This is an optimization exercise on Yosys and OpenROAD, whose aim is small area, not a production implementation.
Only simulation tests tie the RTL to the original design; equivalence was not proved.
The series may have gaps, and a smaller design here may also do less where the tests do not look.

==> flow/design.v <==
module interpreter (
            packet_type_compact,
            data_out,
            data_update_out,
            sampler_idle,
            clk,
            rst_n,
            packet_type,
            payload,
            payload_valid);
parameter integer CHANNEL = 16;
parameter integer DATA_BITS = 16;
parameter integer NUM_BUF_BLOCKS = 6;  
input clk;     
input rst_n;   
input wire[5:0] packet_type;
input wire[47:0] payload;
input wire payload_valid;
output reg[2:0] packet_type_compact;
output reg[DATA_BITS*CHANNEL-1:0] data_out;
output reg data_update_out;
output reg sampler_idle;
reg [47:0] payload_buf[0:NUM_BUF_BLOCKS-1];
reg [2:0]  buf_idx;
reg [12:0] nop_count;
reg update;
always @(*) begin : proc_packet_type
    case (packet_type)
        6'h2a,
        6'h00: begin
            packet_type_compact <= 0;
        end
        6'h11: begin 
            packet_type_compact <= 1;
        end
        6'h22: begin 
            packet_type_compact <= 2;
        end
        6'h33: begin 
            packet_type_compact <= 3;
        end
        default : 
            packet_type_compact <= 4;
    endcase
end
always @(posedge clk or negedge rst_n) begin : proc_payload_buf
    if(~rst_n) begin
        buf_idx <= 0;
        nop_count <= 0;
        update <= 0;
        sampler_idle <= 1;
    end else begin
        update <= 0;
        if(payload_valid)
            case (packet_type)
                6'h2a: begin
                    sampler_idle <= 1;
                end
                6'h00: begin
                    nop_count <= nop_count+1;
                end
                6'h11,
                6'h22: begin 
                    sampler_idle <= 0;
                    buf_idx <= buf_idx+1;
                end
                6'h33: begin 
                    update <= 1;
                    buf_idx <= 0;
                end
                default :  ;
            endcase
    end
end
always @(posedge clk) begin : proc_payload_buf_data
    if(payload_valid)
        case (packet_type)
            6'h11,
            6'h22,
            6'h33: begin 
                if(buf_idx < NUM_BUF_BLOCKS)
                    payload_buf[buf_idx] <= payload;
            end
            default :  ;
        endcase
end
integer i;
reg [CHANNEL*DATA_BITS-1:0] flat_buf;
reg [CHANNEL-1:0] bitset_buf;
wire [CHANNEL*DATA_BITS-1:0] zip_pipeline[0:CHANNEL];
wire [CHANNEL*DATA_BITS-1:0] unzip_pipeline[0:CHANNEL];
wire [CHANNEL-1:0] bitset_pipeline[0:CHANNEL];
reg [CHANNEL:0] update_pipeline;
always @(posedge clk or negedge rst_n) begin : proc_flat_buf
    if(~rst_n) begin
        bitset_buf <= 0;
        for (i = 0; i <= CHANNEL; i=i+1)
            update_pipeline[i] <= 0;
    end else begin
        bitset_buf <= payload_buf[0][15:0];
        update_pipeline[CHANNEL] <= update;
        for (i = 0; i < CHANNEL; i=i+1)
            update_pipeline[i] <= update_pipeline[i+1];
    end
end
always @(posedge clk) begin : proc_flat_buf_data
    for (i = 0; i < CHANNEL; i=i+1)
        flat_buf[i*DATA_BITS +: DATA_BITS] <= payload_buf[(i+1)/3][(i+1)%3*16 +: 16];
end
assign zip_pipeline[CHANNEL] = flat_buf;
assign unzip_pipeline[CHANNEL] = 0;
assign bitset_pipeline[CHANNEL] = bitset_buf;
genvar j;
generate
    for (j = CHANNEL-1; j >= 0; j=j-1) begin : gen_unzip
        uncompress_pipeline
        #(  .CHANNEL(CHANNEL),
            .DATA_BITS(DATA_BITS),
            .INDEX(j))
        pipeline(
            .clk(clk),
            .rst_n(rst_n),
            .zip_in(zip_pipeline[j+1]),
            .zip_out(zip_pipeline[j]),
            .unzip_in(unzip_pipeline[j+1]),
            .unzip_out(unzip_pipeline[j]),
            .bitset_in(bitset_pipeline[j+1]),
            .bitset_out(bitset_pipeline[j])
        );
    end
endgenerate
integer k;
always @(posedge clk or negedge rst_n) begin : proc_data_out
    if(~rst_n) begin
        data_update_out <= 0;
    end else if(update_pipeline[0]) begin
        data_update_out <= 1;
    end else begin 
        data_update_out <= 0;
    end
end
always @(posedge clk) begin : proc_data_out_data
    if(update_pipeline[0]) begin
        for (k = 0; k < CHANNEL; k=k+1) begin
            if(bitset_pipeline[0][k])
                data_out[k*DATA_BITS +: DATA_BITS] <= unzip_pipeline[0][k*DATA_BITS +: DATA_BITS];
        end
    end
end
endmodule
module uncompress_pipeline (
            zip_out,
            bitset_out,
            unzip_out,
            clk,
            rst_n,
            zip_in,
            bitset_in,
            unzip_in);
parameter integer CHANNEL = 16;
parameter integer DATA_BITS = 16;
parameter integer INDEX = 0;
input wire clk;     
input wire rst_n;   
input wire [CHANNEL*DATA_BITS-1:0] zip_in;
input wire [CHANNEL-1:0] bitset_in;
input wire [CHANNEL*DATA_BITS-1:0] unzip_in;
output reg [CHANNEL*DATA_BITS-1:0] zip_out;
output reg [CHANNEL-1:0] bitset_out;
output reg [CHANNEL*DATA_BITS-1:0] unzip_out;
always @(posedge clk or negedge rst_n) begin : proc_bitset_out
    if(~rst_n) begin
        bitset_out <= 0;
    end else begin
        bitset_out <= bitset_in;
    end
end
always @(posedge clk) begin : proc_unzip_out
    unzip_out <= unzip_in;
    if(bitset_in[INDEX])begin 
        unzip_out[INDEX*DATA_BITS +: DATA_BITS] <= zip_in[DATA_BITS-1:0];
        zip_out <= zip_in >> DATA_BITS;
    end else begin 
        zip_out <= zip_in;
    end
end
endmodule
==> flow/run.sh <==
#!/bin/bash
# synth_recipe.tcl (not shown) runs the flow's synth.tcl, then flattens the netlist and writes it again
# the make line also repeats each setting of config.mk as NAME=value (left out here)
make -C /OpenROAD-flow-scripts/flow DESIGN_CONFIG=/design/flow/config.mk WORK_HOME=/design/flow/orfs CLKGATE_MAP_FILE= SYNTH_SCRIPT=/design/flow/synth_recipe.tcl finish
==> flow/config.mk <==
export PLATFORM = sky130hd
export DESIGN_NAME = interpreter
export DESIGN_NICKNAME = interpreter
export VERILOG_FILES = /design/flow/design.v
export SDC_FILE = /design/flow/constraint.sdc
export NUM_CORES = 4
export LEC_CHECK = 0
export CAP_MARGIN = 20
export CORE_MARGIN = 2
export CORE_UTILIZATION = 40
export SLEW_MARGIN = 20
==> flow/constraint.sdc <==
create_clock -name core_clock -period 5.0 [get_ports {clk}]
set_input_delay 1.0000 -clock core_clock [delete_from_list [all_inputs] [get_ports {clk}]]
set_output_delay 1.0000 -clock core_clock [all_outputs]
set_load 0.01 [all_outputs]
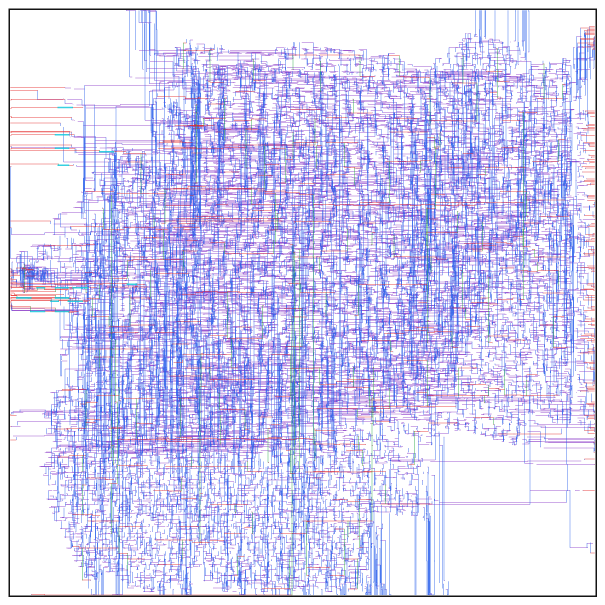
*Signal wires by layer, run 1*
(1 px per um)
met2 -> blue  # wire length 111 mm
met4 -> green  # wire length 5250 um
met5 -> cyan  # wire length 182 um
met3 -> red  # wire length 10000 um
met1 -> purple  # wire length 115 mm
per-cell routed wire length: 18.3 um
via count: 54619
Post-Route WL: 241000 um
all-layer global routing usage: 0.139

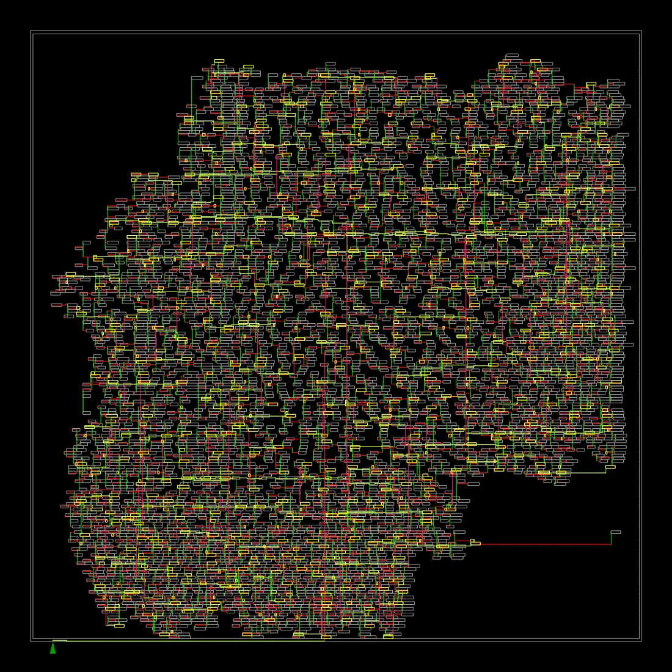
*The clock network, run 1*
CTS buffer count: 467
FF+latch count: 5175

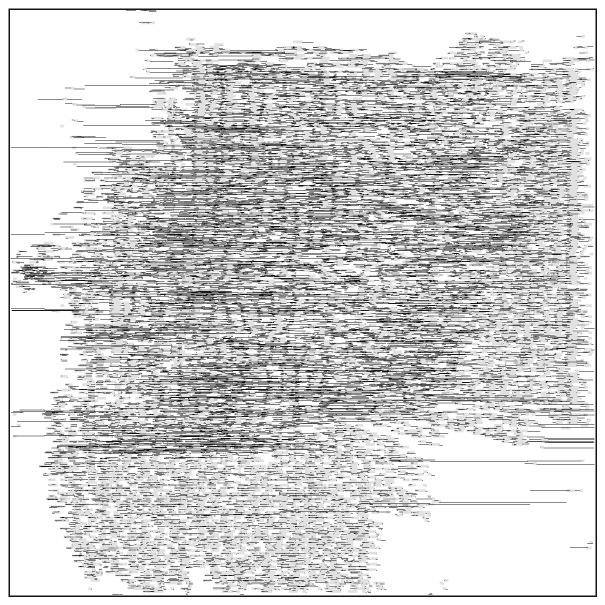
*Metal 1, run 1*
(1 px per um)
longest straight run = 127 um
share of all routed wire = 48%

## run 1: cell usage after synthesis
| library cell | instances | area, sq um |
|---|---|---|
| o21ai_0 | 1 | 5.00 |
| nor4b_1 | 2 | 17.5 |
| o21a_2 | 1 | 8.76 |
| xor2_1 | 2 | 17.5 |
| or3b_1 | 1 | 8.76 |
| nor2b_1 | 3 | 18.8 |
| o21bai_1 | 1 | 7.51 |
| a21oi_1 | 2 | 10.0 |
| o22a_1 | 1 | 8.76 |
| dfstp_2 | 1 | 26.3 |
| dfxtp_1 | 4352 | 87100 |
| nand2b_1 | 1 | 6.26 |
| nand3_1 | 1 | 5.00 |
| ha_1 | 1 | 12.5 |
| o211ai_1 | 2 | 15.0 |
| edfxtp_1 | 528 | 15900 |
| nand3b_1 | 1 | 7.51 |
| nor3b_1 | 1 | 7.51 |
| and2_2 | 2 | 15.0 |
| nand2_1 | 5 | 18.8 |
| and2_1 | 272 | 1700 |
| o21a_1 | 1 | 7.51 |
| a221o_1 | 2 | 20.0 |
| and4bb_2 | 1 | 12.5 |
| o211a_1 | 1 | 10.0 |
| nor2_1 | 3 | 11.3 |
| clkbuf_1 | 29 | 109 |
| buf_6 | 1 | 11.3 |
| and4bb_1 | 1 | 12.5 |
| buf_2 | 213 | 1070 |
| nor3_1 | 1 | 5.00 |
| dfrtp_1 | 294 | 7360 |
| nand4bb_1 | 1 | 11.3 |
| nor4_1 | 6 | 37.5 |
| mux2_2 | 1920 | 21600 |
| or2_2 | 2 | 12.5 |
## run 1: worst max-delay path, cell delays in order
cell and delay (ns):
clkdlybuf4s50_1 0.61, nand2_1 0.20, nor4_1 0.40, buf_4 0.18, clkdlybuf4s50_1 0.53
## run 1: state kept, by name, summed over array words and instances (netlist names)
register	cells
update	1
sampler_idle	1
bitset_buf	16
gen_unzip.pipeline.bitset_out	256
gen_unzip.pipeline.unzip_out	2176
update_pipeline	17
data_out	256
gen_unzip.pipeline.zip_out	1920
payload_buf	272
data_update_out	1
buf_idx	3
flat_buf	256
==> flow_summary.ini, run 1 <==
[synth]
synthAdderAreaFrac = 0.0000925
synthCells = 7657
syn-cell-area_sq_um = 135000
synthXorXnorAreaFrac = 0.000130
synth_top_family_by_area = multiplexers
yosysWarnings = 17
syn_nets = 7715
synth_compound_area_frac = 0.000685
yosys.area_share.simple = 0.0141
synth_area_per_cell_sq_um = 17.7
synth.ff_latch_count = 5175
synth.area.mux_share = 0.160
ys_seq_area_frac = 0.816
yosysUniqueCellTypes = 36

[setup_path]
r2r_setup_slack_ns = 2.69
crit_path_start = packet_type[1]
critical_path_class = input pin to primary output
cp-end-kind = primary output
crit_end = packet_type_compact[1]
cp.arrival_ns = 2.93
r2r-end = gen_unzip[10].pipeline.zip_out[45]
reg2reg_depth = 2
rr_startpoint = gen_unzip[11].pipeline.bitset_out[10]
startpoint_type = input pin
cp.required_ns = 4.00
crit_path_max_fanout = 6

[drt]
ant_nets = 0
drt-met1-wl_um = 115000
drc = 0
firstDrtPassIters = 7
drt_iter0_drc = 2472
dr_wl_met2_um = 111000
dr_wl_met3_um = 10000
highest_layer = met5
via_per_inst = 4.14

[cells_and_area]
nClkBuffers = 698
largestClassByArea = registers
clock_area_frac = 0.0991
multi_input_area_sq_um = 23700
final_cell_mix = 4352 x dfxtp_1, 1920 x mux2_2, 528 x edfxtp_1
seq_share = 0.694
drive_gt1_frac = 0.314
signal_buffer_area_fraction = 0.0224
instances_no_fill = 13181
layout.cells.most_common = dfxtp_1
nFillCells = 28239
syn_to_final_growth_pct = 17.7
fin_util = 0.473
antennaDiodeCount = 18
buffers = 351
nets = 8292
multi_input_area_share = 0.149
n_all_inverters = 0
design_area_sq_um = 159000
multi_input_comb_cells = 2239
seq_area_sq_um = 110000

[die]
taps = 4515
placementRows = 213
core-area_sq_um = 337000
die-area_sq_um = 343000
die-width_um = 585
dieHeight_um = 585
ios = 318
initial_core_util = 0.402

[global_route]
grt_use_met2 = 0.222
grtUsageMet3 = 0.0271
grt_antenna_before_repair = 51
met1_usage = 0.192
busiest_layer = met2
grt_start_max_net_pins = 162
grt_pass1_vias = 58168
grt_first_pass_wirelength_um = 364000
grt_overflow = 0

[placement]
placed_area_sq_um = 143000
gp_congestion = 0.779
portBuffers = 317
hpwlAfterDp_um = 162000
place_ws_ns = 1.07
dp_cells = 12279

[flow_run]
max_cap_violations = 0

[hold_path]
hold_depth = 0
hold_start = gen_unzip[7].pipeline.unzip_out[200]
hold_end = gen_unzip[6].pipeline.unzip_out[200]
holdCritPathClass = flop to flop

[clock_network]
hold_buffers = 1
htree_levels = 5
worstSkewPairLatency_ns = 0.96
clk_path_buf_depth = 4
cts_tree = yes
cts_resized = 0
postCtsSetupRepairBufs = 0
clk_pin_slew_ns = 0.06
cts_root_buf = clkbuf_16
clock-sinks = 5175

[timing]
post-route-period-util = 0.785
whs_ns = 0.294
finClkSkew_ns = 0.0892
setup_slack_ns = 1.07
finalSetupTns_ns = 0
drv_slew = 0
fmax_mhz = 255
setup_viol = 0
worstMarginPinSlew_ns = 1.08
finalHoldViolCount = 0
rsz0062_at_grt = false
final.min_clock_period_ns = 3.93
relSlewSlack = 0.277

[outcome]
status = timing/DRC/antenna clean
## Run 2: what changed since run 1
==> flow/design.v (replaced) <==
module interpreter (
            packet_type_compact,
            data_out,
            data_update_out,
            sampler_idle,
            clk,
            rst_n,
            packet_type,
            payload,
            payload_valid);
parameter integer CHANNEL = 16;
parameter integer DATA_BITS = 16;
input clk;     
input rst_n;   
input wire[5:0] packet_type;
input wire[47:0] payload;
input wire payload_valid;
output reg[2:0] packet_type_compact;
output reg[DATA_BITS*CHANNEL-1:0] data_out;
output reg data_update_out;
output reg sampler_idle;
always @(*) begin : proc_packet_type
    case (packet_type)
        6'h2a,
        6'h00:   packet_type_compact = 3'd0;
        6'h11: packet_type_compact = 3'd1;
        6'h22:  packet_type_compact = 3'd2;
        6'h33:  packet_type_compact = 3'd3;
        default:         packet_type_compact = 3'd4;
    endcase
end
wire is_idle = payload_valid && packet_type == 6'h2a;
wire is_fn   = payload_valid && (packet_type == 6'h11 || packet_type == 6'h22);
wire is_last = payload_valid && packet_type == 6'h33;
reg [2:0] buf_idx;
reg update;
always @(posedge clk or negedge rst_n) begin : proc_ctrl
    if(~rst_n) begin
        buf_idx <= 0;
        update <= 0;
        sampler_idle <= 1;
        data_update_out <= 0;
    end else begin
        update <= is_last;
        data_update_out <= update;
        if (is_idle)
            sampler_idle <= 1;
        else if (is_fn)
            sampler_idle <= 0;
        if (is_last)
            buf_idx <= 0;
        else if (is_fn)
            buf_idx <= buf_idx + 1;
    end
end
reg [47:0] buf0, buf1, buf2, buf3, buf4;
reg [31:0] buf5;
wire wr = is_fn || is_last;
always @(posedge clk) begin : proc_payload_buf
    if (wr && buf_idx == 3'd0) buf0 <= payload;
    if (wr && buf_idx == 3'd1) buf1 <= payload;
    if (wr && buf_idx == 3'd2) buf2 <= payload;
    if (wr && buf_idx == 3'd3) buf3 <= payload;
    if (wr && buf_idx == 3'd4) buf4 <= payload;
    if (wr && buf_idx == 3'd5) buf5 <= payload[31:0];
end
wire [CHANNEL*DATA_BITS-1:0] words = {buf5, buf4, buf3, buf2, buf1, buf0[47:16]};
wire [CHANNEL-1:0] bitset = buf0[15:0];
wire [CHANNEL*DATA_BITS-1:0] unpacked;
uncompress_pipeline #(.CHANNEL(CHANNEL), .DATA_BITS(DATA_BITS)) expand (
    .bitset(bitset),
    .words(words),
    .unpacked(unpacked)
);
integer k;
always @(posedge clk) begin : proc_data_out
    for (k = 0; k < CHANNEL; k = k + 1)
        if (update && bitset[k])
            data_out[k*DATA_BITS +: DATA_BITS] <= unpacked[k*DATA_BITS +: DATA_BITS];
end
endmodule
module uncompress_pipeline (
            bitset,
            words,
            unpacked);
parameter integer CHANNEL = 16;
parameter integer DATA_BITS = 16;
input wire [CHANNEL-1:0] bitset;
input wire [CHANNEL*DATA_BITS-1:0] words;
output reg [CHANNEL*DATA_BITS-1:0] unpacked;
reg [CHANNEL-1:0] m;
reg [3:0] zeros [0:CHANNEL-1];    
reg [CHANNEL-1:0] sel [0:3];      
reg [DATA_BITS-1:0] v [0:4][0:CHANNEL-1];
integer p, j, x, t;
always @(*) begin : proc_ctrl
    for (p = 0; p < CHANNEL; p = p + 1)
        m[p] = bitset[CHANNEL-1-p];
    zeros[0] = 0;
    for (p = 1; p < CHANNEL; p = p + 1)
        zeros[p] = zeros[p-1] + {3'd0, ~m[p-1]};
    for (j = 0; j < 4; j = j + 1)
        for (x = 0; x < CHANNEL; x = x + 1) begin
            sel[j][x] = 1'b0;
            for (t = 0; t < (1 << j); t = t + 1)
                if (x + t < CHANNEL && x >= (1 << j))
                    if (m[x+t] && zeros[x+t][j] && (zeros[x+t] & ((1 << j) - 1)) == t)
                        sel[j][x] = 1'b1;
        end
end
always @(*) begin : proc_net
    for (x = 0; x < CHANNEL; x = x + 1)
        v[4][x] = words[x*DATA_BITS +: DATA_BITS];
    for (j = 3; j >= 0; j = j - 1)
        for (x = 0; x < CHANNEL; x = x + 1)
            if (x >= (1 << j) && sel[j][x])
                v[j][x] = v[j+1][x - (1 << j)];
            else
                v[j][x] = v[j+1][x];
    for (x = 0; x < CHANNEL; x = x + 1)
        unpacked[(CHANNEL-1-x)*DATA_BITS +: DATA_BITS] = v[0][x];
end
endmodule
--- a/flow/config.mk
+++ b/flow/config.mk
@@ -7,2 +7,3 @@
 export LEC_CHECK = 0
+export ABC_AREA = 1
 export CAP_MARGIN = 20
==> flow_summary.ini, run 2 <==
[outcome]
status = complete, but fails checks
checkFailReasons = setup timing

[timing]
fmax_mhz = 168
setup_viol = 128
final.min_clock_period_ns = 5.95
setup_slack_ns = -0.946
relSlewSlack = 0.165

[clock_network]
cts_root_buf = clkbuf_16
clk_pin_slew_ns = 0.06
hold_buffers = 0
postCtsSetupRepairBufs = 22
clk_path_buf_depth = 3
htree_levels = 2

[drt]
drt_iter0_drc = 2992
wl_per_cell_um = 27.7
drc = 0

[synth]
synth.most_common_cell = nand3_1
synth_top_family_by_area = simple AND/OR/NAND/NOR gates
syn_nets = 3325
yosysWarnings = 5
yosysUniqueCellTypes = 48
syn-cell-area_sq_um = 29000
synth.ff_latch_count = 534
async_flop_share = 0.0112
synth_edf_count = 528
synthXorXnorAreaFrac = 0.000863
yosysTopAreaCellShare = 0.547
yosys.area.top_type = edfxtp_1
yosys.area_share.simple = 0.289

[cells_and_area]
drive_gt1_frac = 0.242
regMostFlops = data_out
largest_reg_flops = 256
syn_to_final_growth_pct = 40.7
nFillCells = 6349
nets = 3880
fin_util = 0.570

[global_route]
track_usage = 0.348
grt_first_pass_wirelength_um = 184000
grt_start_max_net_pins = 49
grt_antenna_before_repair = 4
grt_pass1_vias = 26813

[die]
die-width_um = 273
ios = 318
die-area_sq_um = 74600
placementRows = 98

[setup_path]
reg2reg_depth = 27
rr_startpoint = buf0[14]
cp-end-kind = flop
critical_path_class = flop to flop
cp_common_cell = ha_4
slowest_delay_ns = 0.63
r2r-end = data_out[23]
r2r_setup_slack_ns = -0.95
slowest_stage = fa_2
cp.required_ns = 5.44

[flow_run]
max_cap_violations = 0

[placement]
place_ws_ns = -1.24

[hold_path]
hold_start = buf0[19]
==> run 2: cell types whose count changed in the layout (fill, tap and decap cells not counted), moves of 344 or more <==
cell,before,now
dfxtp_1,4352,0
mux2_2,1920,31
nand2_1,5,666
nand3_1,1,613
clkbuf_16,476,63
inv_1,0,344
==> run 2: metal layers <==
layer | global-route usage | vias up | part of all wire | routed length [um]
met5 | 0 | - | 0 | 0
met4 | 0.261 | 0 | 0.093 | 12300
met3 | 0.0546 | 420 | 0.071 | 9340
met2 | 0.573 | 1420 | 0.47 | 62200
met1 | 0.412 | 13217 | 0.37 | 48300
li1 | - | 12311 | - | -
==> run 2: worst max-delay path by stage <==
| stage | from | end | cells after the start |
|---|---|---|---|
| 2_1_floorplan | buf0[14] | data_out[54] | 27 |
| 3_3_place_gp | buf0[14] | data_out[110] | 27 |
| 3_5_place_dp | buf0[14] | data_out[110] | 30 |
| 4_1_cts | buf0[13] | data_out[7] | 30 |
| 5_1_grt | buf0[14] | data_out[35] | 27 |
| 6_report | buf0[14] | data_out[23] | 27 |
==> run 2: kinds of logic after synthesis <==
family	after synthesis
compound gates	273
xor+xnor	2
fa+ha+maj	47
buf+inv	506
flops	534
mux	48
simple gates	1811
==> run 2: area by class of cell <==
type / instances / area, sq um / share of cell area
repair buffers: 641 / 6340 / 0.155
flip-flops and latches: 534 / 16000 / 0.392
well taps: 950 / 1190 / 0.0291
inverters: 358 / 1350 / 0.0331
clock buffers: 72 / 1570 / 0.0384
multi-input cells: 2181 / 13800 / 0.339
clock inverters: 40 / 505 / 0.0124
diodes: 1 / 2.50 / 0.0000614
==> run 2: per-stage QoR <==
| stage | TNS (ns) | cell area [sq um] | instances |
|---|---|---|---|
| 2_1_floorplan | -161.99 | 29300 | 3221 |
| 3_3_place_gp | -128.67 | 35700 | 4624 |
| 3_5_place_dp | -137.83 | 35700 | 4624 |
| 4_1_cts | -93.58 | 39400 | 4757 |
| 5_1_grt | -124.26 | 40800 | 4776 |
| 6_report | -107.18 | 40800 | 4777 |
==> run 2: critical path, delay by kind of cell, from the launching register on <==
family	cells	cell delay (ns)
flops	1	0.37
simple gates	7	0.84
fa+ha+maj	14	3.77
buf+inv	6	0.67
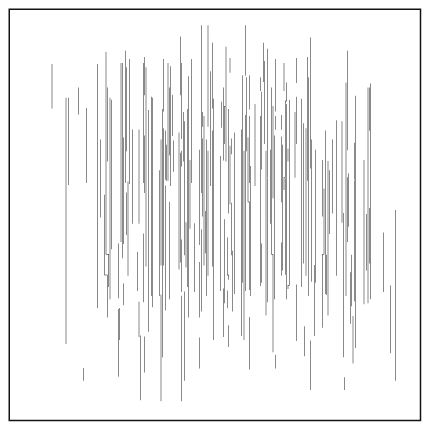
*M4 wires, run 2*
(1.5 px per um)
nets with wire on the layer = 143
wire length on this layer = 12300 um
share of all routed wire = 9.3%
longest straight run = 168 um
Post-Route WL: 132000 um
via count: 27368

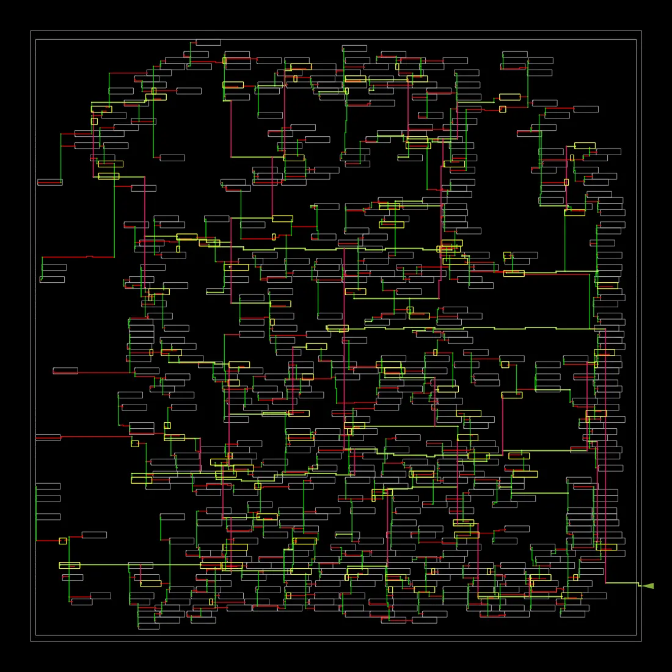
*The clock network, run 2*
FF+latch count: 534
CTS buffer count: 60
Clock Skew: 0.0621 ns

## Run 3: files that changed since run 2, shown whole
==> flow/design.v <==
module interpreter (
            packet_type_compact,
            data_out,
            data_update_out,
            sampler_idle,
            clk,
            rst_n,
            packet_type,
            payload,
            payload_valid);
parameter integer CHANNEL = 16;
parameter integer DATA_BITS = 16;
input clk;     
input rst_n;   
input wire[5:0] packet_type;
input wire[47:0] payload;
input wire payload_valid;
output reg[2:0] packet_type_compact;
output reg[DATA_BITS*CHANNEL-1:0] data_out;
output reg data_update_out;
output reg sampler_idle;
always @(*) begin : proc_packet_type
    case (packet_type)
        6'h2a,
        6'h00:   packet_type_compact = 3'd0;
        6'h11: packet_type_compact = 3'd1;
        6'h22:  packet_type_compact = 3'd2;
        6'h33:  packet_type_compact = 3'd3;
        default:         packet_type_compact = 3'd4;
    endcase
end
wire is_idle = payload_valid && packet_type == 6'h2a;
wire is_fn   = payload_valid && (packet_type == 6'h11 || packet_type == 6'h22);
wire is_last = payload_valid && packet_type == 6'h33;
reg [2:0] buf_idx;
reg update;
always @(posedge clk or negedge rst_n) begin : proc_ctrl
    if(~rst_n) begin
        buf_idx <= 0;
        update <= 0;
        sampler_idle <= 1;
        data_update_out <= 0;
    end else begin
        update <= is_last;
        data_update_out <= update;
        if (is_idle)
            sampler_idle <= 1;
        else if (is_fn)
            sampler_idle <= 0;
        if (is_last)
            buf_idx <= 0;
        else if (is_fn)
            buf_idx <= buf_idx + 1;
    end
end
reg [47:0] buf0, buf1, buf2, buf3, buf4;
reg [31:0] buf5;
wire wr = is_fn || is_last;
wire [CHANNEL-1:0] sel8_in, sel4_in;
reg [CHANNEL-1:8] sel8;
reg [CHANNEL-1:4] sel4;
uncompress_ctl #(.CHANNEL(CHANNEL)) expand_ctl (
    .bitset(payload[CHANNEL-1:0]),
    .sel8(sel8_in),
    .sel4(sel4_in)
);
always @(posedge clk) begin : proc_payload_buf
    if (wr && buf_idx == 3'd0) begin
        buf0 <= payload;
        sel8 <= sel8_in[CHANNEL-1:8];
        sel4 <= sel4_in[CHANNEL-1:4];
    end
    if (wr && buf_idx == 3'd1) buf1 <= payload;
    if (wr && buf_idx == 3'd2) buf2 <= payload;
    if (wr && buf_idx == 3'd3) buf3 <= payload;
    if (wr && buf_idx == 3'd4) buf4 <= payload;
    if (wr && buf_idx == 3'd5) buf5 <= payload[31:0];
end
wire [CHANNEL*DATA_BITS-1:0] words = {buf5, buf4, buf3, buf2, buf1, buf0[47:16]};
wire [CHANNEL-1:0] bitset = buf0[15:0];
wire [CHANNEL*DATA_BITS-1:0] near;
wire [CHANNEL-1:0] last_shift;
uncompress_pipeline #(.CHANNEL(CHANNEL), .DATA_BITS(DATA_BITS)) expand (
    .bitset(bitset),
    .sel8({sel8, 8'd0}),
    .sel4({sel4, 4'd0}),
    .words(words),
    .near(near),
    .last_shift(last_shift)
);
integer k;
reg [DATA_BITS-1:0] up;
reg take, take_up, take_here;
always @(posedge clk) begin : proc_data_out
    if (update && bitset[CHANNEL-1])
        data_out[(CHANNEL-1)*DATA_BITS +: DATA_BITS] <= near[(CHANNEL-1)*DATA_BITS +: DATA_BITS];
    for (k = 0; k < CHANNEL-1; k = k + 1) begin
        take = update & bitset[k];
        take_up = take & last_shift[k];
        take_here = take & ~last_shift[k];
        up = near[(k+1)*DATA_BITS +: DATA_BITS];
        data_out[k*DATA_BITS +: DATA_BITS] <=
              ({DATA_BITS{take_here}} & near[k*DATA_BITS +: DATA_BITS])
            | ({DATA_BITS{take_up}}   & up)
            | ({DATA_BITS{~take}}     & data_out[k*DATA_BITS +: DATA_BITS]);
    end
end
endmodule
module uncompress_ctl (
            bitset,
            sel8,
            sel4);
parameter integer CHANNEL = 16;
input wire [CHANNEL-1:0] bitset;
output reg [CHANNEL-1:0] sel8;    
output reg [CHANNEL-1:0] sel4;    
reg [CHANNEL-1:0] m;
reg [3:0] zeros [0:CHANNEL-1];    
reg [3:0] pre [0:4][0:CHANNEL-1];  
integer p, j, x, t;
always @(*) begin : proc_ctl
    for (p = 0; p < CHANNEL; p = p + 1)
        m[p] = bitset[CHANNEL-1-p];
    for (p = 0; p < CHANNEL; p = p + 1)
        pre[0][p] = {3'd0, ~m[p]};
    for (j = 0; j < 4; j = j + 1)
        for (p = 0; p < CHANNEL; p = p + 1)
            if ((p >> j) & 1)
                pre[j+1][p] = pre[j][p] + pre[j][((p >> j) << j) - 1];
            else
                pre[j+1][p] = pre[j][p];
    zeros[0] = 0;
    for (p = 1; p < CHANNEL; p = p + 1)
        zeros[p] = pre[4][p-1];
    for (x = 0; x < CHANNEL; x = x + 1) begin
        sel8[x] = x >= 8 && zeros[x][3];
        sel4[x] = 1'b0;
        for (t = 0; t < 4; t = t + 1)
            if (x + t < CHANNEL && x >= 4)
                if (m[x+t] && zeros[x+t][2] && zeros[x+t][1:0] == t)
                    sel4[x] = 1'b1;
    end
end
endmodule
module uncompress_pipeline (
            bitset,
            sel8,
            sel4,
            words,
            near,
            last_shift);
parameter integer CHANNEL = 16;
parameter integer DATA_BITS = 16;
input wire [CHANNEL-1:0] bitset;
input wire [CHANNEL-1:0] sel8;
input wire [CHANNEL-1:0] sel4;
input wire [CHANNEL*DATA_BITS-1:0] words;
output reg [CHANNEL*DATA_BITS-1:0] near;
output reg [CHANNEL-1:0] last_shift;
reg [CHANNEL-1:0] m;
reg [1:0] zeros [0:CHANNEL-1];    
reg [1:0] pre [0:4][0:CHANNEL-1];  
reg [CHANNEL-1:0] sel2;           
reg [DATA_BITS-1:0] v [1:4][0:CHANNEL-1];
integer p, j, x, t;
always @(*) begin : proc_ctl
    for (p = 0; p < CHANNEL; p = p + 1)
        m[p] = bitset[CHANNEL-1-p];
    for (p = 0; p < CHANNEL; p = p + 1)
        pre[0][p] = {1'b0, ~m[p]};
    for (j = 0; j < 4; j = j + 1)
        for (p = 0; p < CHANNEL; p = p + 1)
            if ((p >> j) & 1)
                pre[j+1][p] = pre[j][p] + pre[j][((p >> j) << j) - 1];
            else
                pre[j+1][p] = pre[j][p];
    zeros[0] = 0;
    for (p = 1; p < CHANNEL; p = p + 1)
        zeros[p] = pre[4][p-1];
    for (x = 0; x < CHANNEL; x = x + 1) begin
        sel2[x] = 1'b0;
        for (t = 0; t < 2; t = t + 1)
            if (x + t < CHANNEL && x >= 2)
                if (m[x+t] && zeros[x+t][1] && zeros[x+t][0] == t)
                    sel2[x] = 1'b1;
    end
    for (p = 0; p < CHANNEL; p = p + 1)
        last_shift[CHANNEL-1-p] = zeros[p][0];
end
always @(*) begin : proc_net
    for (x = 0; x < CHANNEL; x = x + 1)
        v[4][x] = words[x*DATA_BITS +: DATA_BITS];
    for (x = 0; x < CHANNEL; x = x + 1) begin
        v[3][x] = (x >= 8 && sel8[x]) ? v[4][(x+8)%CHANNEL] : v[4][x];
    end
    for (x = 0; x < CHANNEL; x = x + 1)
        v[2][x] = (x >= 4 && sel4[x]) ? v[3][(x+12)%CHANNEL] : v[3][x];
    for (x = 0; x < CHANNEL; x = x + 1)
        v[1][x] = (x >= 2 && sel2[x]) ? v[2][(x+14)%CHANNEL] : v[2][x];
    for (x = 0; x < CHANNEL; x = x + 1)
        near[(CHANNEL-1-x)*DATA_BITS +: DATA_BITS] = v[1][x];
end
endmodule
==> flow/config.mk <==
export PLATFORM = sky130hd
export DESIGN_NAME = interpreter
export DESIGN_NICKNAME = interpreter
export VERILOG_FILES = /design/flow/design.v
export SDC_FILE = /design/flow/constraint.sdc
export NUM_CORES = 4
export LEC_CHECK = 0
export ABC_AREA = 1
export CAP_MARGIN = 20
export CORE_MARGIN = 2
export CORE_UTILIZATION = 50
export SLEW_MARGIN = 20
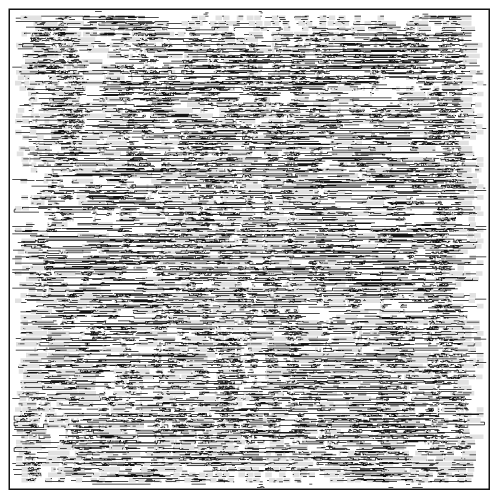
*Metal 1, run 3*
(2 px per um)
longest straight run = 72.7 um
main direction = horizontal
wire length on this layer = 41.3 mm
nets with wire on the layer = 3507
share of all routed wire = 36%

==> flow_summary.ini, run 3 <==
[outcome]
status = timing/DRC/antenna clean

[synth]
yosys.area.top_type = edfxtp_1
synth.ff_latch_count = 554
syn-cell-area_sq_um = 27700
synth_edf_count = 308
synth_top_flop_cell = edfxtp_1
syn_nets = 3423
synth_area_leaders = edfxtp_1 33%, dfxtp_1 17%, nand2_1 13%, nand3_1 12%, o21ai_0 3.8%
synthCells = 3299
async_flop_share = 0.0108
yosysWarnings = 8
yosysTopAreaCellShare = 0.334
yosysUniqueCellTypes = 52
synth.most_common_cell = nand2_1
ys_top_cells_by_count = 988 x nand2_1, 678 x nand3_1, 308 x edfxtp_1

[setup_path]
reg2reg_depth = 17
path_cells = clkdlybuf4s50_1 > buf_4 > fa_1 > inv_1 > ha_1 > ha_1 > fa_1 > ha_4 > fa_1 > ha_1 > fa_1 > nand2_1 > inv_1 > nand3_1 > nand2_1 > a31oi_1 > o31ai_1
critPathBufInv = 4
startpoint_type = input pin
crit_family = adder cells
slowest_stage = fa_1
r2r-end = data_out[1]
cp.required_ns = 5.36
critical_path_class = input pin to flop
rr_startpoint = buf0[15]
r2r_setup_slack_ns = 0.25
cp-end-kind = flop
slowest_delay_ns = 0.52
crit_path_max_fanout = 3
cp_common_cell = fa_1

[timing]
rsz0062_at_grt = false
finalSetupTns_ns = 0
setup_slack_ns = 0.204
setup_viol = 0
post-route-period-util = 0.959
relSlewSlack = 0.203
worstMarginPinSlew_ns = 1.18
finClkSkew_ns = 0.0266
fmax_mhz = 209
final.min_clock_period_ns = 4.80
drv_slew = 0
finalHoldViolCount = 0

[drt]
drt_iter0_drc = 3413
drc = 0
wl_per_cell_um = 26.4
firstDrtPassIters = 7
via_per_inst = 6.16
vias = 27017
wl_um = 116000

[global_route]
grt_overflow = 0
grt_pass1_vias = 25636
grt_start_max_net_pins = 69
grt_antenna_before_repair = 3
track_usage = 0.400
grt_first_pass_wirelength_um = 166000

[cells_and_area]
nFillCells = 4702
design_area_sq_um = 33800
syn_to_final_growth_pct = 22.3
layout.cells.most_common = nand2_1
regMostFlops = data_out
largest_reg_flops = 256
drive_gt1_frac = 0.0824
instances_no_fill = 4383
nets = 3750
final_cell_mix = 988 x nand2_1, 678 x nand3_1, 317 x clkdlybuf4s50_1

[placement]
hpwlAfterDp_um = 88700
portBuffers = 317
place_ws_ns = -0.416
gp_congestion = 1.09
dp_cells = 4265
placed_area_sq_um = 31800

[die]
die-width_um = 239
core-area_sq_um = 54900
dieHeight_um = 239
placementRows = 86
die-area_sq_um = 57200
initial_core_util = 0.504
ios = 318

[clock_network]
worstSkewPairLatency_ns = 0.65
clock-sinks = 554
clk_pin_slew_ns = 0.06
cts_root_buf = clkbuf_16
postCtsSetupRepairBufs = 0
cts_buffers = 59
htree_levels = 2
cts_tree = yes
clk_path_buf_depth = 3

[flow_run]
max_cap_violations = 0

[hold_path]
hold_depth = 2
hold_start = data_out[218]
holdCritPathClass = flop to flop
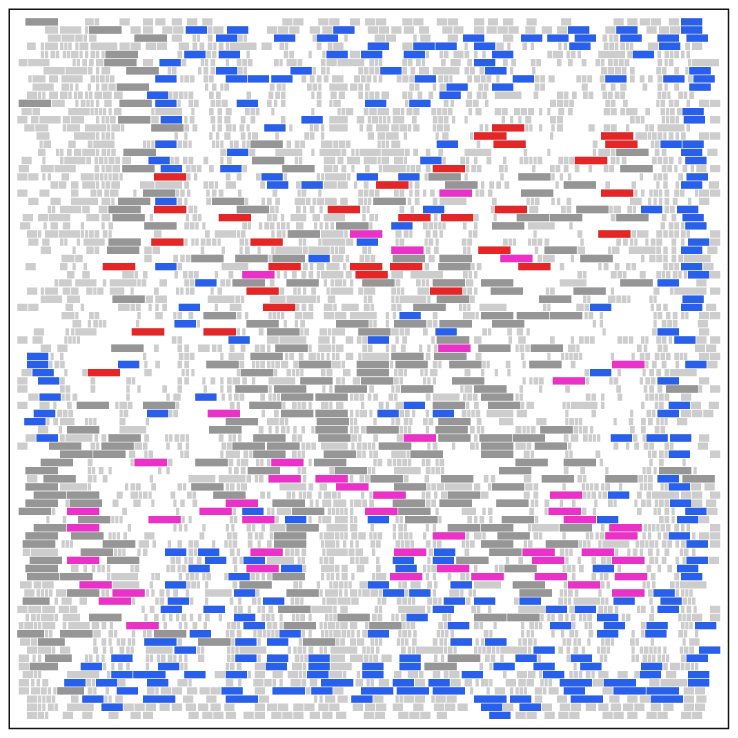
*Sequential cells colored by netlist name, run 3*
(3 px per um) Other sequential cells in the stronger gray, the rest of the logic in the fainter gray.
buf1 -> magenta  # placed flops 48
buf5 -> red  # placed flops 32
data_out -> blue  # placed flops 256, where all over the die

==> run 3: kinds of logic after synthesis <==
| logic type | count (synthesis) | synth area share |
|---|---|---|
| simple gates | 1880 | 0.304 |
| flops | 554 | 0.514 |
| buf+inv | 403 | 0.0590 |
| compound gates | 358 | 0.0713 |
| fa+ha+maj | 67 | 0.0382 |
| mux | 22 | 0.00868 |
| xor+xnor | 15 | 0.00502 |
==> run 3: tightest hold or removal path, delay by kind of cell (launching register included) <==
| kind | cells | cell delay, ns |
|---|---|---|
| flops | 1 | 0.32 |
| simple gates | 2 | 0.11 |
==> run 3: through the flow <==
step / utilization / hold WS (ns)
floorplan: - / 0.349
global placement: 0.580 / 0.459
detailed placement: 0.580 / 0.456
CTS: 0.615 / 0.471
global route: 0.616 / 0.490
finish: 0.617 / 0.471
==> run 3: worst max-delay path by stage <==
stage | slack [ns] | cells past startpoint | start | endpoint
5_1_grt | 0.006 | 17 | payload[15] | sel4[11]
4_1_cts | 0.16 | 13 | buf0[15] | data_out[9]
3_5_place_dp | -0.42 | 17 | payload[15] | sel4[12]
3_3_place_gp | -0.38 | 17 | payload[15] | sel4[11]
2_1_floorplan | -0.60 | 9 | packet_type[2] | buf1[0]
6_report | 0.20 | 17 | payload[15] | sel4[11]
==> run 3: repair_timing <==
action | in CTS | in global routing
setup endpoints to repair | 0 | 2
gates resized for setup | 0 | 1
hold buffers | 0 | 0
==> run 3: per-layer routing <==
layer,global-route usage,routed length (um),vias up
met3,0.0569,10800,414
met5,0,0,-
met1,0.488,41300,12949
li1,-,-,11890
met2,0.658,54300,1764
met4,0.276,9480,0
==> run 3: layout make-up <==
cell class / count / area [sq um] / area share
flip-flops and latches: 554 / 14200 / 0.420
multi-input cells: 2342 / 11900 / 0.352
diodes: 3 / 7.51 / 0.000222
inverters: 253 / 950 / 0.0281
clock inverters: 27 / 228 / 0.00673
well taps: 704 / 881 / 0.0260
repair buffers: 416 / 3980 / 0.118
clock buffers: 84 / 1680 / 0.0497
### Signal wires by layer, run 3

(2 px per um)
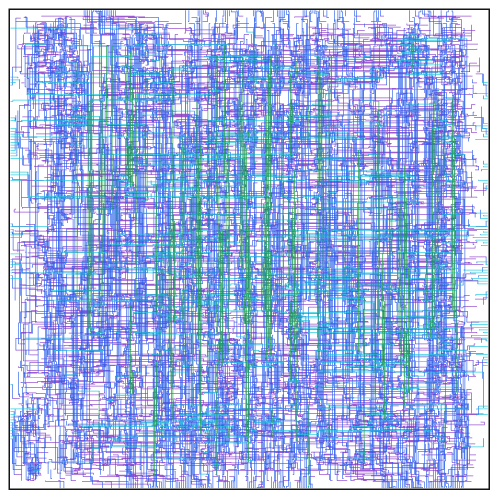

## Run 4: what changed since run 3
==> flow/flow/run.sh (new file) <==
#!/bin/bash
# Own flow: the standard layout (standard.sh), with these changes:
# - synthesis maps the logic with an area-oriented ABC script (flow/area.abc)
#   instead of ORFS's one, and leaves adders to ABC as plain logic;
#   registers, flattening and renaming are the standard synthesis's;
# - ports are buffered with the smallest buffer (buf_1);
# - CTS inserts no dummy loads;
# - power recovery (downsizing where there is slack) after global route.
set -euo pipefail
W=$PWD
{
    echo 'proc abc {args} {'
    echo '    set i [lsearch -exact $args -script]'
    echo '    if {$i >= 0} { lset args [expr {$i + 1}] $::env(OWN_ABC_SCRIPT) }'
    echo '    puts "own abc: $args"'
    echo '    yosys abc {*}$args'
    echo '}'
    cat "$W/synth_recipe.tcl"
} > "$W/own_synth.tcl"
sed "s#SYNTH_SCRIPT=[^ ]*#SYNTH_SCRIPT=$W/own_synth.tcl#" "$W/standard.sh" > "$W/own_standard.sh"
grep -q "SYNTH_SCRIPT=$W/own_synth.tcl" "$W/own_standard.sh"
export OWN_ABC_SCRIPT="$W/flow/area.abc"
ARGS=(
    "ADDER_MAP_FILE="
    "BUFFER_PORTS_ARGS=-buffer_cell sky130_fd_sc_hd__buf_1"
    "CTS_ARGS=-sink_clustering_enable -repair_clock_nets -dont_use_dummy_load -buf_list {sky130_fd_sc_hd__clkbuf_4 sky130_fd_sc_hd__clkbuf_8}"
    "RECOVER_POWER=100"
)
bash "$W/own_standard.sh" "${ARGS[@]}" synth > "$W/synth.log" 2>&1
grep -q "own abc:" "$W/orfs/logs/$FLOW_PLATFORM/interpreter/base/1_2_yosys.log"
bash "$W/own_standard.sh" "${ARGS[@]}" finish > "$W/layout.log" 2>&1
test -f "$W/out/final.def"
==> flow/flow/area.abc (new file) <==
strash
dch -f
amap
==> flow/standard.sh (new file) <==
#!/bin/bash
# synth_recipe.tcl (not shown) runs the flow's synth.tcl, then flattens the netlist and writes it again
# the make line also repeats each setting of config.mk as NAME=value (left out here)
make -C /OpenROAD-flow-scripts/flow DESIGN_CONFIG=/design/flow/config.mk WORK_HOME=/design/flow/orfs CLKGATE_MAP_FILE= SYNTH_SCRIPT=/design/flow/synth_recipe.tcl "${@:-finish}"
--- a/flow/config.mk
+++ b/flow/config.mk
@@ -10,3 +10,3 @@
 export CORE_MARGIN = 2
-export CORE_UTILIZATION = 50
+export CORE_UTILIZATION = 40
 export SLEW_MARGIN = 20
removed: flow/run.sh
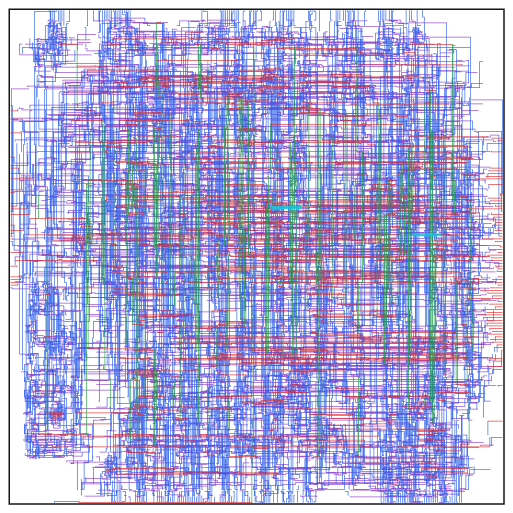
*Signal wires by layer, run 4*
(2 px per um)
per-cell routed wire length: 33.7 um
all-layer global routing usage: 0.389
Post-Route WL: 122000 um
via count: 23903

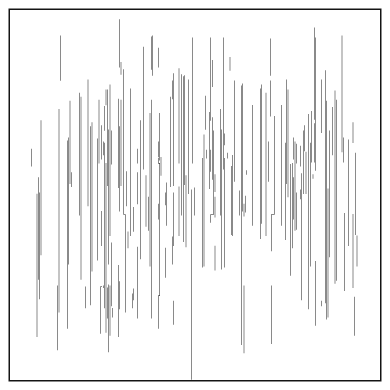
*M4 wires, run 4*
(1.5 px per um)
nets with wire on the layer = 140
longest straight run = 173 um
main direction = vertical
share of all routed wire = 7.3%
wire length on this layer = 8900 um

==> flow_summary.ini, run 4 <==
[timing]
drv_slew = 196
fmax_mhz = 209
relSlewSlack = -0.580
setup_slack_ns = 0.223
worstMarginPinSlew_ns = 2.37
final.min_clock_period_ns = 4.78
finalSetupTns_ns = 0
rsz0062_at_grt = true
post-route-period-util = 0.955
finalHoldViolCount = 0
setup_viol = 0

[setup_path]
cp.arrival_ns = 5.06
startpoint_type = input pin
slowest_stage = nor2_1
crit_path_start = packet_type[2]
cp-end-kind = flop
reg2reg_depth = 15
crit_path_max_fanout = 35
slowest_delay_ns = 1.29
critical_path_class = input pin to flop
cp.required_ns = 5.28
rr_startpoint = buf0[15]

[synth]
synth_area_leaders = edfxtp_1 39%, dfxtp_1 20%, o22ai_1 8.5%, o221ai_1 8.2%, nand2_1 6.1%
synth.ff_latch_count = 554
yosysUniqueCellTypes = 35
synth.most_common_cell = nand2_1
syn-cell-area_sq_um = 23600
yosysWarnings = 8
async_flop_share = 0.0108
ys_top_cells_by_count = 380 x nand2_1, 319 x o22ai_1, 308 x edfxtp_1
synth_edf_count = 308
yosys.area.top_type = edfxtp_1
synth_top_flop_cell = edfxtp_1
syn_nets = 2306
synthCells = 2249
yosysTopAreaCellShare = 0.393

[global_route]
grt_pass1_vias = 22735
grt_overflow = 0
grt_first_pass_wirelength_um = 166000
grtUsageMet3 = 0.123
grt_antenna_before_repair = 4
grt_start_max_net_pins = 69
grt_use_met2 = 0.608
busiest_layer = met2

[die]
core-area_sq_um = 57900
dieHeight_um = 247
ios = 318
die-width_um = 247
placementRows = 88
initial_core_util = 0.407

[cells_and_area]
layout.cells.most_common = nand2_1
syn_to_final_growth_pct = 20.9
nets = 2902
drive_gt1_frac = 0.102
nFillCells = 5594
final_cell_mix = 380 x nand2_1, 308 x edfxtp_1, 307 x o22ai_1
regMostFlops = data_out
largest_reg_flops = 256
multi_input_area_sq_um = 8800
instances_no_fill = 3612
seq_area_sq_um = 14200

[outcome]
status = complete, but fails checks
checkFailReasons = capacitance limit, slew limit

[drt]
drt_iter0_drc = 2801
via_per_inst = 6.62
drc = 0
firstDrtPassIters = 10

[clock_network]
worstSkewPairLatency_ns = 0.71
cts_tree = yes
clk_path_buf_depth = 3
cts_root_buf = clkbuf_8
clock-sinks = 554
cts_buffers = 96
htree_levels = 3
hold_buffers = 0
clk_pin_slew_ns = 0.05

[placement]
hpwlAfterDp_um = 90800
portBuffers = 317
dp_cells = 3509
place_ws_ns = -0.408
gp_congestion = 0.994

[flow_run]
max_cap_violations = 5
==> run 4: final timing paths <==
check                      slack (ns)              end
setup / recovery                 0.22         buf3[32]
hold / removal                   0.23  data_update_out
setup reg to reg                 0.32    data_out[121]
hold reg to reg                  0.46     data_out[98]
max in group asynchronous        4.47     sampler_idle
min in group core_clock          0.46     data_out[98]
==> run 4: kinds of logic (layout without fill, tap and decap cells) <==
| logic type | count (synthesis) | count (layout) | share of synthesized area |
|---|---|---|---|
| DFF | 554 | 554 | 0.603 |
| AOI/OAI and AO/OA | 883 | 883 | 0.264 |
| other | 0 | 4 | 0 |
| buffers and inverters | 196 | 790 | 0.0312 |
| and+or+nand+nor | 616 | 616 | 0.101 |
==> run 4: cell type report <==
class                           instances  share of cell area
Tap cell                              765              0.0336
Timing Repair Buffer                  497              0.0856
Timing Repair inverter                  1            0.000307
Inverter                              196              0.0260
Antenna cell                            4            0.000351
Clock buffer                           96              0.0464
Sequential cell                       554               0.499
Multi-Input combinational cell       1499               0.309
==> run 4: worst max-delay path, delay by kind of cell <==
kind                   cells  cell delay (ns)
AOI/OAI and AO/OA          1             0.24
buffers and inverters      3             1.38
and+or+nand+nor            6             2.39
==> run 4: what timing repair did <==
| action | CTS | global route |
|---|---|---|
| setup endpoints to repair | 32 | 138 |
| gates cloned | 1 | 0 |
| pin swaps | 2 | 2 |
| gates resized for setup | 8 | 22 |
| buffers inserted | 2 | 0 |
==> run 4: metal layers <==
| metal | share of wire | wire length, um | vias up |
|---|---|---|---|
| met4 | 0.073 | 8900 | 4 |
| met2 | 0.45 | 55100 | 1677 |
| met1 | 0.36 | 43700 | 11728 |
| met5 | 0.00021 | 26 | - |
| li1 | - | - | 10119 |
| met3 | 0.12 | 14000 | 375 |
==> run 4: stage by stage <==
stage	instance area [sq um]	hold slack, ns	utilization
detailed placement	27200	0.448	0.470
CTS	28600	0.188	0.494
global route	28500	0.239	0.492
floorplan	23600	0.438	-
finish	28500	0.228	0.492
global placement	27200	0.445	0.470
## Run 5: what changed since run 4
--- a/flow/design.v
+++ b/flow/design.v
@@ -118,3 +118,3 @@
 reg [3:0] zeros [0:CHANNEL-1];    
-reg [3:0] pre [0:4][0:CHANNEL-1];  
+reg [3:0] pre [0:CHANNEL-1];       
 integer p, j, x, t;
@@ -124,12 +124,12 @@
     for (p = 0; p < CHANNEL; p = p + 1)
-        pre[0][p] = {3'd0, ~m[p]};
-    for (j = 0; j < 4; j = j + 1)
-        for (p = 0; p < CHANNEL; p = p + 1)
-            if ((p >> j) & 1)
-                pre[j+1][p] = pre[j][p] + pre[j][((p >> j) << j) - 1];
-            else
-                pre[j+1][p] = pre[j][p];
+        pre[p] = {3'd0, ~m[p]};
+    for (j = 1; j < CHANNEL; j = j * 2)
+        for (p = 2*j - 1; p < CHANNEL; p = p + 2*j)
+            pre[p] = pre[p] + pre[p-j];
+    for (j = CHANNEL / 4; j >= 1; j = j / 2)
+        for (p = 3*j - 1; p < CHANNEL; p = p + 2*j)
+            pre[p] = pre[p] + pre[p-j];
     zeros[0] = 0;
     for (p = 1; p < CHANNEL; p = p + 1)
-        zeros[p] = pre[4][p-1];
+        zeros[p] = pre[p-1];
     for (x = 0; x < CHANNEL; x = x + 1) begin
--- a/flow/flow/run.sh
+++ b/flow/flow/run.sh
@@ -6,4 +6,4 @@
 # - ports are buffered with the smallest buffer (buf_1);
-# - CTS inserts no dummy loads;
-# - power recovery (downsizing where there is slack) after global route.
+# - CTS inserts no dummy loads, and clusters up to 16 sinks within 60 um
+#   under clkbuf_4/clkbuf_8 buffers.
 set -euo pipefail
@@ -25,4 +25,3 @@
     "BUFFER_PORTS_ARGS=-buffer_cell sky130_fd_sc_hd__buf_1"
-    "CTS_ARGS=-sink_clustering_enable -repair_clock_nets -dont_use_dummy_load -buf_list {sky130_fd_sc_hd__clkbuf_4 sky130_fd_sc_hd__clkbuf_8}"
-    "RECOVER_POWER=100"
+    "CTS_ARGS=-sink_clustering_enable -repair_clock_nets -dont_use_dummy_load -sink_clustering_size 16 -sink_clustering_max_diameter 60 -buf_list {sky130_fd_sc_hd__clkbuf_4 sky130_fd_sc_hd__clkbuf_8}"
 )
--- a/flow/config.mk
+++ b/flow/config.mk
@@ -10,3 +10,4 @@
 export CORE_MARGIN = 2
-export CORE_UTILIZATION = 40
+export CORE_UTILIZATION = 42
+export SETUP_SLACK_MARGIN = 0.3
 export SLEW_MARGIN = 20
==> flow_summary.ini, run 5 <==
[die]
die-width_um = 240
ios = 318
placementRows = 86
core-area_sq_um = 55100
initial_core_util = 0.425
die-area_sq_um = 57700
dieHeight_um = 240

[drt]
firstDrtPassIters = 8
wl_um = 118000
drt_iter0_drc = 3585
vias = 23473
wl_per_cell_um = 33.7
ant_nets = 0
via_per_inst = 6.70
drc = 0

[placement]
hpwlAfterDp_um = 88400
dp_cells = 3442
portBuffers = 317
gp_congestion = 1.08
placed_area_sq_um = 27000

[cells_and_area]
final_cell_mix = 377 x nand2_1, 317 x buf_1, 308 x edfxtp_1
largest_reg_flops = 256
instances_no_fill = 3505
nFillCells = 5129
syn_to_final_growth_pct = 19.3
nets = 2814
drive_gt1_frac = 0.102
fin_util = 0.507
layout.cells.most_common = nand2_1
regMostFlops = data_out
design_area_sq_um = 27900

[synth]
ys_top_cells_by_count = 377 x nand2_1, 315 x o22ai_1, 308 x edfxtp_1
synth_top_flop_cell = edfxtp_1
yosysWarnings = 8
syn_nets = 2275
synth_edf_count = 308
synth_area_per_cell_sq_um = 10.6
yosysUniqueCellTypes = 40
synth.ff_latch_count = 554
synth_area_leaders = edfxtp_1 39%, dfxtp_1 21%, o22ai_1 8.4%, o221ai_1 8.0%, nand2_1 6.0%
yosysTopAreaCellShare = 0.395
async_flop_share = 0.0108
synth.most_common_cell = nand2_1
ys_seq_area_frac = 0.606
yosys.area.top_type = edfxtp_1
synthCells = 2218
syn-cell-area_sq_um = 23400

[setup_path]
crit_path_max_fanout = 16
cp-end-kind = flop
cp.arrival_ns = 5.17
r2r-end = data_out[118]
rr_startpoint = buf0[15]
critical_path_class = flop to flop
reg2reg_depth = 20
startpoint_type = flop
cp.required_ns = 5.57
r2r_setup_slack_ns = 0.40

[global_route]
grt_start_max_net_pins = 49
grt_antenna_before_repair = 3
grt_first_pass_wirelength_um = 160000
grt_pass1_vias = 21877
grt_overflow = 0
track_usage = 0.399

[clock_network]
clock-sinks = 554
clk_path_buf_depth = 3
cts_tree = yes
clk_pin_slew_ns = 0.10
hold_buffers = 0
htree_levels = 2
cts_buffers = 48
cts_root_buf = clkbuf_8

[timing]
fmax_mhz = 217
drv_slew = 0
finClkSkew_ns = 0.0821
rsz0062_at_grt = true
finalSetupTns_ns = 0
relSlewSlack = 0.222
worstMarginPinSlew_ns = 1.17
setup_viol = 0
post-route-period-util = 0.921
final.min_clock_period_ns = 4.60
finalHoldViolCount = 0

[outcome]
status = timing/DRC/antenna clean

[flow_run]
max_cap_violations = 0

[hold_path]
holdCritPathClass = input pin to asynchronous set/reset pin
## run 5: worst max-delay path, cell delays in order (launching register included)
cell      delay (ns)
edfxtp_1        0.48
nor2_2          0.18
a21oi_2         0.05
clkinv_1        0.09
nor2_4          0.05
nor2_4          0.15
clkinv_1        0.11
o22ai_2         0.14
buf_4           0.17
o22ai_2         0.08
buf_4           0.15
a21oi_2         0.16
nand2_1         0.13
nor2_1          0.18
a21oi_2         0.08
buf_4           0.14
buf_4           0.15
o32ai_2         0.23
clkinv_1        0.50
o22ai_1         0.99
o221ai_1        0.24
## run 5: how the worst max path moves through the flow
stage / start / end / slack (ns) / cells after the start
2_1_floorplan: packet_type[3] / buf4[0] / 0.23 / 6
3_3_place_gp: buf0[15] / data_out[31] / -0.005 / 26
3_5_place_dp: buf0[15] / data_out[31] / -0.14 / 26
4_1_cts: buf0[15] / data_out[14] / 0.32 / 28
5_1_grt: buf0[15] / data_out[27] / 0.23 / 31
6_report: buf0[15] / data_out[118] / 0.40 / 20
## run 5: layout make-up
class	instances	area, sq um	area share
well taps	748	936	0.0335
inverters	175	679	0.0243
flip-flops and latches	554	14200	0.508
clock buffers	48	661	0.0236
diodes	2	5.00	0.000179
repair inverters	3	20.0	0.000717
repair buffers	486	2540	0.0908
multi-input cells	1489	8900	0.318
## run 5: through the flow
stage	worst slack (ns)	hold WS [ns]
6_report	0.397	0.132
5_1_grt	0.229	0.152
3_5_place_dp	-0.137	0.445
2_1_floorplan	0.229	0.438
4_1_cts	0.316	0.129
3_3_place_gp	-0.00495	0.445
## run 5: kinds of logic after synthesis
kind of cell           after synthesis  share of synthesized area
buffers and inverters              175                     0.0280
and+or+nand+nor                    606                      0.100
AOI/OAI and AO/OA                  883                      0.265
DFF                                554                      0.606
## run 5: routing by layer
metal	GRT usage	wire, um
met1	0.498	42500
met2	0.630	53600
met3	0.0975	14300
met4	0.233	7650
met5	0	11
## run 5: what timing repair did
item | in CTS | in global routing
cloned | 2 | 1
pin swaps | 4 | 6
setup buffers | 6 | 4
resized for setup | 23 | 33
setup endpoints to repair | 84 | 99
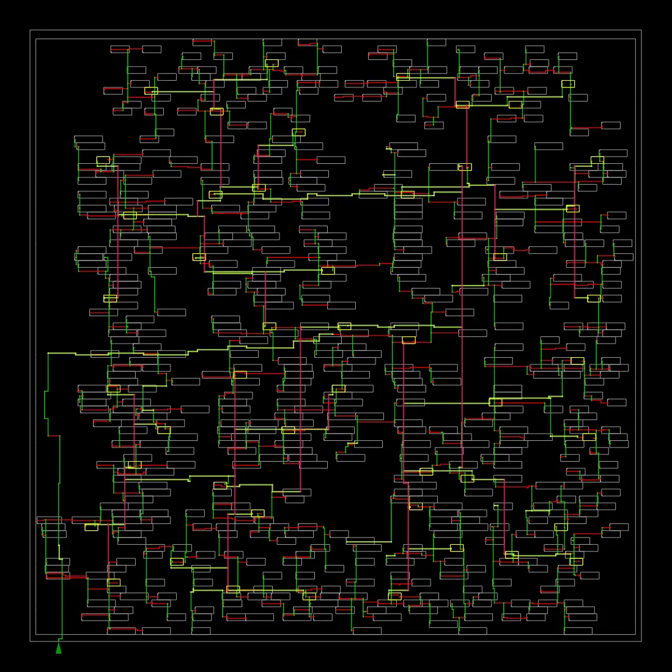
*The clock network, run 5*
clock latency (worst-skew pair): 0.73 ns

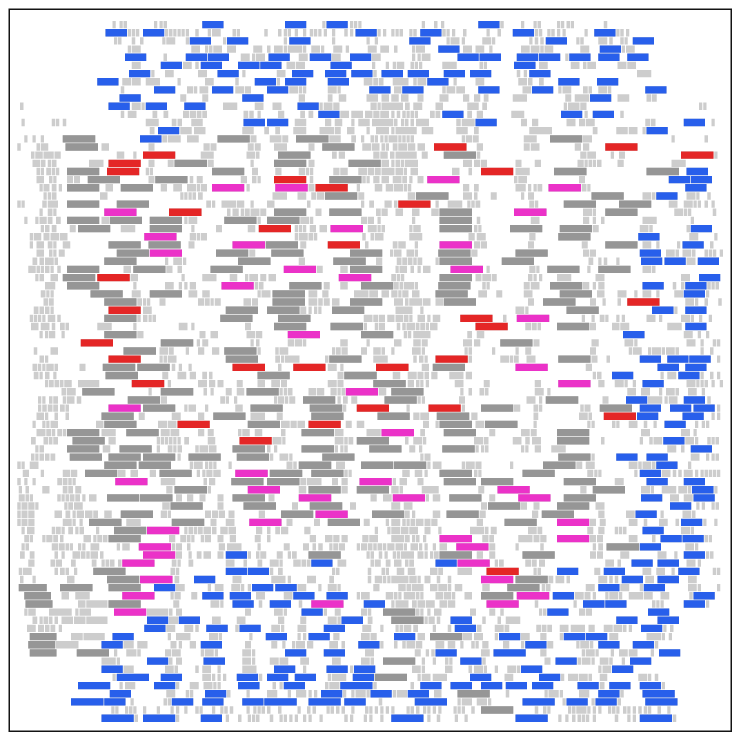
*Sequential cells colored by netlist name, run 5*
(3 px per um) Other sequential cells in the stronger gray, the rest of the logic in the fainter gray.
buf5 -> red  # placed flops 32
data_out -> blue  # placed flops 256, where all over the die
buf1 -> magenta  # placed flops 48
not colored = 218

## Run 6: what changed since run 5
--- a/flow/design.v
+++ b/flow/design.v
@@ -58,5 +58,7 @@
 wire wr = is_fn || is_last;
-wire [CHANNEL-1:0] sel8_in, sel4_in;
+wire [CHANNEL-1:0] sel8_in, sel4_in, sel2_in, last_in;
 reg [CHANNEL-1:8] sel8;
 reg [CHANNEL-1:4] sel4;
+reg [CHANNEL-1:2] sel2;
+reg [CHANNEL-2:0] last_shift;
 uncompress_ctl #(.CHANNEL(CHANNEL)) expand_ctl (
@@ -64,3 +66,5 @@
     .sel8(sel8_in),
-    .sel4(sel4_in)
+    .sel4(sel4_in),
+    .sel2(sel2_in),
+    .last_shift(last_in)
 );
@@ -71,2 +75,4 @@
         sel4 <= sel4_in[CHANNEL-1:4];
+        sel2 <= sel2_in[CHANNEL-1:2];
+        last_shift <= last_in[CHANNEL-2:0];
     end
@@ -81,10 +87,8 @@
 wire [CHANNEL*DATA_BITS-1:0] near;
-wire [CHANNEL-1:0] last_shift;
 uncompress_pipeline #(.CHANNEL(CHANNEL), .DATA_BITS(DATA_BITS)) expand (
-    .bitset(bitset),
     .sel8({sel8, 8'd0}),
     .sel4({sel4, 4'd0}),
+    .sel2({sel2, 2'd0}),
     .words(words),
-    .near(near),
-    .last_shift(last_shift)
+    .near(near)
 );
@@ -111,7 +115,11 @@
             sel8,
-            sel4);
+            sel4,
+            sel2,
+            last_shift);
 parameter integer CHANNEL = 16;
 input wire [CHANNEL-1:0] bitset;
-output reg [CHANNEL-1:0] sel8;    
-output reg [CHANNEL-1:0] sel4;    
+output reg [CHANNEL-1:0] sel8;        
+output reg [CHANNEL-1:0] sel4;        
+output reg [CHANNEL-1:0] sel2;        
+output reg [CHANNEL-1:0] last_shift;  
 reg [CHANNEL-1:0] m;
@@ -141,41 +149,2 @@
                     sel4[x] = 1'b1;
-    end
-end
-endmodule
-module uncompress_pipeline (
-            bitset,
-            sel8,
-            sel4,
-            words,
-            near,
-            last_shift);
-parameter integer CHANNEL = 16;
-parameter integer DATA_BITS = 16;
-input wire [CHANNEL-1:0] bitset;
-input wire [CHANNEL-1:0] sel8;
-input wire [CHANNEL-1:0] sel4;
-input wire [CHANNEL*DATA_BITS-1:0] words;
-output reg [CHANNEL*DATA_BITS-1:0] near;
-output reg [CHANNEL-1:0] last_shift;
-reg [CHANNEL-1:0] m;
-reg [1:0] zeros [0:CHANNEL-1];    
-reg [1:0] pre [0:4][0:CHANNEL-1];  
-reg [CHANNEL-1:0] sel2;           
-reg [DATA_BITS-1:0] v [1:4][0:CHANNEL-1];
-integer p, j, x, t;
-always @(*) begin : proc_ctl
-    for (p = 0; p < CHANNEL; p = p + 1)
-        m[p] = bitset[CHANNEL-1-p];
-    for (p = 0; p < CHANNEL; p = p + 1)
-        pre[0][p] = {1'b0, ~m[p]};
-    for (j = 0; j < 4; j = j + 1)
-        for (p = 0; p < CHANNEL; p = p + 1)
-            if ((p >> j) & 1)
-                pre[j+1][p] = pre[j][p] + pre[j][((p >> j) << j) - 1];
-            else
-                pre[j+1][p] = pre[j][p];
-    zeros[0] = 0;
-    for (p = 1; p < CHANNEL; p = p + 1)
-        zeros[p] = pre[4][p-1];
-    for (x = 0; x < CHANNEL; x = x + 1) begin
         sel2[x] = 1'b0;
@@ -185,6 +154,21 @@
                     sel2[x] = 1'b1;
+        last_shift[CHANNEL-1-x] = zeros[x][0];
     end
-    for (p = 0; p < CHANNEL; p = p + 1)
-        last_shift[CHANNEL-1-p] = zeros[p][0];
 end
+endmodule
+module uncompress_pipeline (
+            sel8,
+            sel4,
+            sel2,
+            words,
+            near);
+parameter integer CHANNEL = 16;
+parameter integer DATA_BITS = 16;
+input wire [CHANNEL-1:0] sel8;
+input wire [CHANNEL-1:0] sel4;
+input wire [CHANNEL-1:0] sel2;
+input wire [CHANNEL*DATA_BITS-1:0] words;
+output reg [CHANNEL*DATA_BITS-1:0] near;
+reg [DATA_BITS-1:0] v [1:4][0:CHANNEL-1];
+integer x;
 always @(*) begin : proc_net
@@ -192,5 +176,4 @@
         v[4][x] = words[x*DATA_BITS +: DATA_BITS];
-    for (x = 0; x < CHANNEL; x = x + 1) begin
+    for (x = 0; x < CHANNEL; x = x + 1)
         v[3][x] = (x >= 8 && sel8[x]) ? v[4][(x+8)%CHANNEL] : v[4][x];
-    end
     for (x = 0; x < CHANNEL; x = x + 1)
--- a/flow/config.mk
+++ b/flow/config.mk
@@ -11,3 +11,3 @@
 export CORE_UTILIZATION = 42
-export SETUP_SLACK_MARGIN = 0.3
+export SETUP_SLACK_MARGIN = 0.1
 export SLEW_MARGIN = 20
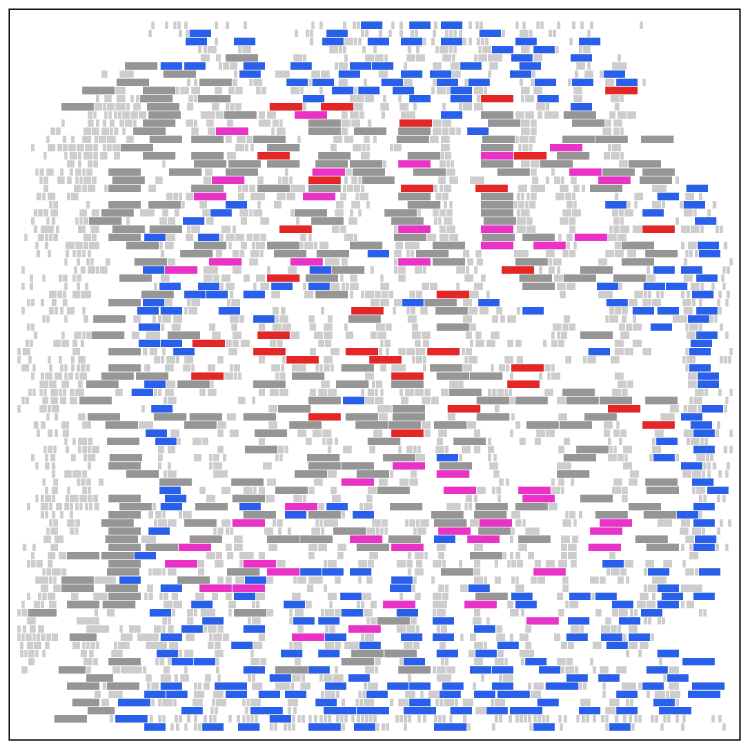
*Sequential cells colored by netlist name, run 6*
(3 px per um) Other sequential cells in the stronger gray, the rest of the logic in the fainter gray.
buf1 -> magenta  # placed flops 48
buf5 -> red  # placed flops 32
data_out -> blue  # placed flops 256, where all over the die
register area: 15100 sq um
fraction of area in registers: 0.540
final core occ: 0.494

==> flow_summary.ini, run 6 <==
[outcome]
status = timing/DRC/antenna clean

[die]
ios = 318
dieHeight_um = 243
die-area_sq_um = 59100
placementRows = 87
core-area_sq_um = 56500
initial_core_util = 0.425
die-width_um = 243

[clock_network]
cts_tree = yes
htree_levels = 2
postCtsSetupRepairBufs = 0
cts_root_buf = clkbuf_8
worstSkewPairLatency_ns = 0.70
clk_path_buf_depth = 3
cts_buffers = 46
hold_buffers = 0
clk_pin_slew_ns = 0.10
clock-sinks = 583

[synth]
synth_top_flop_cell = edfxtp_1
syn-cell-area_sq_um = 24000
synth_area_per_cell_sq_um = 11.6
synthXorXnorAreaFrac = 0
async_flop_share = 0.0103
yosysWarnings = 6
ys_top_cells_by_count = 347 x nand2_1, 337 x edfxtp_1, 240 x dfxtp_1
synthCells = 2069
synth.ff_latch_count = 583
synth.area.mux_share = 0
syn_nets = 2126
yosysUniqueCellTypes = 39
yosys.area_share.simple = 0.0907
synth_area_leaders = edfxtp_1 42%, dfxtp_1 20%, o221ai_1 7.6%, o22a_1 7.3%, o22ai_1 5.7%
synth_compound_area_frac = 0.264
synth_top_family_by_area = compound AO/OA/AOI/OAI gates
yosys.area.top_type = edfxtp_1
synthAdderAreaFrac = 0
synth.most_common_cell = nand2_1
ys_seq_area_frac = 0.628
synth_edf_count = 337
yosysTopAreaCellShare = 0.422

[cells_and_area]
regMostFlops = data_out
largest_reg_flops = 256
layout.cells.most_common = nand2_1
drive_gt1_frac = 0.0753
nets = 2623
instances_no_fill = 3322
nFillCells = 5186
multi_input_area_sq_um = 8610
syn_to_final_growth_pct = 16.3
final_cell_mix = 346 x nand2_1, 337 x edfxtp_1, 317 x buf_1

[timing]
final.min_clock_period_ns = 4.41
rsz0062_at_grt = false
setup_slack_ns = 0.589
finalSetupTns_ns = 0
finalHoldViolCount = 0
setup_viol = 0
worstMarginPinSlew_ns = 1.27
finClkSkew_ns = 0.0590
whs_ns = 0.159
fmax_mhz = 227
drv_slew = 0
relSlewSlack = 0.148
post-route-period-util = 0.882

[setup_path]
crit_family = compound AO/OA/AOI/OAI gates
cp_common_cell = a21oi_1
slowest_stage = a21oi_1
cp.required_ns = 5.40
path_cells = buf_1 > buf_12 > buf_4 > a21oi_2 > clkinv_1 > buf_4 > a21oi_1 > a21oi_1 > a21oi_1 > nor2_1 > a21oi_2 > clkinv_1 > a21oi_1 > nand2_1 > buf_4 > a21oi_1 > clkinv_1 > buf_4 > o221ai_1 > clkinv_1 > a22oi_1 > o21ai_0
cp-end-kind = flop
critical_path_class = input pin to flop
startpoint_type = input pin
critPathBufInv = 10
crit_path_max_fanout = 4
slowest_delay_ns = 0.30
cp.arrival_ns = 4.81

[global_route]
grt_first_pass_wirelength_um = 159000
grt_pass1_vias = 22021
grt_start_max_net_pins = 81
track_usage = 0.378
grt_overflow = 0
grt_antenna_before_repair = 3

[drt]
ant_nets = 0
wl_per_cell_um = 34.5
via_per_inst = 6.86
drc = 0
drt_iter0_drc = 3309
firstDrtPassIters = 7

[placement]
dp_cells = 3273
hpwlAfterDp_um = 81600
gp_congestion = 1.01
portBuffers = 317
place_ws_ns = -0.281

[flow_run]
max_cap_violations = 0

[hold_path]
holdCritPathClass = input pin to asynchronous set/reset pin
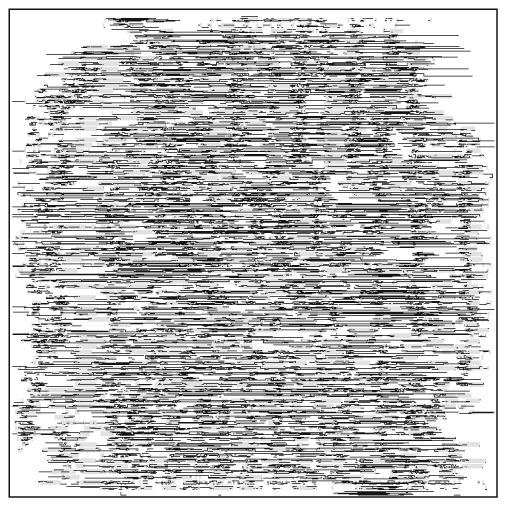
*Metal 1, run 6*
(2 px per um)
met1 usage in global routing: 0.497
Post-Route WL: 115000 um
via count: 22796

run 6: timing repair:
| item | 4_1_cts | 5_1_grt |
|---|---|---|
| gates resized for setup | 0 | 6 |
| endpoints found under the setup margin | 0 | 6 |
| endpoints found under the hold margin | 0 | 0 |
run 6: routing by layer:
layer	track usage	wire, um	vias up	part of all wire
met3	0.0910	14300	366	0.12
li1	-	-	9449	-
met5	0	13	-	0.00011
met1	0.497	42700	11142	0.37
met2	0.578	50400	1837	0.44
met4	0.204	7300	2	0.064
run 6: worst paths after layout:
| check | from | to | slack [ns] | cells past startpoint |
|---|---|---|---|---|
| max reg2reg | update | data_out[11] | 1.26 | 4 |
| max | payload[14] | sel4[12] | 0.59 | 22 |
| max in group asynchronous | rst_n | sampler_idle | 4.55 | 1 |
| min | rst_n | buf_idx[0] | 0.16 | 1 |
| min in group core_clock | data_out[78] | data_out[78] | 0.47 | 2 |
| min reg2reg | data_out[78] | data_out[78] | 0.47 | 2 |
run 6: cell families (layout without fill, tap and decap cells):
| group | count (synthesis) | in the layout |
|---|---|---|
| buffers and inverters | 109 | 604 |
| DFF | 583 | 583 |
| AOI/OAI and AO/OA | 832 | 832 |
| and+or+nand+nor | 545 | 545 |
| other | 0 | 2 |
run 6: metrics by stage:
stage	instance area (sq um)
6_report	27900
3_5_place_dp	27300
5_1_grt	27900
4_1_cts	27900
3_3_place_gp	27300
2_1_floorplan	24000
run 6: layout make-up:
class	instances	area share
Timing Repair Buffer	449	0.0803
Multi-Input combinational cell	1377	0.308
Antenna cell	2	0.000179
Tap cell	756	0.0339
Inverter	109	0.0147
Clock buffer	46	0.0227
Sequential cell	583	0.540
### The clock network, run 6

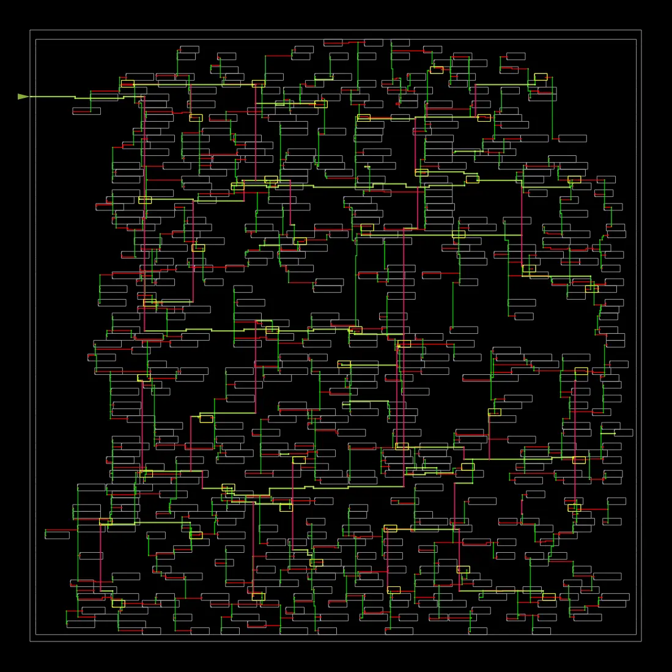

## Run 7: what changed since run 6
--- a/flow/config.mk
+++ b/flow/config.mk
@@ -11,2 +11,3 @@
 export CORE_UTILIZATION = 42
+export GPL_TIMING_DRIVEN = 0
 export SETUP_SLACK_MARGIN = 0.1
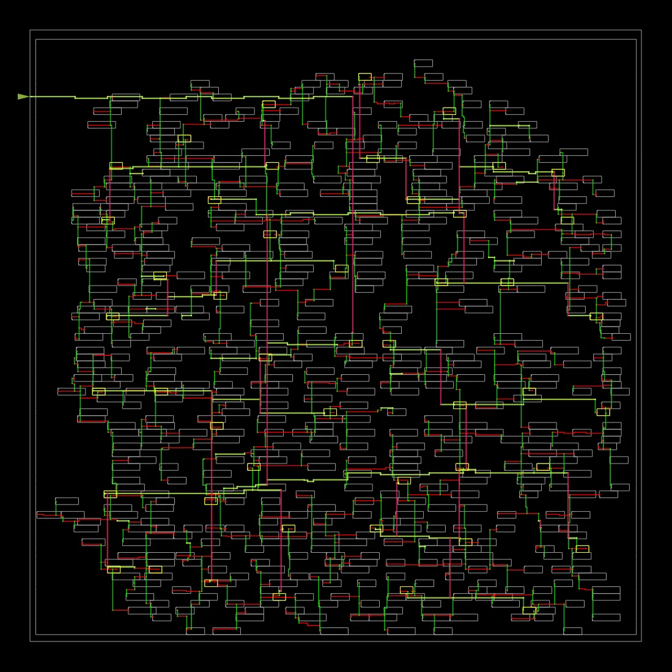
*The clock network, run 7*
Clock Skew: 0.0631 ns
CTS buffer count: 48

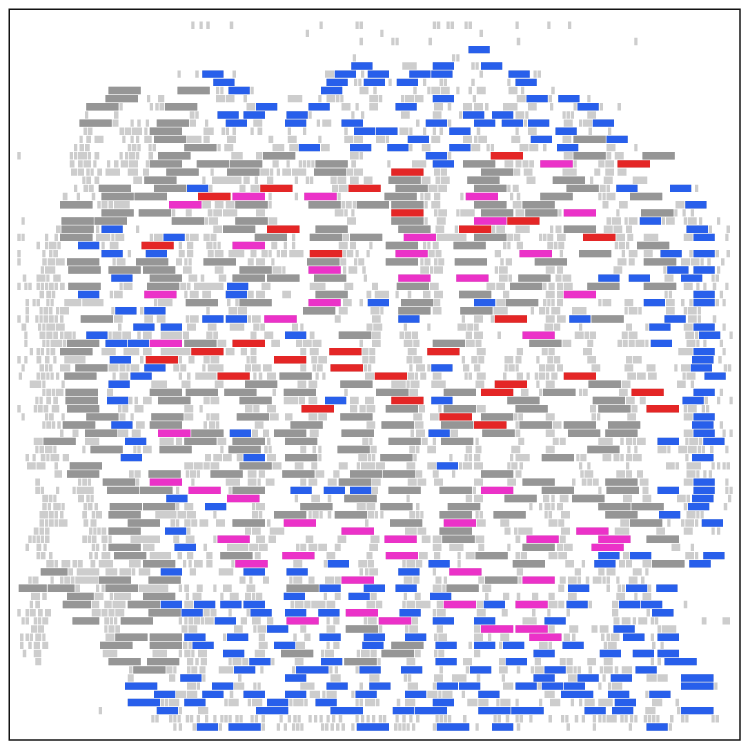
*Sequential cells colored by netlist name, run 7*
(3 px per um) Other sequential cells in the stronger gray, the rest of the logic in the fainter gray.
buf1 -> magenta  # placed flops 48
buf5 -> red  # placed flops 32
data_out -> blue  # placed flops 256, where all over the die
not colored = 247
final core occ: 0.487
fraction of area in registers: 0.548
register area: 15100 sq um

==> flow_summary.ini, run 7 <==
[outcome]
status = timing/DRC/antenna clean

[setup_path]
crit_path_start = payload[12]
cp.arrival_ns = 5.13
crit_path_max_fanout = 10
reg2reg_depth = 5
cp-end-kind = flop
crit_end = sel4[9]
critical_path_class = input pin to flop
r2r_setup_slack_ns = 0.99
startpoint_type = input pin
r2r-end = data_out[107]
cp.required_ns = 5.45
rr_startpoint = sel8[8]

[clock_network]
clock-sinks = 583
clk_path_buf_depth = 3
clk_pin_slew_ns = 0.10
htree_levels = 2
cts_tree = yes
worstSkewPairLatency_ns = 0.71
cts_root_buf = clkbuf_8

[placement]
hpwlAfterDp_um = 79100
gp_congestion = 1.01
portBuffers = 317

[die]
ios = 318
die-area_sq_um = 59100
core-area_sq_um = 56500
initial_core_util = 0.425
dieHeight_um = 243
die-width_um = 243
placementRows = 87

[timing]
relSlewSlack = 0.154
rsz0062_at_grt = false
post-route-period-util = 0.937
worstMarginPinSlew_ns = 1.27
whs_ns = 0.134
setup_viol = 0
finalHoldViolCount = 0
fmax_mhz = 213
final.min_clock_period_ns = 4.68
drv_slew = 0

[drt]
ant_nets = 0
drt_iter0_drc = 3753
vias = 22860
drc = 0
wl_um = 110000
wl_per_cell_um = 34.1
firstDrtPassIters = 7
via_per_inst = 7.09

[flow_run]
max_cap_violations = 0

[synth]
synth_edf_count = 337
yosysUniqueCellTypes = 39
ys_top_cells_by_count = 347 x nand2_1, 337 x edfxtp_1, 240 x dfxtp_1
synth.ff_latch_count = 583
synth_area_leaders = edfxtp_1 42%, dfxtp_1 20%, o221ai_1 7.6%, o22a_1 7.3%, o22ai_1 5.7%
ys_seq_area_frac = 0.628
synth.most_common_cell = nand2_1
synthCells = 2069
yosys.area.top_type = edfxtp_1
syn-cell-area_sq_um = 24000
yosysTopAreaCellShare = 0.422
async_flop_share = 0.0103
synth_area_per_cell_sq_um = 11.6
yosysWarnings = 6
syn_nets = 2126
synth_top_flop_cell = edfxtp_1

[cells_and_area]
largest_reg_flops = 256
drive_gt1_frac = 0.0506
regMostFlops = data_out
final_cell_mix = 344 x nand2_1, 337 x edfxtp_1, 311 x buf_1
nets = 2527
syn_to_final_growth_pct = 14.7
layout.cells.most_common = nand2_1

[global_route]
grt_first_pass_wirelength_um = 153000
grt_start_max_net_pins = 33
grt_pass1_vias = 21727
track_usage = 0.361
grt_overflow = 0
grt_antenna_before_repair = 5

[hold_path]
holdCritPathClass = input pin to asynchronous set/reset pin
[run 7: per-stage QoR]
stage,TNS (ns),instances,worst slack (ns),instance area [sq um]
2_1_floorplan,-20.50,2069,-0.237,24000
3_5_place_dp,-32.97,3170,-2.09,26700
6_report,0,3226,0.316,27500
3_3_place_gp,-536.28,3142,-3.02,26200
5_1_grt,0,3224,0.0671,27500
4_1_cts,0,3220,0.131,27400
[run 7: timing repair]
action                     4_1_cts  5_1_grt
pin swaps                        1        1
setup endpoints to repair       22       10
setup buffers                    2        1
gates cloned                     0        0
hold buffers                     0        0
resized for setup               30       17
[run 7: worst max-delay path, stage by stage]
cell,delay (ns)
clkdlybuf4s15_2,0.54
clkinv_1,0.30
o22ai_1,0.23
o22ai_2,0.13
nand2_2,0.11
o21ai_2,0.08
buf_4,0.18
o21ai_0,0.18
nor2_1,0.07
o22ai_1,0.43
clkinv_1,0.30
a21oi_1,0.37
clkinv_1,0.19
o221ai_1,0.36
nor3_1,0.10
a211oi_1,0.38
o21ai_0,0.15
[run 7: cell type report]
| cell class | instances | area (sq um) |
|---|---|---|
| inverters | 109 | 413 |
| diodes | 2 | 5.00 |
| clock buffers | 48 | 661 |
| flip-flops and latches | 583 | 15100 |
| repair buffers | 351 | 1730 |
| multi-input cells | 1377 | 8690 |
| well taps | 756 | 946 |
| fillers | 5157 | 29000 |
[run 7: cells by family after synthesis]
kind of cell / after synthesis / synth area share
AOI/OAI and AO/OA: 832 / 0.264
and+or+nand+nor: 545 / 0.0907
buffers and inverters: 109 / 0.0170
DFF: 583 / 0.628
[run 7: per-layer routing]
layer / vias to the layer above / global-route usage / part of all wire
met5: - / 0 / 0.00017
met4: 6 / 0.177 / 0.056
met3: 311 / 0.0908 / 0.13
met2: 1949 / 0.560 / 0.45
met1: 11327 / 0.471 / 0.37
li1: 9267 / - / -
## Run 8: what changed since run 7
--- a/flow/design.v
+++ b/flow/design.v
@@ -58,7 +58,7 @@
 wire wr = is_fn || is_last;
-wire [CHANNEL-1:0] sel8_in, sel4_in, sel2_in, last_in;
+wire [CHANNEL-1:0] sel8_in, sel4_in;
+wire [5:0] zq_in;
 reg [CHANNEL-1:8] sel8;
 reg [CHANNEL-1:4] sel4;
-reg [CHANNEL-1:2] sel2;
-reg [CHANNEL-2:0] last_shift;
+reg [5:0] zq;
 uncompress_ctl #(.CHANNEL(CHANNEL)) expand_ctl (
@@ -67,4 +67,3 @@
     .sel4(sel4_in),
-    .sel2(sel2_in),
-    .last_shift(last_in)
+    .zq(zq_in)
 );
@@ -75,4 +74,3 @@
         sel4 <= sel4_in[CHANNEL-1:4];
-        sel2 <= sel2_in[CHANNEL-1:2];
-        last_shift <= last_in[CHANNEL-2:0];
+        zq <= zq_in;
     end
@@ -87,8 +85,11 @@
 wire [CHANNEL*DATA_BITS-1:0] near;
+wire [CHANNEL-1:0] last_shift;
 uncompress_pipeline #(.CHANNEL(CHANNEL), .DATA_BITS(DATA_BITS)) expand (
+    .bitset(bitset),
+    .zq(zq),
     .sel8({sel8, 8'd0}),
     .sel4({sel4, 4'd0}),
-    .sel2({sel2, 2'd0}),
     .words(words),
-    .near(near)
+    .near(near),
+    .last_shift(last_shift)
 );
@@ -116,4 +117,3 @@
             sel4,
-            sel2,
-            last_shift);
+            zq);
 parameter integer CHANNEL = 16;
@@ -122,4 +122,3 @@
 output reg [CHANNEL-1:0] sel4;        
-output reg [CHANNEL-1:0] sel2;        
-output reg [CHANNEL-1:0] last_shift;  
+output reg [5:0] zq;                  
 reg [CHANNEL-1:0] m;
@@ -149,9 +148,4 @@
                     sel4[x] = 1'b1;
-        sel2[x] = 1'b0;
-        for (t = 0; t < 2; t = t + 1)
-            if (x + t < CHANNEL && x >= 2)
-                if (m[x+t] && zeros[x+t][1] && zeros[x+t][0] == t)
-                    sel2[x] = 1'b1;
-        last_shift[CHANNEL-1-x] = zeros[x][0];
-    end
+    end
+    zq = {zeros[12][1:0], zeros[8][1:0], zeros[4][1:0]};
 end
@@ -159,16 +153,42 @@
 module uncompress_pipeline (
+            bitset,
+            zq,
             sel8,
             sel4,
-            sel2,
             words,
-            near);
+            near,
+            last_shift);
 parameter integer CHANNEL = 16;
 parameter integer DATA_BITS = 16;
+input wire [CHANNEL-1:0] bitset;
+input wire [5:0] zq;
 input wire [CHANNEL-1:0] sel8;
 input wire [CHANNEL-1:0] sel4;
-input wire [CHANNEL-1:0] sel2;
 input wire [CHANNEL*DATA_BITS-1:0] words;
 output reg [CHANNEL*DATA_BITS-1:0] near;
+output reg [CHANNEL-1:0] last_shift;
+reg [CHANNEL:0] m;
+reg [1:0] zeros [0:CHANNEL-1];    
+reg [CHANNEL-1:0] sel2;           
 reg [DATA_BITS-1:0] v [1:4][0:CHANNEL-1];
-integer x;
+integer p, x;
+always @(*) begin : proc_ctl
+    for (p = 0; p < CHANNEL; p = p + 1)
+        m[p] = bitset[CHANNEL-1-p];
+    m[CHANNEL] = 1'b0;
+    for (p = 0; p < CHANNEL; p = p + 1)
+        if (p % 4 == 0)
+            zeros[p] = (p == 0) ? 2'd0 : zq[(p/4-1)*2 +: 2];
+        else
+            zeros[p] = zeros[p-1] + {1'b0, ~m[p-1]};
+    for (x = 0; x < CHANNEL; x = x + 1) begin
+        if (x < 2)
+            sel2[x] = 1'b0;
+        else if (m[x])
+            sel2[x] = zeros[x][1] & (~zeros[x][0] | m[x+1]);
+        else
+            sel2[x] = m[x+1] & zeros[x][1] & ~zeros[x][0];
+        last_shift[CHANNEL-1-x] = zeros[x][0];
+    end
+end
 always @(*) begin : proc_net
--- a/flow/config.mk
+++ b/flow/config.mk
@@ -12,3 +12,3 @@
 export GPL_TIMING_DRIVEN = 0
-export SETUP_SLACK_MARGIN = 0.1
+export SETUP_SLACK_MARGIN = 0.25
 export SLEW_MARGIN = 20
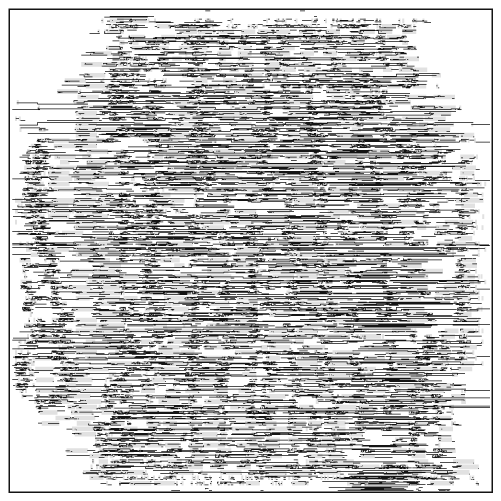
*Metal 1, run 8*
(2 px per um)
wire length on this layer = 39.8 mm
share of all routed wire = 36%
longest straight run = 127 um
nets with wire on the layer = 2426

==> flow_summary.ini, run 8 <==
[outcome]
status = timing/DRC/antenna clean

[die]
placementRows = 86
die-width_um = 241
ios = 318
die-area_sq_um = 57900
dieHeight_um = 241
initial_core_util = 0.426
core-area_sq_um = 55200

[setup_path]
rr_startpoint = buf0[7]
cp-end-kind = flop
cp.arrival_ns = 4.94
r2r-end = data_out[88]
slowest_stage = o21ai_0
startpoint_type = input pin
crit_path_max_fanout = 8
r2r_setup_slack_ns = 0.66
cp.required_ns = 5.49
cp_common_cell = nor2_1
critPathBufInv = 4
crit_family = compound AO/OA/AOI/OAI gates
slowest_delay_ns = 0.61
critical_path_class = input pin to flop
reg2reg_depth = 12
path_cells = buf_4 > nor2_1 > a21o_1 > nor2_1 > a21oi_1 > o21ai_0 > o21ai_1 > o21ai_2 > inv_4 > o21ai_4 > nor2_2 > a21oi_4 > inv_4 > nor2_4 > clkinv_1 > o22ai_4 > nor2_1 > a21oi_1 > nand2_1 > nor3_2 > nor3_2 > o31ai_1

[placement]
hpwlAfterDp_um = 81100
place_ws_ns = -1.77
portBuffers = 317
gp_congestion = 1.01

[clock_network]
clk_path_buf_depth = 3
worstSkewPairLatency_ns = 0.71
clk_pin_slew_ns = 0.09
htree_levels = 2
cts_root_buf = clkbuf_8
cts_tree = yes
cts_buffers = 46
hold_buffers = 0

[timing]
finalHoldViolCount = 0
worstMarginPinSlew_ns = 1.28
relSlewSlack = 0.147
setup_slack_ns = 0.547
whs_ns = 0.183
drv_slew = 0
final.min_clock_period_ns = 4.45
rsz0062_at_grt = false
post-route-period-util = 0.891
setup_viol = 0
fmax_mhz = 225

[synth]
synth_top_flop_cell = edfxtp_1
yosysTopAreaCellShare = 0.401
synth.ff_latch_count = 560
synth_area_leaders = edfxtp_1 40%, dfxtp_1 20%, o221ai_1 8.3%, o22a_1 7.0%, o22ai_1 5.8%
syn_nets = 2180
synth.most_common_cell = nand2_1
synth_edf_count = 314
ys_top_cells_by_count = 339 x nand2_1, 314 x edfxtp_1, 240 x dfxtp_1
async_flop_share = 0.0107
synth_area_per_cell_sq_um = 11.1
yosys.area.top_type = edfxtp_1
yosysWarnings = 7
synthCells = 2123
yosysUniqueCellTypes = 35
syn-cell-area_sq_um = 23500
ys_seq_area_frac = 0.611

[cells_and_area]
regMostFlops = data_out
multi_input_area_sq_um = 8870
nets = 2582
seq_area_sq_um = 14400
fin_util = 0.491
nFillCells = 5145
layout.cells.most_common = nand2_1
final_cell_mix = 338 x nand2_1, 314 x edfxtp_1, 310 x buf_1
drive_gt1_frac = 0.0527
syn_to_final_growth_pct = 15.1
largest_reg_flops = 256

[drt]
drt_iter0_drc = 2931
drc = 0
ant_nets = 0
vias = 22391
wl_um = 109000
firstDrtPassIters = 7
via_per_inst = 6.84
wl_per_cell_um = 33.4

[hold_path]
holdCritPathClass = input pin to asynchronous set/reset pin

[global_route]
grt_pass1_vias = 21206
track_usage = 0.368
grt_overflow = 0
grt_antenna_before_repair = 7
grt_first_pass_wirelength_um = 150000
grt_start_max_net_pins = 35

[flow_run]
max_cap_violations = 0
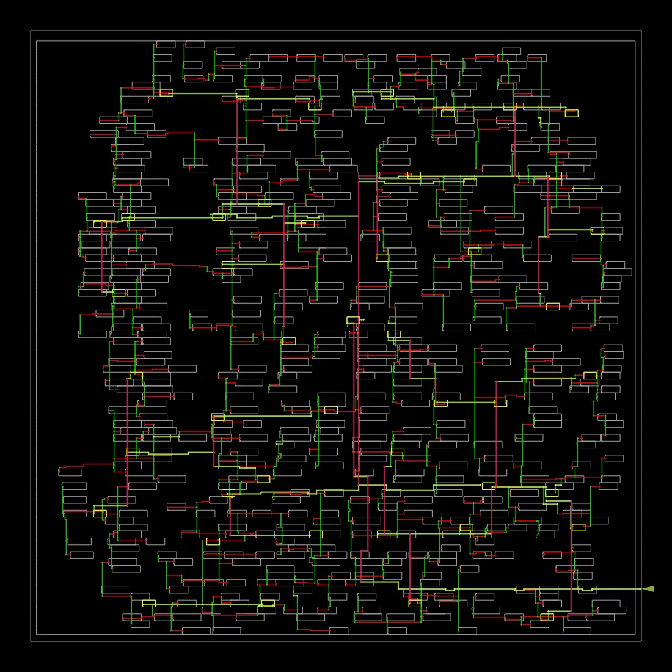
*The clock network, run 8*
Clock Skew: 0.0694 ns
Clock Sinks: 560

[run 8: layer usage]
layer	track usage	vias up	share of wire
met1	0.458	10974	0.36
met2	0.577	1679	0.45
met3	0.0904	348	0.11
met4	0.226	8	0.071
met5	0	-	0.00053
li1	-	9382	-
[run 8: worst max path at each step]
stage	to	cells past startpoint	start
after global placement	buf3[0]	7	packet_type[3]
after global routing	sel4[12]	27	payload[12]
after CTS	sel4[12]	26	payload[12]
after detailed placement	sel4[12]	23	payload[12]
after floorplan	buf2[0]	6	packet_type[3]
final	sel4[12]	22	payload[12]
[run 8: kinds of logic after synthesis]
kind of cell / count (synthesis) / synth area share
AO/OA/AOI/OAI: 869 / 0.273
buffers and inverters: 131 / 0.0209
flip-flops: 560 / 0.611
AND/OR/NAND/NOR: 563 / 0.0943
[run 8: layout make-up]
class,instances,area share
Sequential cell,560,0.531
Clock buffer,46,0.0234
Tap cell,748,0.0346
Timing Repair Buffer,354,0.0647
Antenna cell,4,0.000370
Inverter,131,0.0184
Multi-Input combinational cell,1432,0.327
[run 8: through the flow]
step	std cells	TNS [ns]	area, sq um
after floorplan	2123	-20.05	23600
after global placement	3188	-604.39	25700
after detailed placement	3222	-13.53	26300
after CTS	3268	0	27000
after global routing	3271	0	27100
final	3275	0	27100
[run 8: repair_timing]
item                                    CTS  global route
buffers inserted                          0             2
endpoints found under the setup margin   10             8
pin swaps                                 0             0
resized for setup                        28            18
endpoints found under the hold margin     0             0
[run 8: worst register-to-register path, cell delays in order (launching register included)]
cell and delay [ns]:
edfxtp_1 0.38, clkinv_1 0.17, nor2_1 0.21, o21ai_0 0.14, nor2_2 0.46, buf_8 0.25
clkinv_1 0.70, o21ai_0 0.38, o21ai_2 0.26, buf_8 0.23, clkinv_1 0.45, o22a_1 0.37
o221ai_1 0.15
## Run 9: what changed since run 8
--- a/flow/design.v
+++ b/flow/design.v
@@ -125,3 +125,3 @@
 reg [3:0] zeros [0:CHANNEL-1];    
-reg [3:0] pre [0:CHANNEL-1];       
+reg [3:0] pre [0:4][0:CHANNEL-1];  
 integer p, j, x, t;
@@ -131,12 +131,12 @@
     for (p = 0; p < CHANNEL; p = p + 1)
-        pre[p] = {3'd0, ~m[p]};
-    for (j = 1; j < CHANNEL; j = j * 2)
-        for (p = 2*j - 1; p < CHANNEL; p = p + 2*j)
-            pre[p] = pre[p] + pre[p-j];
-    for (j = CHANNEL / 4; j >= 1; j = j / 2)
-        for (p = 3*j - 1; p < CHANNEL; p = p + 2*j)
-            pre[p] = pre[p] + pre[p-j];
+        pre[0][p] = {3'd0, ~m[p]};
+    for (j = 0; j < 4; j = j + 1)
+        for (p = 0; p < CHANNEL; p = p + 1)
+            if ((p >> j) & 1)
+                pre[j+1][p] = pre[j][p] + pre[j][((p >> j) << j) - 1];
+            else
+                pre[j+1][p] = pre[j][p];
     zeros[0] = 0;
     for (p = 1; p < CHANNEL; p = p + 1)
-        zeros[p] = pre[p-1];
+        zeros[p] = pre[4][p-1];
     for (x = 0; x < CHANNEL; x = x + 1) begin
--- a/flow/config.mk
+++ b/flow/config.mk
@@ -12,3 +12,3 @@
 export GPL_TIMING_DRIVEN = 0
-export SETUP_SLACK_MARGIN = 0.25
+export SETUP_SLACK_MARGIN = 0.15
 export SLEW_MARGIN = 20
==> flow_summary.ini, run 9 <==
[die]
core-area_sq_um = 55400
dieHeight_um = 241
ios = 318
die-width_um = 241
initial_core_util = 0.427
placementRows = 86
die-area_sq_um = 58200

[timing]
setup_viol = 0
finalSetupTns_ns = 0
final.min_clock_period_ns = 4.66
finalHoldViolCount = 0
fmax_mhz = 215
worstMarginPinSlew_ns = 1.28
relSlewSlack = 0.143
rsz0062_at_grt = false
drv_slew = 0
post-route-period-util = 0.931
finClkSkew_ns = 0.0625

[clock_network]
clk_pin_slew_ns = 0.09
cts_tree = yes
clock-sinks = 560
hold_buffers = 0
clk_path_buf_depth = 3
cts_root_buf = clkbuf_8
cts_buffers = 46
worstSkewPairLatency_ns = 0.70
postCtsSetupRepairBufs = 1
htree_levels = 2
cts_resized = 24

[cells_and_area]
largest_reg_flops = 256
nFillCells = 5092
final_cell_mix = 337 x nand2_1, 314 x edfxtp_1, 314 x buf_1
multi_input_area_sq_um = 8950
fin_util = 0.492
syn_to_final_growth_pct = 15.4
layout.cells.most_common = nand2_1
nets = 2614
instances_no_fill = 3306
regMostFlops = data_out
drive_gt1_frac = 0.0560
seq_area_sq_um = 14400

[synth]
synth_edf_count = 314
synth.most_common_cell = nand2_1
synth_area_per_cell_sq_um = 11.0
yosysTopAreaCellShare = 0.399
yosysUniqueCellTypes = 37
syn-cell-area_sq_um = 23600
synth_area_leaders = edfxtp_1 40%, dfxtp_1 20%, o221ai_1 8.2%, o22a_1 6.9%, o22ai_1 5.7%
ys_seq_area_frac = 0.609
syn_nets = 2204
async_flop_share = 0.0107
synth_top_flop_cell = edfxtp_1
synthCells = 2147
yosys.area.top_type = edfxtp_1
yosysWarnings = 7
ys_top_cells_by_count = 340 x nand2_1, 314 x edfxtp_1, 240 x dfxtp_1
synth.ff_latch_count = 560

[global_route]
grt_start_max_net_pins = 35
track_usage = 0.371
grt_overflow = 0
grt_first_pass_wirelength_um = 151000
grt_pass1_vias = 20954
grt_antenna_before_repair = 5

[flow_run]
max_cap_violations = 0

[setup_path]
startpoint_type = input pin
cp.required_ns = 5.44
cp-end-kind = flop
critical_path_class = input pin to flop
slowest_delay_ns = 0.40
crit_path_max_fanout = 8
cp.arrival_ns = 5.09
slowest_stage = or3_1

[outcome]
status = timing/DRC/antenna clean

[drt]
via_per_inst = 6.88
drt_iter0_drc = 3535
firstDrtPassIters = 8
drc = 0
ant_nets = 0
wl_per_cell_um = 33.6

[placement]
hpwlAfterDp_um = 81500
portBuffers = 317
gp_congestion = 0.992
dp_cells = 3248

[hold_path]
holdCritPathClass = input pin to asynchronous set/reset pin
## run 9: changes by cell type after synthesis, moves of 4 or more
cell	change
o21ai_0	+17
clkinv_1	+13
nor3_1	+4
a21oi_1	-4
## run 9: area by class of cell
type	instances	share of cell area
Inverter	144	0.0200
Sequential cell	560	0.528
Multi-Input combinational cell	1443	0.328
Antenna cell	3	0.000275
Timing Repair Buffer	362	0.0664
Tap cell	748	0.0343
Clock buffer	46	0.0232
## run 9: path summary, 6_finish.rpt
kind / cells past startpoint / from / endpoint / slack (ns)
max in group asynchronous: 1 / rst_n / sampler_idle / 4.55
worst min register to register: 2 / data_out[21] / data_out[21] / 0.47
min in group core_clock: 2 / data_out[21] / data_out[21] / 0.47
worst min-delay path: 1 / rst_n / data_update_out / 0.16
worst max register to register: 10 / buf0[7] / data_out[88] / 0.46
worst max-delay path: 25 / payload[12] / sel4[12] / 0.34
## run 9: cell families (layout without fill, tap and decap cells)
group / after synthesis / after routing / share of synthesized area
buffers and inverters: 144 / 552 / 0.0229
AO/OA/AOI/OAI: 882 / 882 / 0.275
AND/OR/NAND/NOR: 561 / 561 / 0.0935
other: 0 / 3 / 0
flip-flops: 560 / 560 / 0.609
## run 9: stage by stage
step                setup WS (ns)  area (sq um)  hold slack, ns
finish                      0.344         27300           0.163
global placement            -2.60         25800           0.445
floorplan                   0.161         23700           0.497
global route                0.124         27300           0.177
detailed placement          -1.71         26400           0.449
CTS                         0.151         27100           0.155
## run 9: worst max-delay path: cells and delay by family
family | cells | cell delay [ns]
compound gates | 12 | 1.91
simple gates | 10 | 1.62
buf+inv | 3 | 0.53
## run 9: per-layer routing
| metal | GRT usage | vias to the layer above | part of all wire |
|---|---|---|---|
| met5 | 0 | - | 0.00011 |
| met4 | 0.235 | 2 | 0.073 |
| met3 | 0.0729 | 348 | 0.11 |
| met2 | 0.567 | 1752 | 0.44 |
| met1 | 0.484 | 11176 | 0.37 |
| li1 | - | 9475 | - |
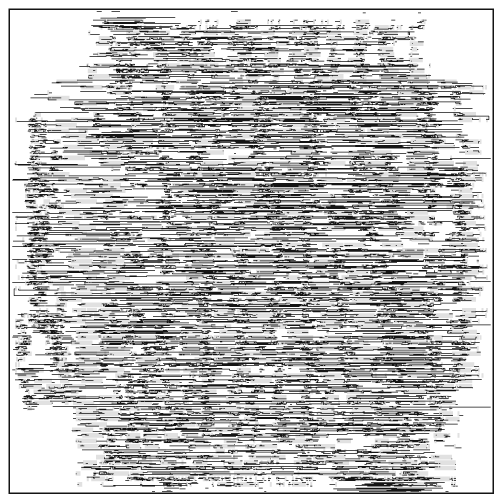
*Metal 1, run 9*
(2 px per um)
wire length on this layer = 41.6 mm
main direction = horizontal
nets with wire on the layer = 2439
via count: 22753
met1 usage in global routing: 0.484
Post-Route WL: 111000 um

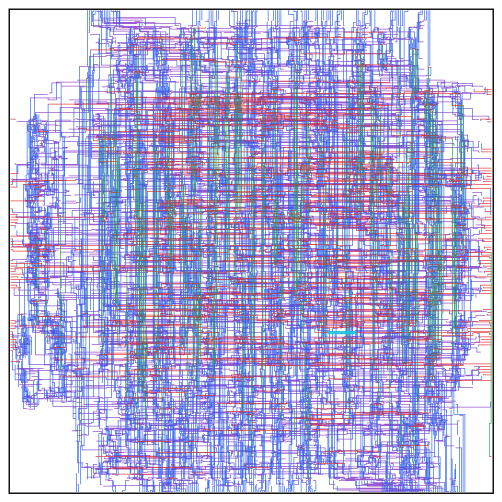
*Signal wires by layer, run 9*
(2 px per um)
met4 -> green  # wire length 8130 um
met2 -> blue  # wire length 48.6 mm
met1 -> purple  # wire length 41.6 mm
met5 -> cyan  # wire length 12.9 um
met3 -> red  # wire length 12700 um

## Run 10: what changed since run 9
--- a/flow/design.v
+++ b/flow/design.v
@@ -58,11 +58,6 @@
 wire wr = is_fn || is_last;
-wire [CHANNEL-1:0] sel8_in, sel4_in;
-wire [5:0] zq_in;
-reg [CHANNEL-1:8] sel8;
-reg [CHANNEL-1:4] sel4;
-reg [5:0] zq;
+wire [11:0] zq_in;
+reg [11:0] zq;
 uncompress_ctl #(.CHANNEL(CHANNEL)) expand_ctl (
     .bitset(payload[CHANNEL-1:0]),
-    .sel8(sel8_in),
-    .sel4(sel4_in),
     .zq(zq_in)
@@ -72,4 +67,2 @@
         buf0 <= payload;
-        sel8 <= sel8_in[CHANNEL-1:8];
-        sel4 <= sel4_in[CHANNEL-1:4];
         zq <= zq_in;
@@ -89,4 +82,2 @@
     .zq(zq),
-    .sel8({sel8, 8'd0}),
-    .sel4({sel4, 4'd0}),
     .words(words),
@@ -115,4 +106,2 @@
             bitset,
-            sel8,
-            sel4,
             zq);
@@ -120,9 +109,37 @@
 input wire [CHANNEL-1:0] bitset;
-output reg [CHANNEL-1:0] sel8;        
-output reg [CHANNEL-1:0] sel4;        
-output reg [5:0] zq;                  
-reg [CHANNEL-1:0] m;
+output reg [11:0] zq;             
+reg [CHANNEL-1:0] u;
+reg [2:0] z0, z1, z2;             
+integer p;
+always @(*) begin : proc_ctl
+    for (p = 0; p < CHANNEL; p = p + 1)
+        u[p] = ~bitset[CHANNEL-1-p];
+    z0 = {2'd0, u[0]} + {2'd0, u[1]} + {2'd0, u[2]} + {2'd0, u[3]};
+    z1 = {2'd0, u[4]} + {2'd0, u[5]} + {2'd0, u[6]} + {2'd0, u[7]};
+    z2 = {2'd0, u[8]} + {2'd0, u[9]} + {2'd0, u[10]} + {2'd0, u[11]};
+    zq[3:0] = {1'b0, z0};
+    zq[7:4] = {1'b0, z0} + {1'b0, z1};
+    zq[11:8] = {1'b0, z0} + {1'b0, z1} + {1'b0, z2};
+end
+endmodule
+module uncompress_pipeline (
+            bitset,
+            zq,
+            words,
+            near,
+            last_shift);
+parameter integer CHANNEL = 16;
+parameter integer DATA_BITS = 16;
+input wire [CHANNEL-1:0] bitset;
+input wire [11:0] zq;
+input wire [CHANNEL*DATA_BITS-1:0] words;
+output reg [CHANNEL*DATA_BITS-1:0] near;
+output reg [CHANNEL-1:0] last_shift;
+reg [CHANNEL:0] m;
 reg [3:0] zeros [0:CHANNEL-1];    
-reg [3:0] pre [0:4][0:CHANNEL-1];  
-integer p, j, x, t;
+reg [CHANNEL-1:0] sel8;           
+reg [CHANNEL-1:0] sel4;           
+reg [CHANNEL-1:0] sel2;           
+reg [DATA_BITS-1:0] v [1:4][0:CHANNEL-1];
+integer p, x, t;
 always @(*) begin : proc_ctl
@@ -130,13 +147,8 @@
         m[p] = bitset[CHANNEL-1-p];
+    m[CHANNEL] = 1'b0;
     for (p = 0; p < CHANNEL; p = p + 1)
-        pre[0][p] = {3'd0, ~m[p]};
-    for (j = 0; j < 4; j = j + 1)
-        for (p = 0; p < CHANNEL; p = p + 1)
-            if ((p >> j) & 1)
-                pre[j+1][p] = pre[j][p] + pre[j][((p >> j) << j) - 1];
-            else
-                pre[j+1][p] = pre[j][p];
-    zeros[0] = 0;
-    for (p = 1; p < CHANNEL; p = p + 1)
-        zeros[p] = pre[4][p-1];
+        if (p % 4 == 0)
+            zeros[p] = (p == 0) ? 4'd0 : zq[(p/4-1)*4 +: 4];
+        else
+            zeros[p] = zeros[p-1] + {3'd0, ~m[p-1]};
     for (x = 0; x < CHANNEL; x = x + 1) begin
@@ -148,38 +160,2 @@
                     sel4[x] = 1'b1;
-    end
-    zq = {zeros[12][1:0], zeros[8][1:0], zeros[4][1:0]};
-end
-endmodule
-module uncompress_pipeline (
-            bitset,
-            zq,
-            sel8,
-            sel4,
-            words,
-            near,
-            last_shift);
-parameter integer CHANNEL = 16;
-parameter integer DATA_BITS = 16;
-input wire [CHANNEL-1:0] bitset;
-input wire [5:0] zq;
-input wire [CHANNEL-1:0] sel8;
-input wire [CHANNEL-1:0] sel4;
-input wire [CHANNEL*DATA_BITS-1:0] words;
-output reg [CHANNEL*DATA_BITS-1:0] near;
-output reg [CHANNEL-1:0] last_shift;
-reg [CHANNEL:0] m;
-reg [1:0] zeros [0:CHANNEL-1];    
-reg [CHANNEL-1:0] sel2;           
-reg [DATA_BITS-1:0] v [1:4][0:CHANNEL-1];
-integer p, x;
-always @(*) begin : proc_ctl
-    for (p = 0; p < CHANNEL; p = p + 1)
-        m[p] = bitset[CHANNEL-1-p];
-    m[CHANNEL] = 1'b0;
-    for (p = 0; p < CHANNEL; p = p + 1)
-        if (p % 4 == 0)
-            zeros[p] = (p == 0) ? 2'd0 : zq[(p/4-1)*2 +: 2];
-        else
-            zeros[p] = zeros[p-1] + {1'b0, ~m[p-1]};
-    for (x = 0; x < CHANNEL; x = x + 1) begin
         if (x < 2)
--- a/flow/config.mk
+++ b/flow/config.mk
@@ -11,4 +11,3 @@
 export CORE_UTILIZATION = 42
-export GPL_TIMING_DRIVEN = 0
-export SETUP_SLACK_MARGIN = 0.15
+export SETUP_SLACK_MARGIN = 0.25
 export SLEW_MARGIN = 20
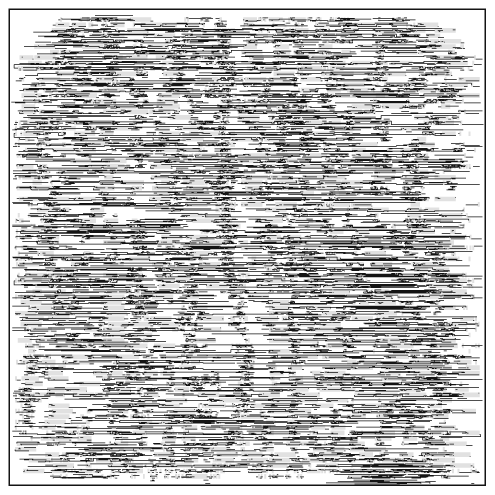
*Metal 1, run 10*
(2 px per um)
Post-Route WL: 115000 um
via count: 22368
met1 usage in global routing: 0.492

==> flow_summary.ini, run 10 <==
[synth]
ys_top_cells_by_count = 338 x nand2_1, 299 x edfxtp_1, 240 x dfxtp_1
yosys.area.top_type = edfxtp_1
yosysUniqueCellTypes = 35
synthCells = 2100
synth_area_leaders = edfxtp_1 39%, dfxtp_1 21%, o221ai_1 8.5%, o22ai_1 6.5%, o22a_1 5.6%
synth_area_per_cell_sq_um = 10.9
synth_edf_count = 299
synth_top_flop_cell = edfxtp_1
synth.ff_latch_count = 545
synth.most_common_cell = nand2_1
yosysWarnings = 5
ys_seq_area_frac = 0.610
syn-cell-area_sq_um = 22900
async_flop_share = 0.0110
yosysTopAreaCellShare = 0.393
syn_nets = 2157

[timing]
finalSetupTns_ns = 0
finalHoldViolCount = 0
setup_slack_ns = 0.482
rsz0062_at_grt = false
final.min_clock_period_ns = 4.52
worstMarginPinSlew_ns = 0.992
setup_viol = 0
post-route-period-util = 0.904
relSlewSlack = 0.337
fmax_mhz = 221
drv_slew = 0

[cells_and_area]
syn_to_final_growth_pct = 14.8
nFillCells = 5076
nets = 2590
regMostFlops = data_out
layout.cells.most_common = nand2_1
drive_gt1_frac = 0.0533
design_area_sq_um = 26200
final_cell_mix = 338 x nand2_1, 317 x buf_1, 299 x edfxtp_1
largest_reg_flops = 256
fin_util = 0.488

[clock_network]
clock-sinks = 545
htree_levels = 2
cts_root_buf = clkbuf_8
postCtsSetupRepairBufs = 0
clk_path_buf_depth = 3
cts_tree = yes
clk_pin_slew_ns = 0.10
worstSkewPairLatency_ns = 0.68

[setup_path]
cp_common_cell = nor2_1
slowest_delay_ns = 0.46
critPathBufInv = 6
cp-end-kind = flop
path_cells = clkinv_1 > nor2_1 > nor2_1 > clkinv_1 > nor2_1 > nor2_1 > clkinv_1 > nor2_1 > clkinv_1 > nor2_1 > nand2_1 > o211ai_1 > nor3_1 > nor4_4 > buf_4 > clkinv_1 > o22ai_1 > nor2_1 > a21oi_1 > o221ai_1
crit_path_max_fanout = 27
cp.required_ns = 5.52
r2r-end = data_out[30]
r2r_setup_slack_ns = 0.48
startpoint_type = flop
crit_family = simple AND/OR/NAND/NOR gates
critical_path_class = flop to flop
slowest_stage = o22ai_1
cp.arrival_ns = 5.04
reg2reg_depth = 20
rr_startpoint = buf0[3]

[die]
ios = 318
die-width_um = 237
placementRows = 85
die-area_sq_um = 56300
core-area_sq_um = 53800
dieHeight_um = 237
initial_core_util = 0.425

[placement]
gp_congestion = 0.983
placed_area_sq_um = 25600
portBuffers = 317
hpwlAfterDp_um = 85200
place_ws_ns = 0.612

[drt]
drc = 0
ant_nets = 0
firstDrtPassIters = 7
via_per_inst = 6.93
drt_iter0_drc = 2851
wl_per_cell_um = 35.7

[outcome]
status = timing/DRC/antenna clean

[flow_run]
max_cap_violations = 0

[global_route]
grt_start_max_net_pins = 60
grt_overflow = 0
grt_first_pass_wirelength_um = 158000
grt_pass1_vias = 21355
grt_antenna_before_repair = 1
track_usage = 0.399

[hold_path]
holdCritPathClass = input pin to asynchronous set/reset pin
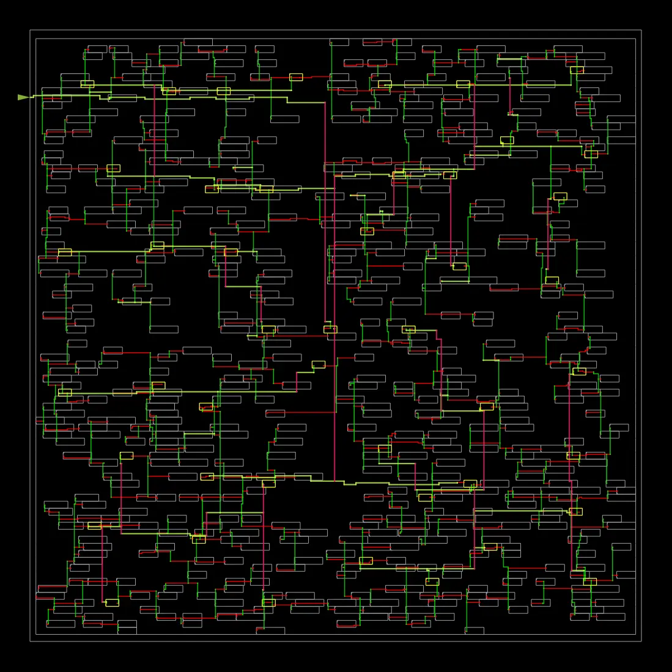
*The clock network, run 10*
CTS buffer count: 46
FF+latch count: 545
Clock Skew: 0.0554 ns
# clk buffers: 46

==> run 10: cell types whose count changed in the layout (fill, tap and decap cells not counted), sizes merged, moves of 16 or more <==
cell / previous run / this run
o22a: 186 / 147
a31oi: 18 / 46
buf: 361 / 385
o22ai: 216 / 238
a32oi: 20 / 0
nand3: 21 / 5
==> run 10: area by class of cell <==
class                   instances  area [sq um]  area share
repair buffers                385          1730      0.0658
diodes                          1          2.50   0.0000954
well taps                     696           871      0.0332
flip-flops and latches        545         13900       0.531
clock buffers                  46           633      0.0241
inverters                     135           518      0.0197
multi-input cells            1420          8550       0.326
==> run 10: through the flow <==
step,hold WS [ns],std cells
2_1_floorplan,0.494,2100
3_3_place_gp,0.443,3181
3_5_place_dp,0.446,3181
4_1_cts,0.157,3227
5_1_grt,0.171,3227
6_report,0.178,3228
==> run 10: what timing repair did <==
item	4_1_cts	5_1_grt
hold buffers	0	0
setup endpoints to repair	0	14
resized for setup	0	3
==> run 10: kinds of logic after synthesis <==
logic type             synth area share
buffers and inverters            0.0222
AO/OA/AOI/OAI                     0.272
AND/OR/NAND/NOR                  0.0960
flip-flops                        0.610
==> run 10: worst max path at each step <==
stage / cells after the start / slack [ns] / from / to
after floorplan: 11 / 0.26 / zq[7] / data_out[18]
after global placement: 14 / 0.64 / buf0[11] / data_out[129]
after detailed placement: 14 / 0.61 / buf0[11] / data_out[129]
after CTS: 15 / 0.59 / buf0[11] / data_out[143]
after global routing: 15 / 0.25 / buf0[11] / data_out[83]
final: 20 / 0.48 / buf0[3] / data_out[30]
==> run 10: layer usage <==
layer  share of wire  GRT usage
met1            0.37      0.492
met2            0.46      0.646
met3           0.091     0.0649
met4           0.083      0.271
met5               0          0
==> run 10: worst register-to-register path, cell delays in order (launching register included) <==
cell and delay (ns):
edfxtp_1 0.43, clkinv_1 0.13, nor2_1 0.22, nor2_1 0.13, clkinv_1 0.11, nor2_1 0.06
nor2_1 0.23, clkinv_1 0.18, nor2_1 0.16, clkinv_1 0.13, nor2_1 0.19, nand2_1 0.13
o211ai_1 0.21, nor3_1 0.14, nor4_4 0.24, buf_4 0.43, clkinv_1 0.24, o22ai_1 0.46
nor2_1 0.10, a21oi_1 0.31, o221ai_1 0.15
## Run 11: what changed since run 10
--- a/flow/config.mk
+++ b/flow/config.mk
@@ -11,3 +11,3 @@
 export CORE_UTILIZATION = 42
-export SETUP_SLACK_MARGIN = 0.25
+export SETUP_SLACK_MARGIN = 0.1
 export SLEW_MARGIN = 20
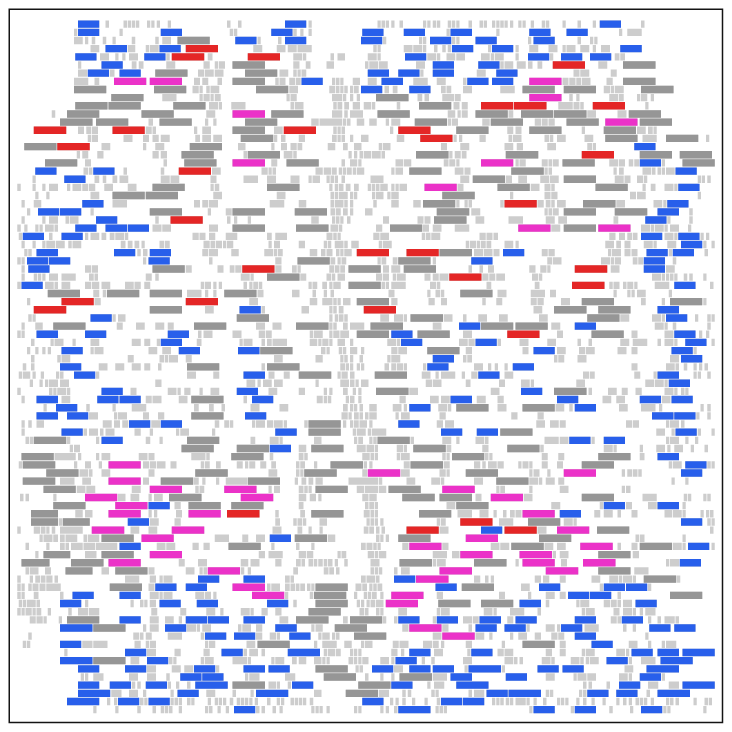
*Sequential cells colored by netlist name, run 11*
(3 px per um) Other sequential cells in the stronger gray, the rest of the logic in the fainter gray.
fraction of area in registers: 0.530
register area: 13900 sq um
final core occ: 0.489

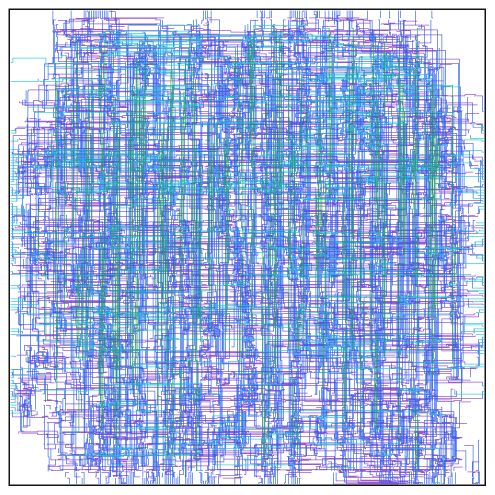
*Signal wires by layer, run 11*
(2 px per um)
per-cell routed wire length: 36.2 um
via count: 23042
Post-Route WL: 117000 um
all-layer global routing usage: 0.404

==> flow_summary.ini, run 11 <==
[clock_network]
clk_path_buf_depth = 3
cts_tree = yes
cts_buffers = 46
worstSkewPairLatency_ns = 0.72
clock-sinks = 545
clk_pin_slew_ns = 0.10
cts_resized = 0
postCtsSetupRepairBufs = 0
hold_buffers = 0
htree_levels = 2
cts_root_buf = clkbuf_8

[cells_and_area]
drive_gt1_frac = 0.0567
instances_no_fill = 3237
largest_reg_flops = 256
nFillCells = 5024
syn_to_final_growth_pct = 15.1
layout.cells.most_common = nand2_1
final_cell_mix = 336 x nand2_1, 317 x buf_1, 299 x edfxtp_1
design_area_sq_um = 26300
multi_input_area_sq_um = 8550
nets = 2598
regMostFlops = data_out

[flow_run]
max_cap_violations = 0

[placement]
placed_area_sq_um = 25700
portBuffers = 317
hpwlAfterDp_um = 84500
place_ws_ns = 0.579
gp_congestion = 1.03

[global_route]
grt_antenna_before_repair = 0
grt_first_pass_wirelength_um = 160000
grt_pass1_vias = 21849
grt_overflow = 0
grt_start_max_net_pins = 60

[die]
die-area_sq_um = 56300
initial_core_util = 0.425
placementRows = 85
dieHeight_um = 237
die-width_um = 237
core-area_sq_um = 53800

[setup_path]
critPathBufInv = 3
slowest_delay_ns = 0.54
cp-end-kind = flop
cp_common_cell = nor2_1
cp.required_ns = 5.48
critical_path_class = flop to flop
r2r_setup_slack_ns = 0.45
rr_startpoint = buf0[11]
reg2reg_depth = 15
cp.arrival_ns = 5.03
crit_path_max_fanout = 18
path_cells = clkinv_1 > nor2_1 > a21oi_1 > clkinv_1 > nor2_1 > a21oi_1 > a31oi_1 > nor2_1 > a211oi_1 > nand2_1 > o21ai_0 > clkinvlp_4 > o22a_1 > o22ai_1 > o221ai_1
crit_family = compound AO/OA/AOI/OAI gates
slowest_stage = clkinvlp_4
startpoint_type = flop

[drt]
drc = 0
firstDrtPassIters = 7
ant_nets = 0
via_per_inst = 7.12
drt_iter0_drc = 3376

[timing]
drv_slew = 0
final.min_clock_period_ns = 4.55
worstMarginPinSlew_ns = 1.20
post-route-period-util = 0.909
rsz0062_at_grt = false
finalSetupTns_ns = 0
setup_slack_ns = 0.455
finalHoldViolCount = 0
finClkSkew_ns = 0.103
relSlewSlack = 0.199
setup_viol = 0
fmax_mhz = 220

[hold_path]
holdCritPathClass = input pin to asynchronous set/reset pin

[synth]
synth.ff_latch_count = 545
yosysWarnings = 5
syn-cell-area_sq_um = 22900
ys_seq_area_frac = 0.610
synth_edf_count = 299
synth_top_flop_cell = edfxtp_1
ys_top_cells_by_count = 338 x nand2_1, 299 x edfxtp_1, 240 x dfxtp_1
synth_area_leaders = edfxtp_1 39%, dfxtp_1 21%, o221ai_1 8.5%, o22ai_1 6.5%, o22a_1 5.6%
synthCells = 2100
yosysTopAreaCellShare = 0.393
async_flop_share = 0.0110
yosys.area.top_type = edfxtp_1
syn_nets = 2157
synth.most_common_cell = nand2_1

[outcome]
status = timing/DRC/antenna clean
## run 11: cell counts after synthesis
Identical to the previous run, type by type.
## run 11: worst max-delay path by stage
stage	startpoint	to	slack, ns	cells past startpoint
CTS	buf0[11]	data_out[112]	0.48	15
finish	buf0[11]	data_out[112]	0.45	15
global placement	buf0[11]	data_out[112]	0.59	15
detailed placement	buf0[11]	data_out[86]	0.58	15
global route	buf0[11]	data_out[112]	0.15	16
floorplan	packet_type[3]	buf2[0]	-0.24	6
## run 11: cells by family after synthesis
kind of cell | share of synthesized area
AO/OA/AOI/OAI | 0.272
AND/OR/NAND/NOR | 0.0960
buffers and inverters | 0.0222
flip-flops | 0.610
## run 11: area by class of cell
type / instances / share of cell area
inverter: 135 / 0.0194
timing repair buffer: 393 / 0.0684
antenna: 2 / 0.000190
sequential: 545 / 0.530
multi-input combinational: 1420 / 0.325
clock buffer: 46 / 0.0241
tap: 696 / 0.0331
## run 11: metal layers
layer	global-route usage	vias up	wire length, um
li1	-	9335	-
met1	0.522	11323	43300
met2	0.613	1959	51200
met3	0.0775	425	13100
met4	0.283	0	9620
met5	0	-	0
## run 11: worst register-to-register path, cell delays in order (launching register included)
cell and delay (ns):
edfxtp_1 0.43, clkinv_1 0.11, nor2_1 0.08, a21oi_1 0.29
clkinv_1 0.20, nor2_1 0.19, a21oi_1 0.09, a31oi_1 0.36
nor2_1 0.10, a211oi_1 0.52, nand2_1 0.17, o21ai_0 0.42
clkinvlp_4 0.54, o22a_1 0.39, o22ai_1 0.27, o221ai_1 0.19
## run 11: per-stage QoR
stage	utilization	hold slack, ns
6_report	0.489	0.163
5_1_grt	0.489	0.160
4_1_cts	0.489	0.154
3_5_place_dp	0.477	0.446
3_3_place_gp	0.477	0.444
2_1_floorplan	-	0.494

[re-timing with driven ports]
The results above use ideal ports. As a check the final layouts listed here were re-extracted and re-timed, cells and wires unchanged. Step 1 sets driving cells, clkbuf_16 on the clock port and buf_2 on the other inputs (assumed; they add their load-dependent delay and slew). Step 2, shift: input delay + t, output delay - t, t = (earliest + latest rising clock arrival at the registers) / 2. This alone moves slack from input paths to output paths. a / b / c = no drivers / after step 1 / after step 2; a / b = the first two.
run	t, ns	setup WS [ns]	hold WS [ns]	worst setup path at the end	cell pins on the clock port's net
run 1	1.014	1.073 / 1.044 / 1.044	0.294 / 0.294 / 0.294	input to output	1
run 2	0.737	-0.946 / -0.946 / -0.946	0.485 / 0.485 / 0.485	register to register	1
run 3	0.698	0.204 / 0.246 / -0.452	0.471 / 0.471 / 0.471	input to register	1
run 4	0.727	0.223 / 0.249 / -0.478	0.228 / 0.202 / 0.462	input to register	1
run 5	0.750	0.397 / 0.397 / 0.019	0.132 / 0.125 / 0.462	input to register	1
run 6	0.735	0.589 / 0.621 / -0.114	0.159 / 0.128 / 0.473	input to register	1
run 7	0.743	0.316 / 0.353 / -0.390	0.134 / 0.099 / 0.473	input to register	1
run 8	0.734	0.547 / 0.572 / -0.161	0.183 / 0.147 / 0.464	input to register	1
run 9	0.730	0.344 / 0.373 / -0.357	0.163 / 0.131 / 0.470	input to register	1
run 10	0.716	0.482 / 0.482 / 0.482	0.178 / 0.139 / 0.466	register to register	1
run 11	0.728	0.455 / 0.455 / 0.455	0.163 / 0.125 / 0.471	register to register	1
For run 8, which loses most, drivers alone change the setup slack by +0.025 ns; drivers and shift together by -0.708 ns.
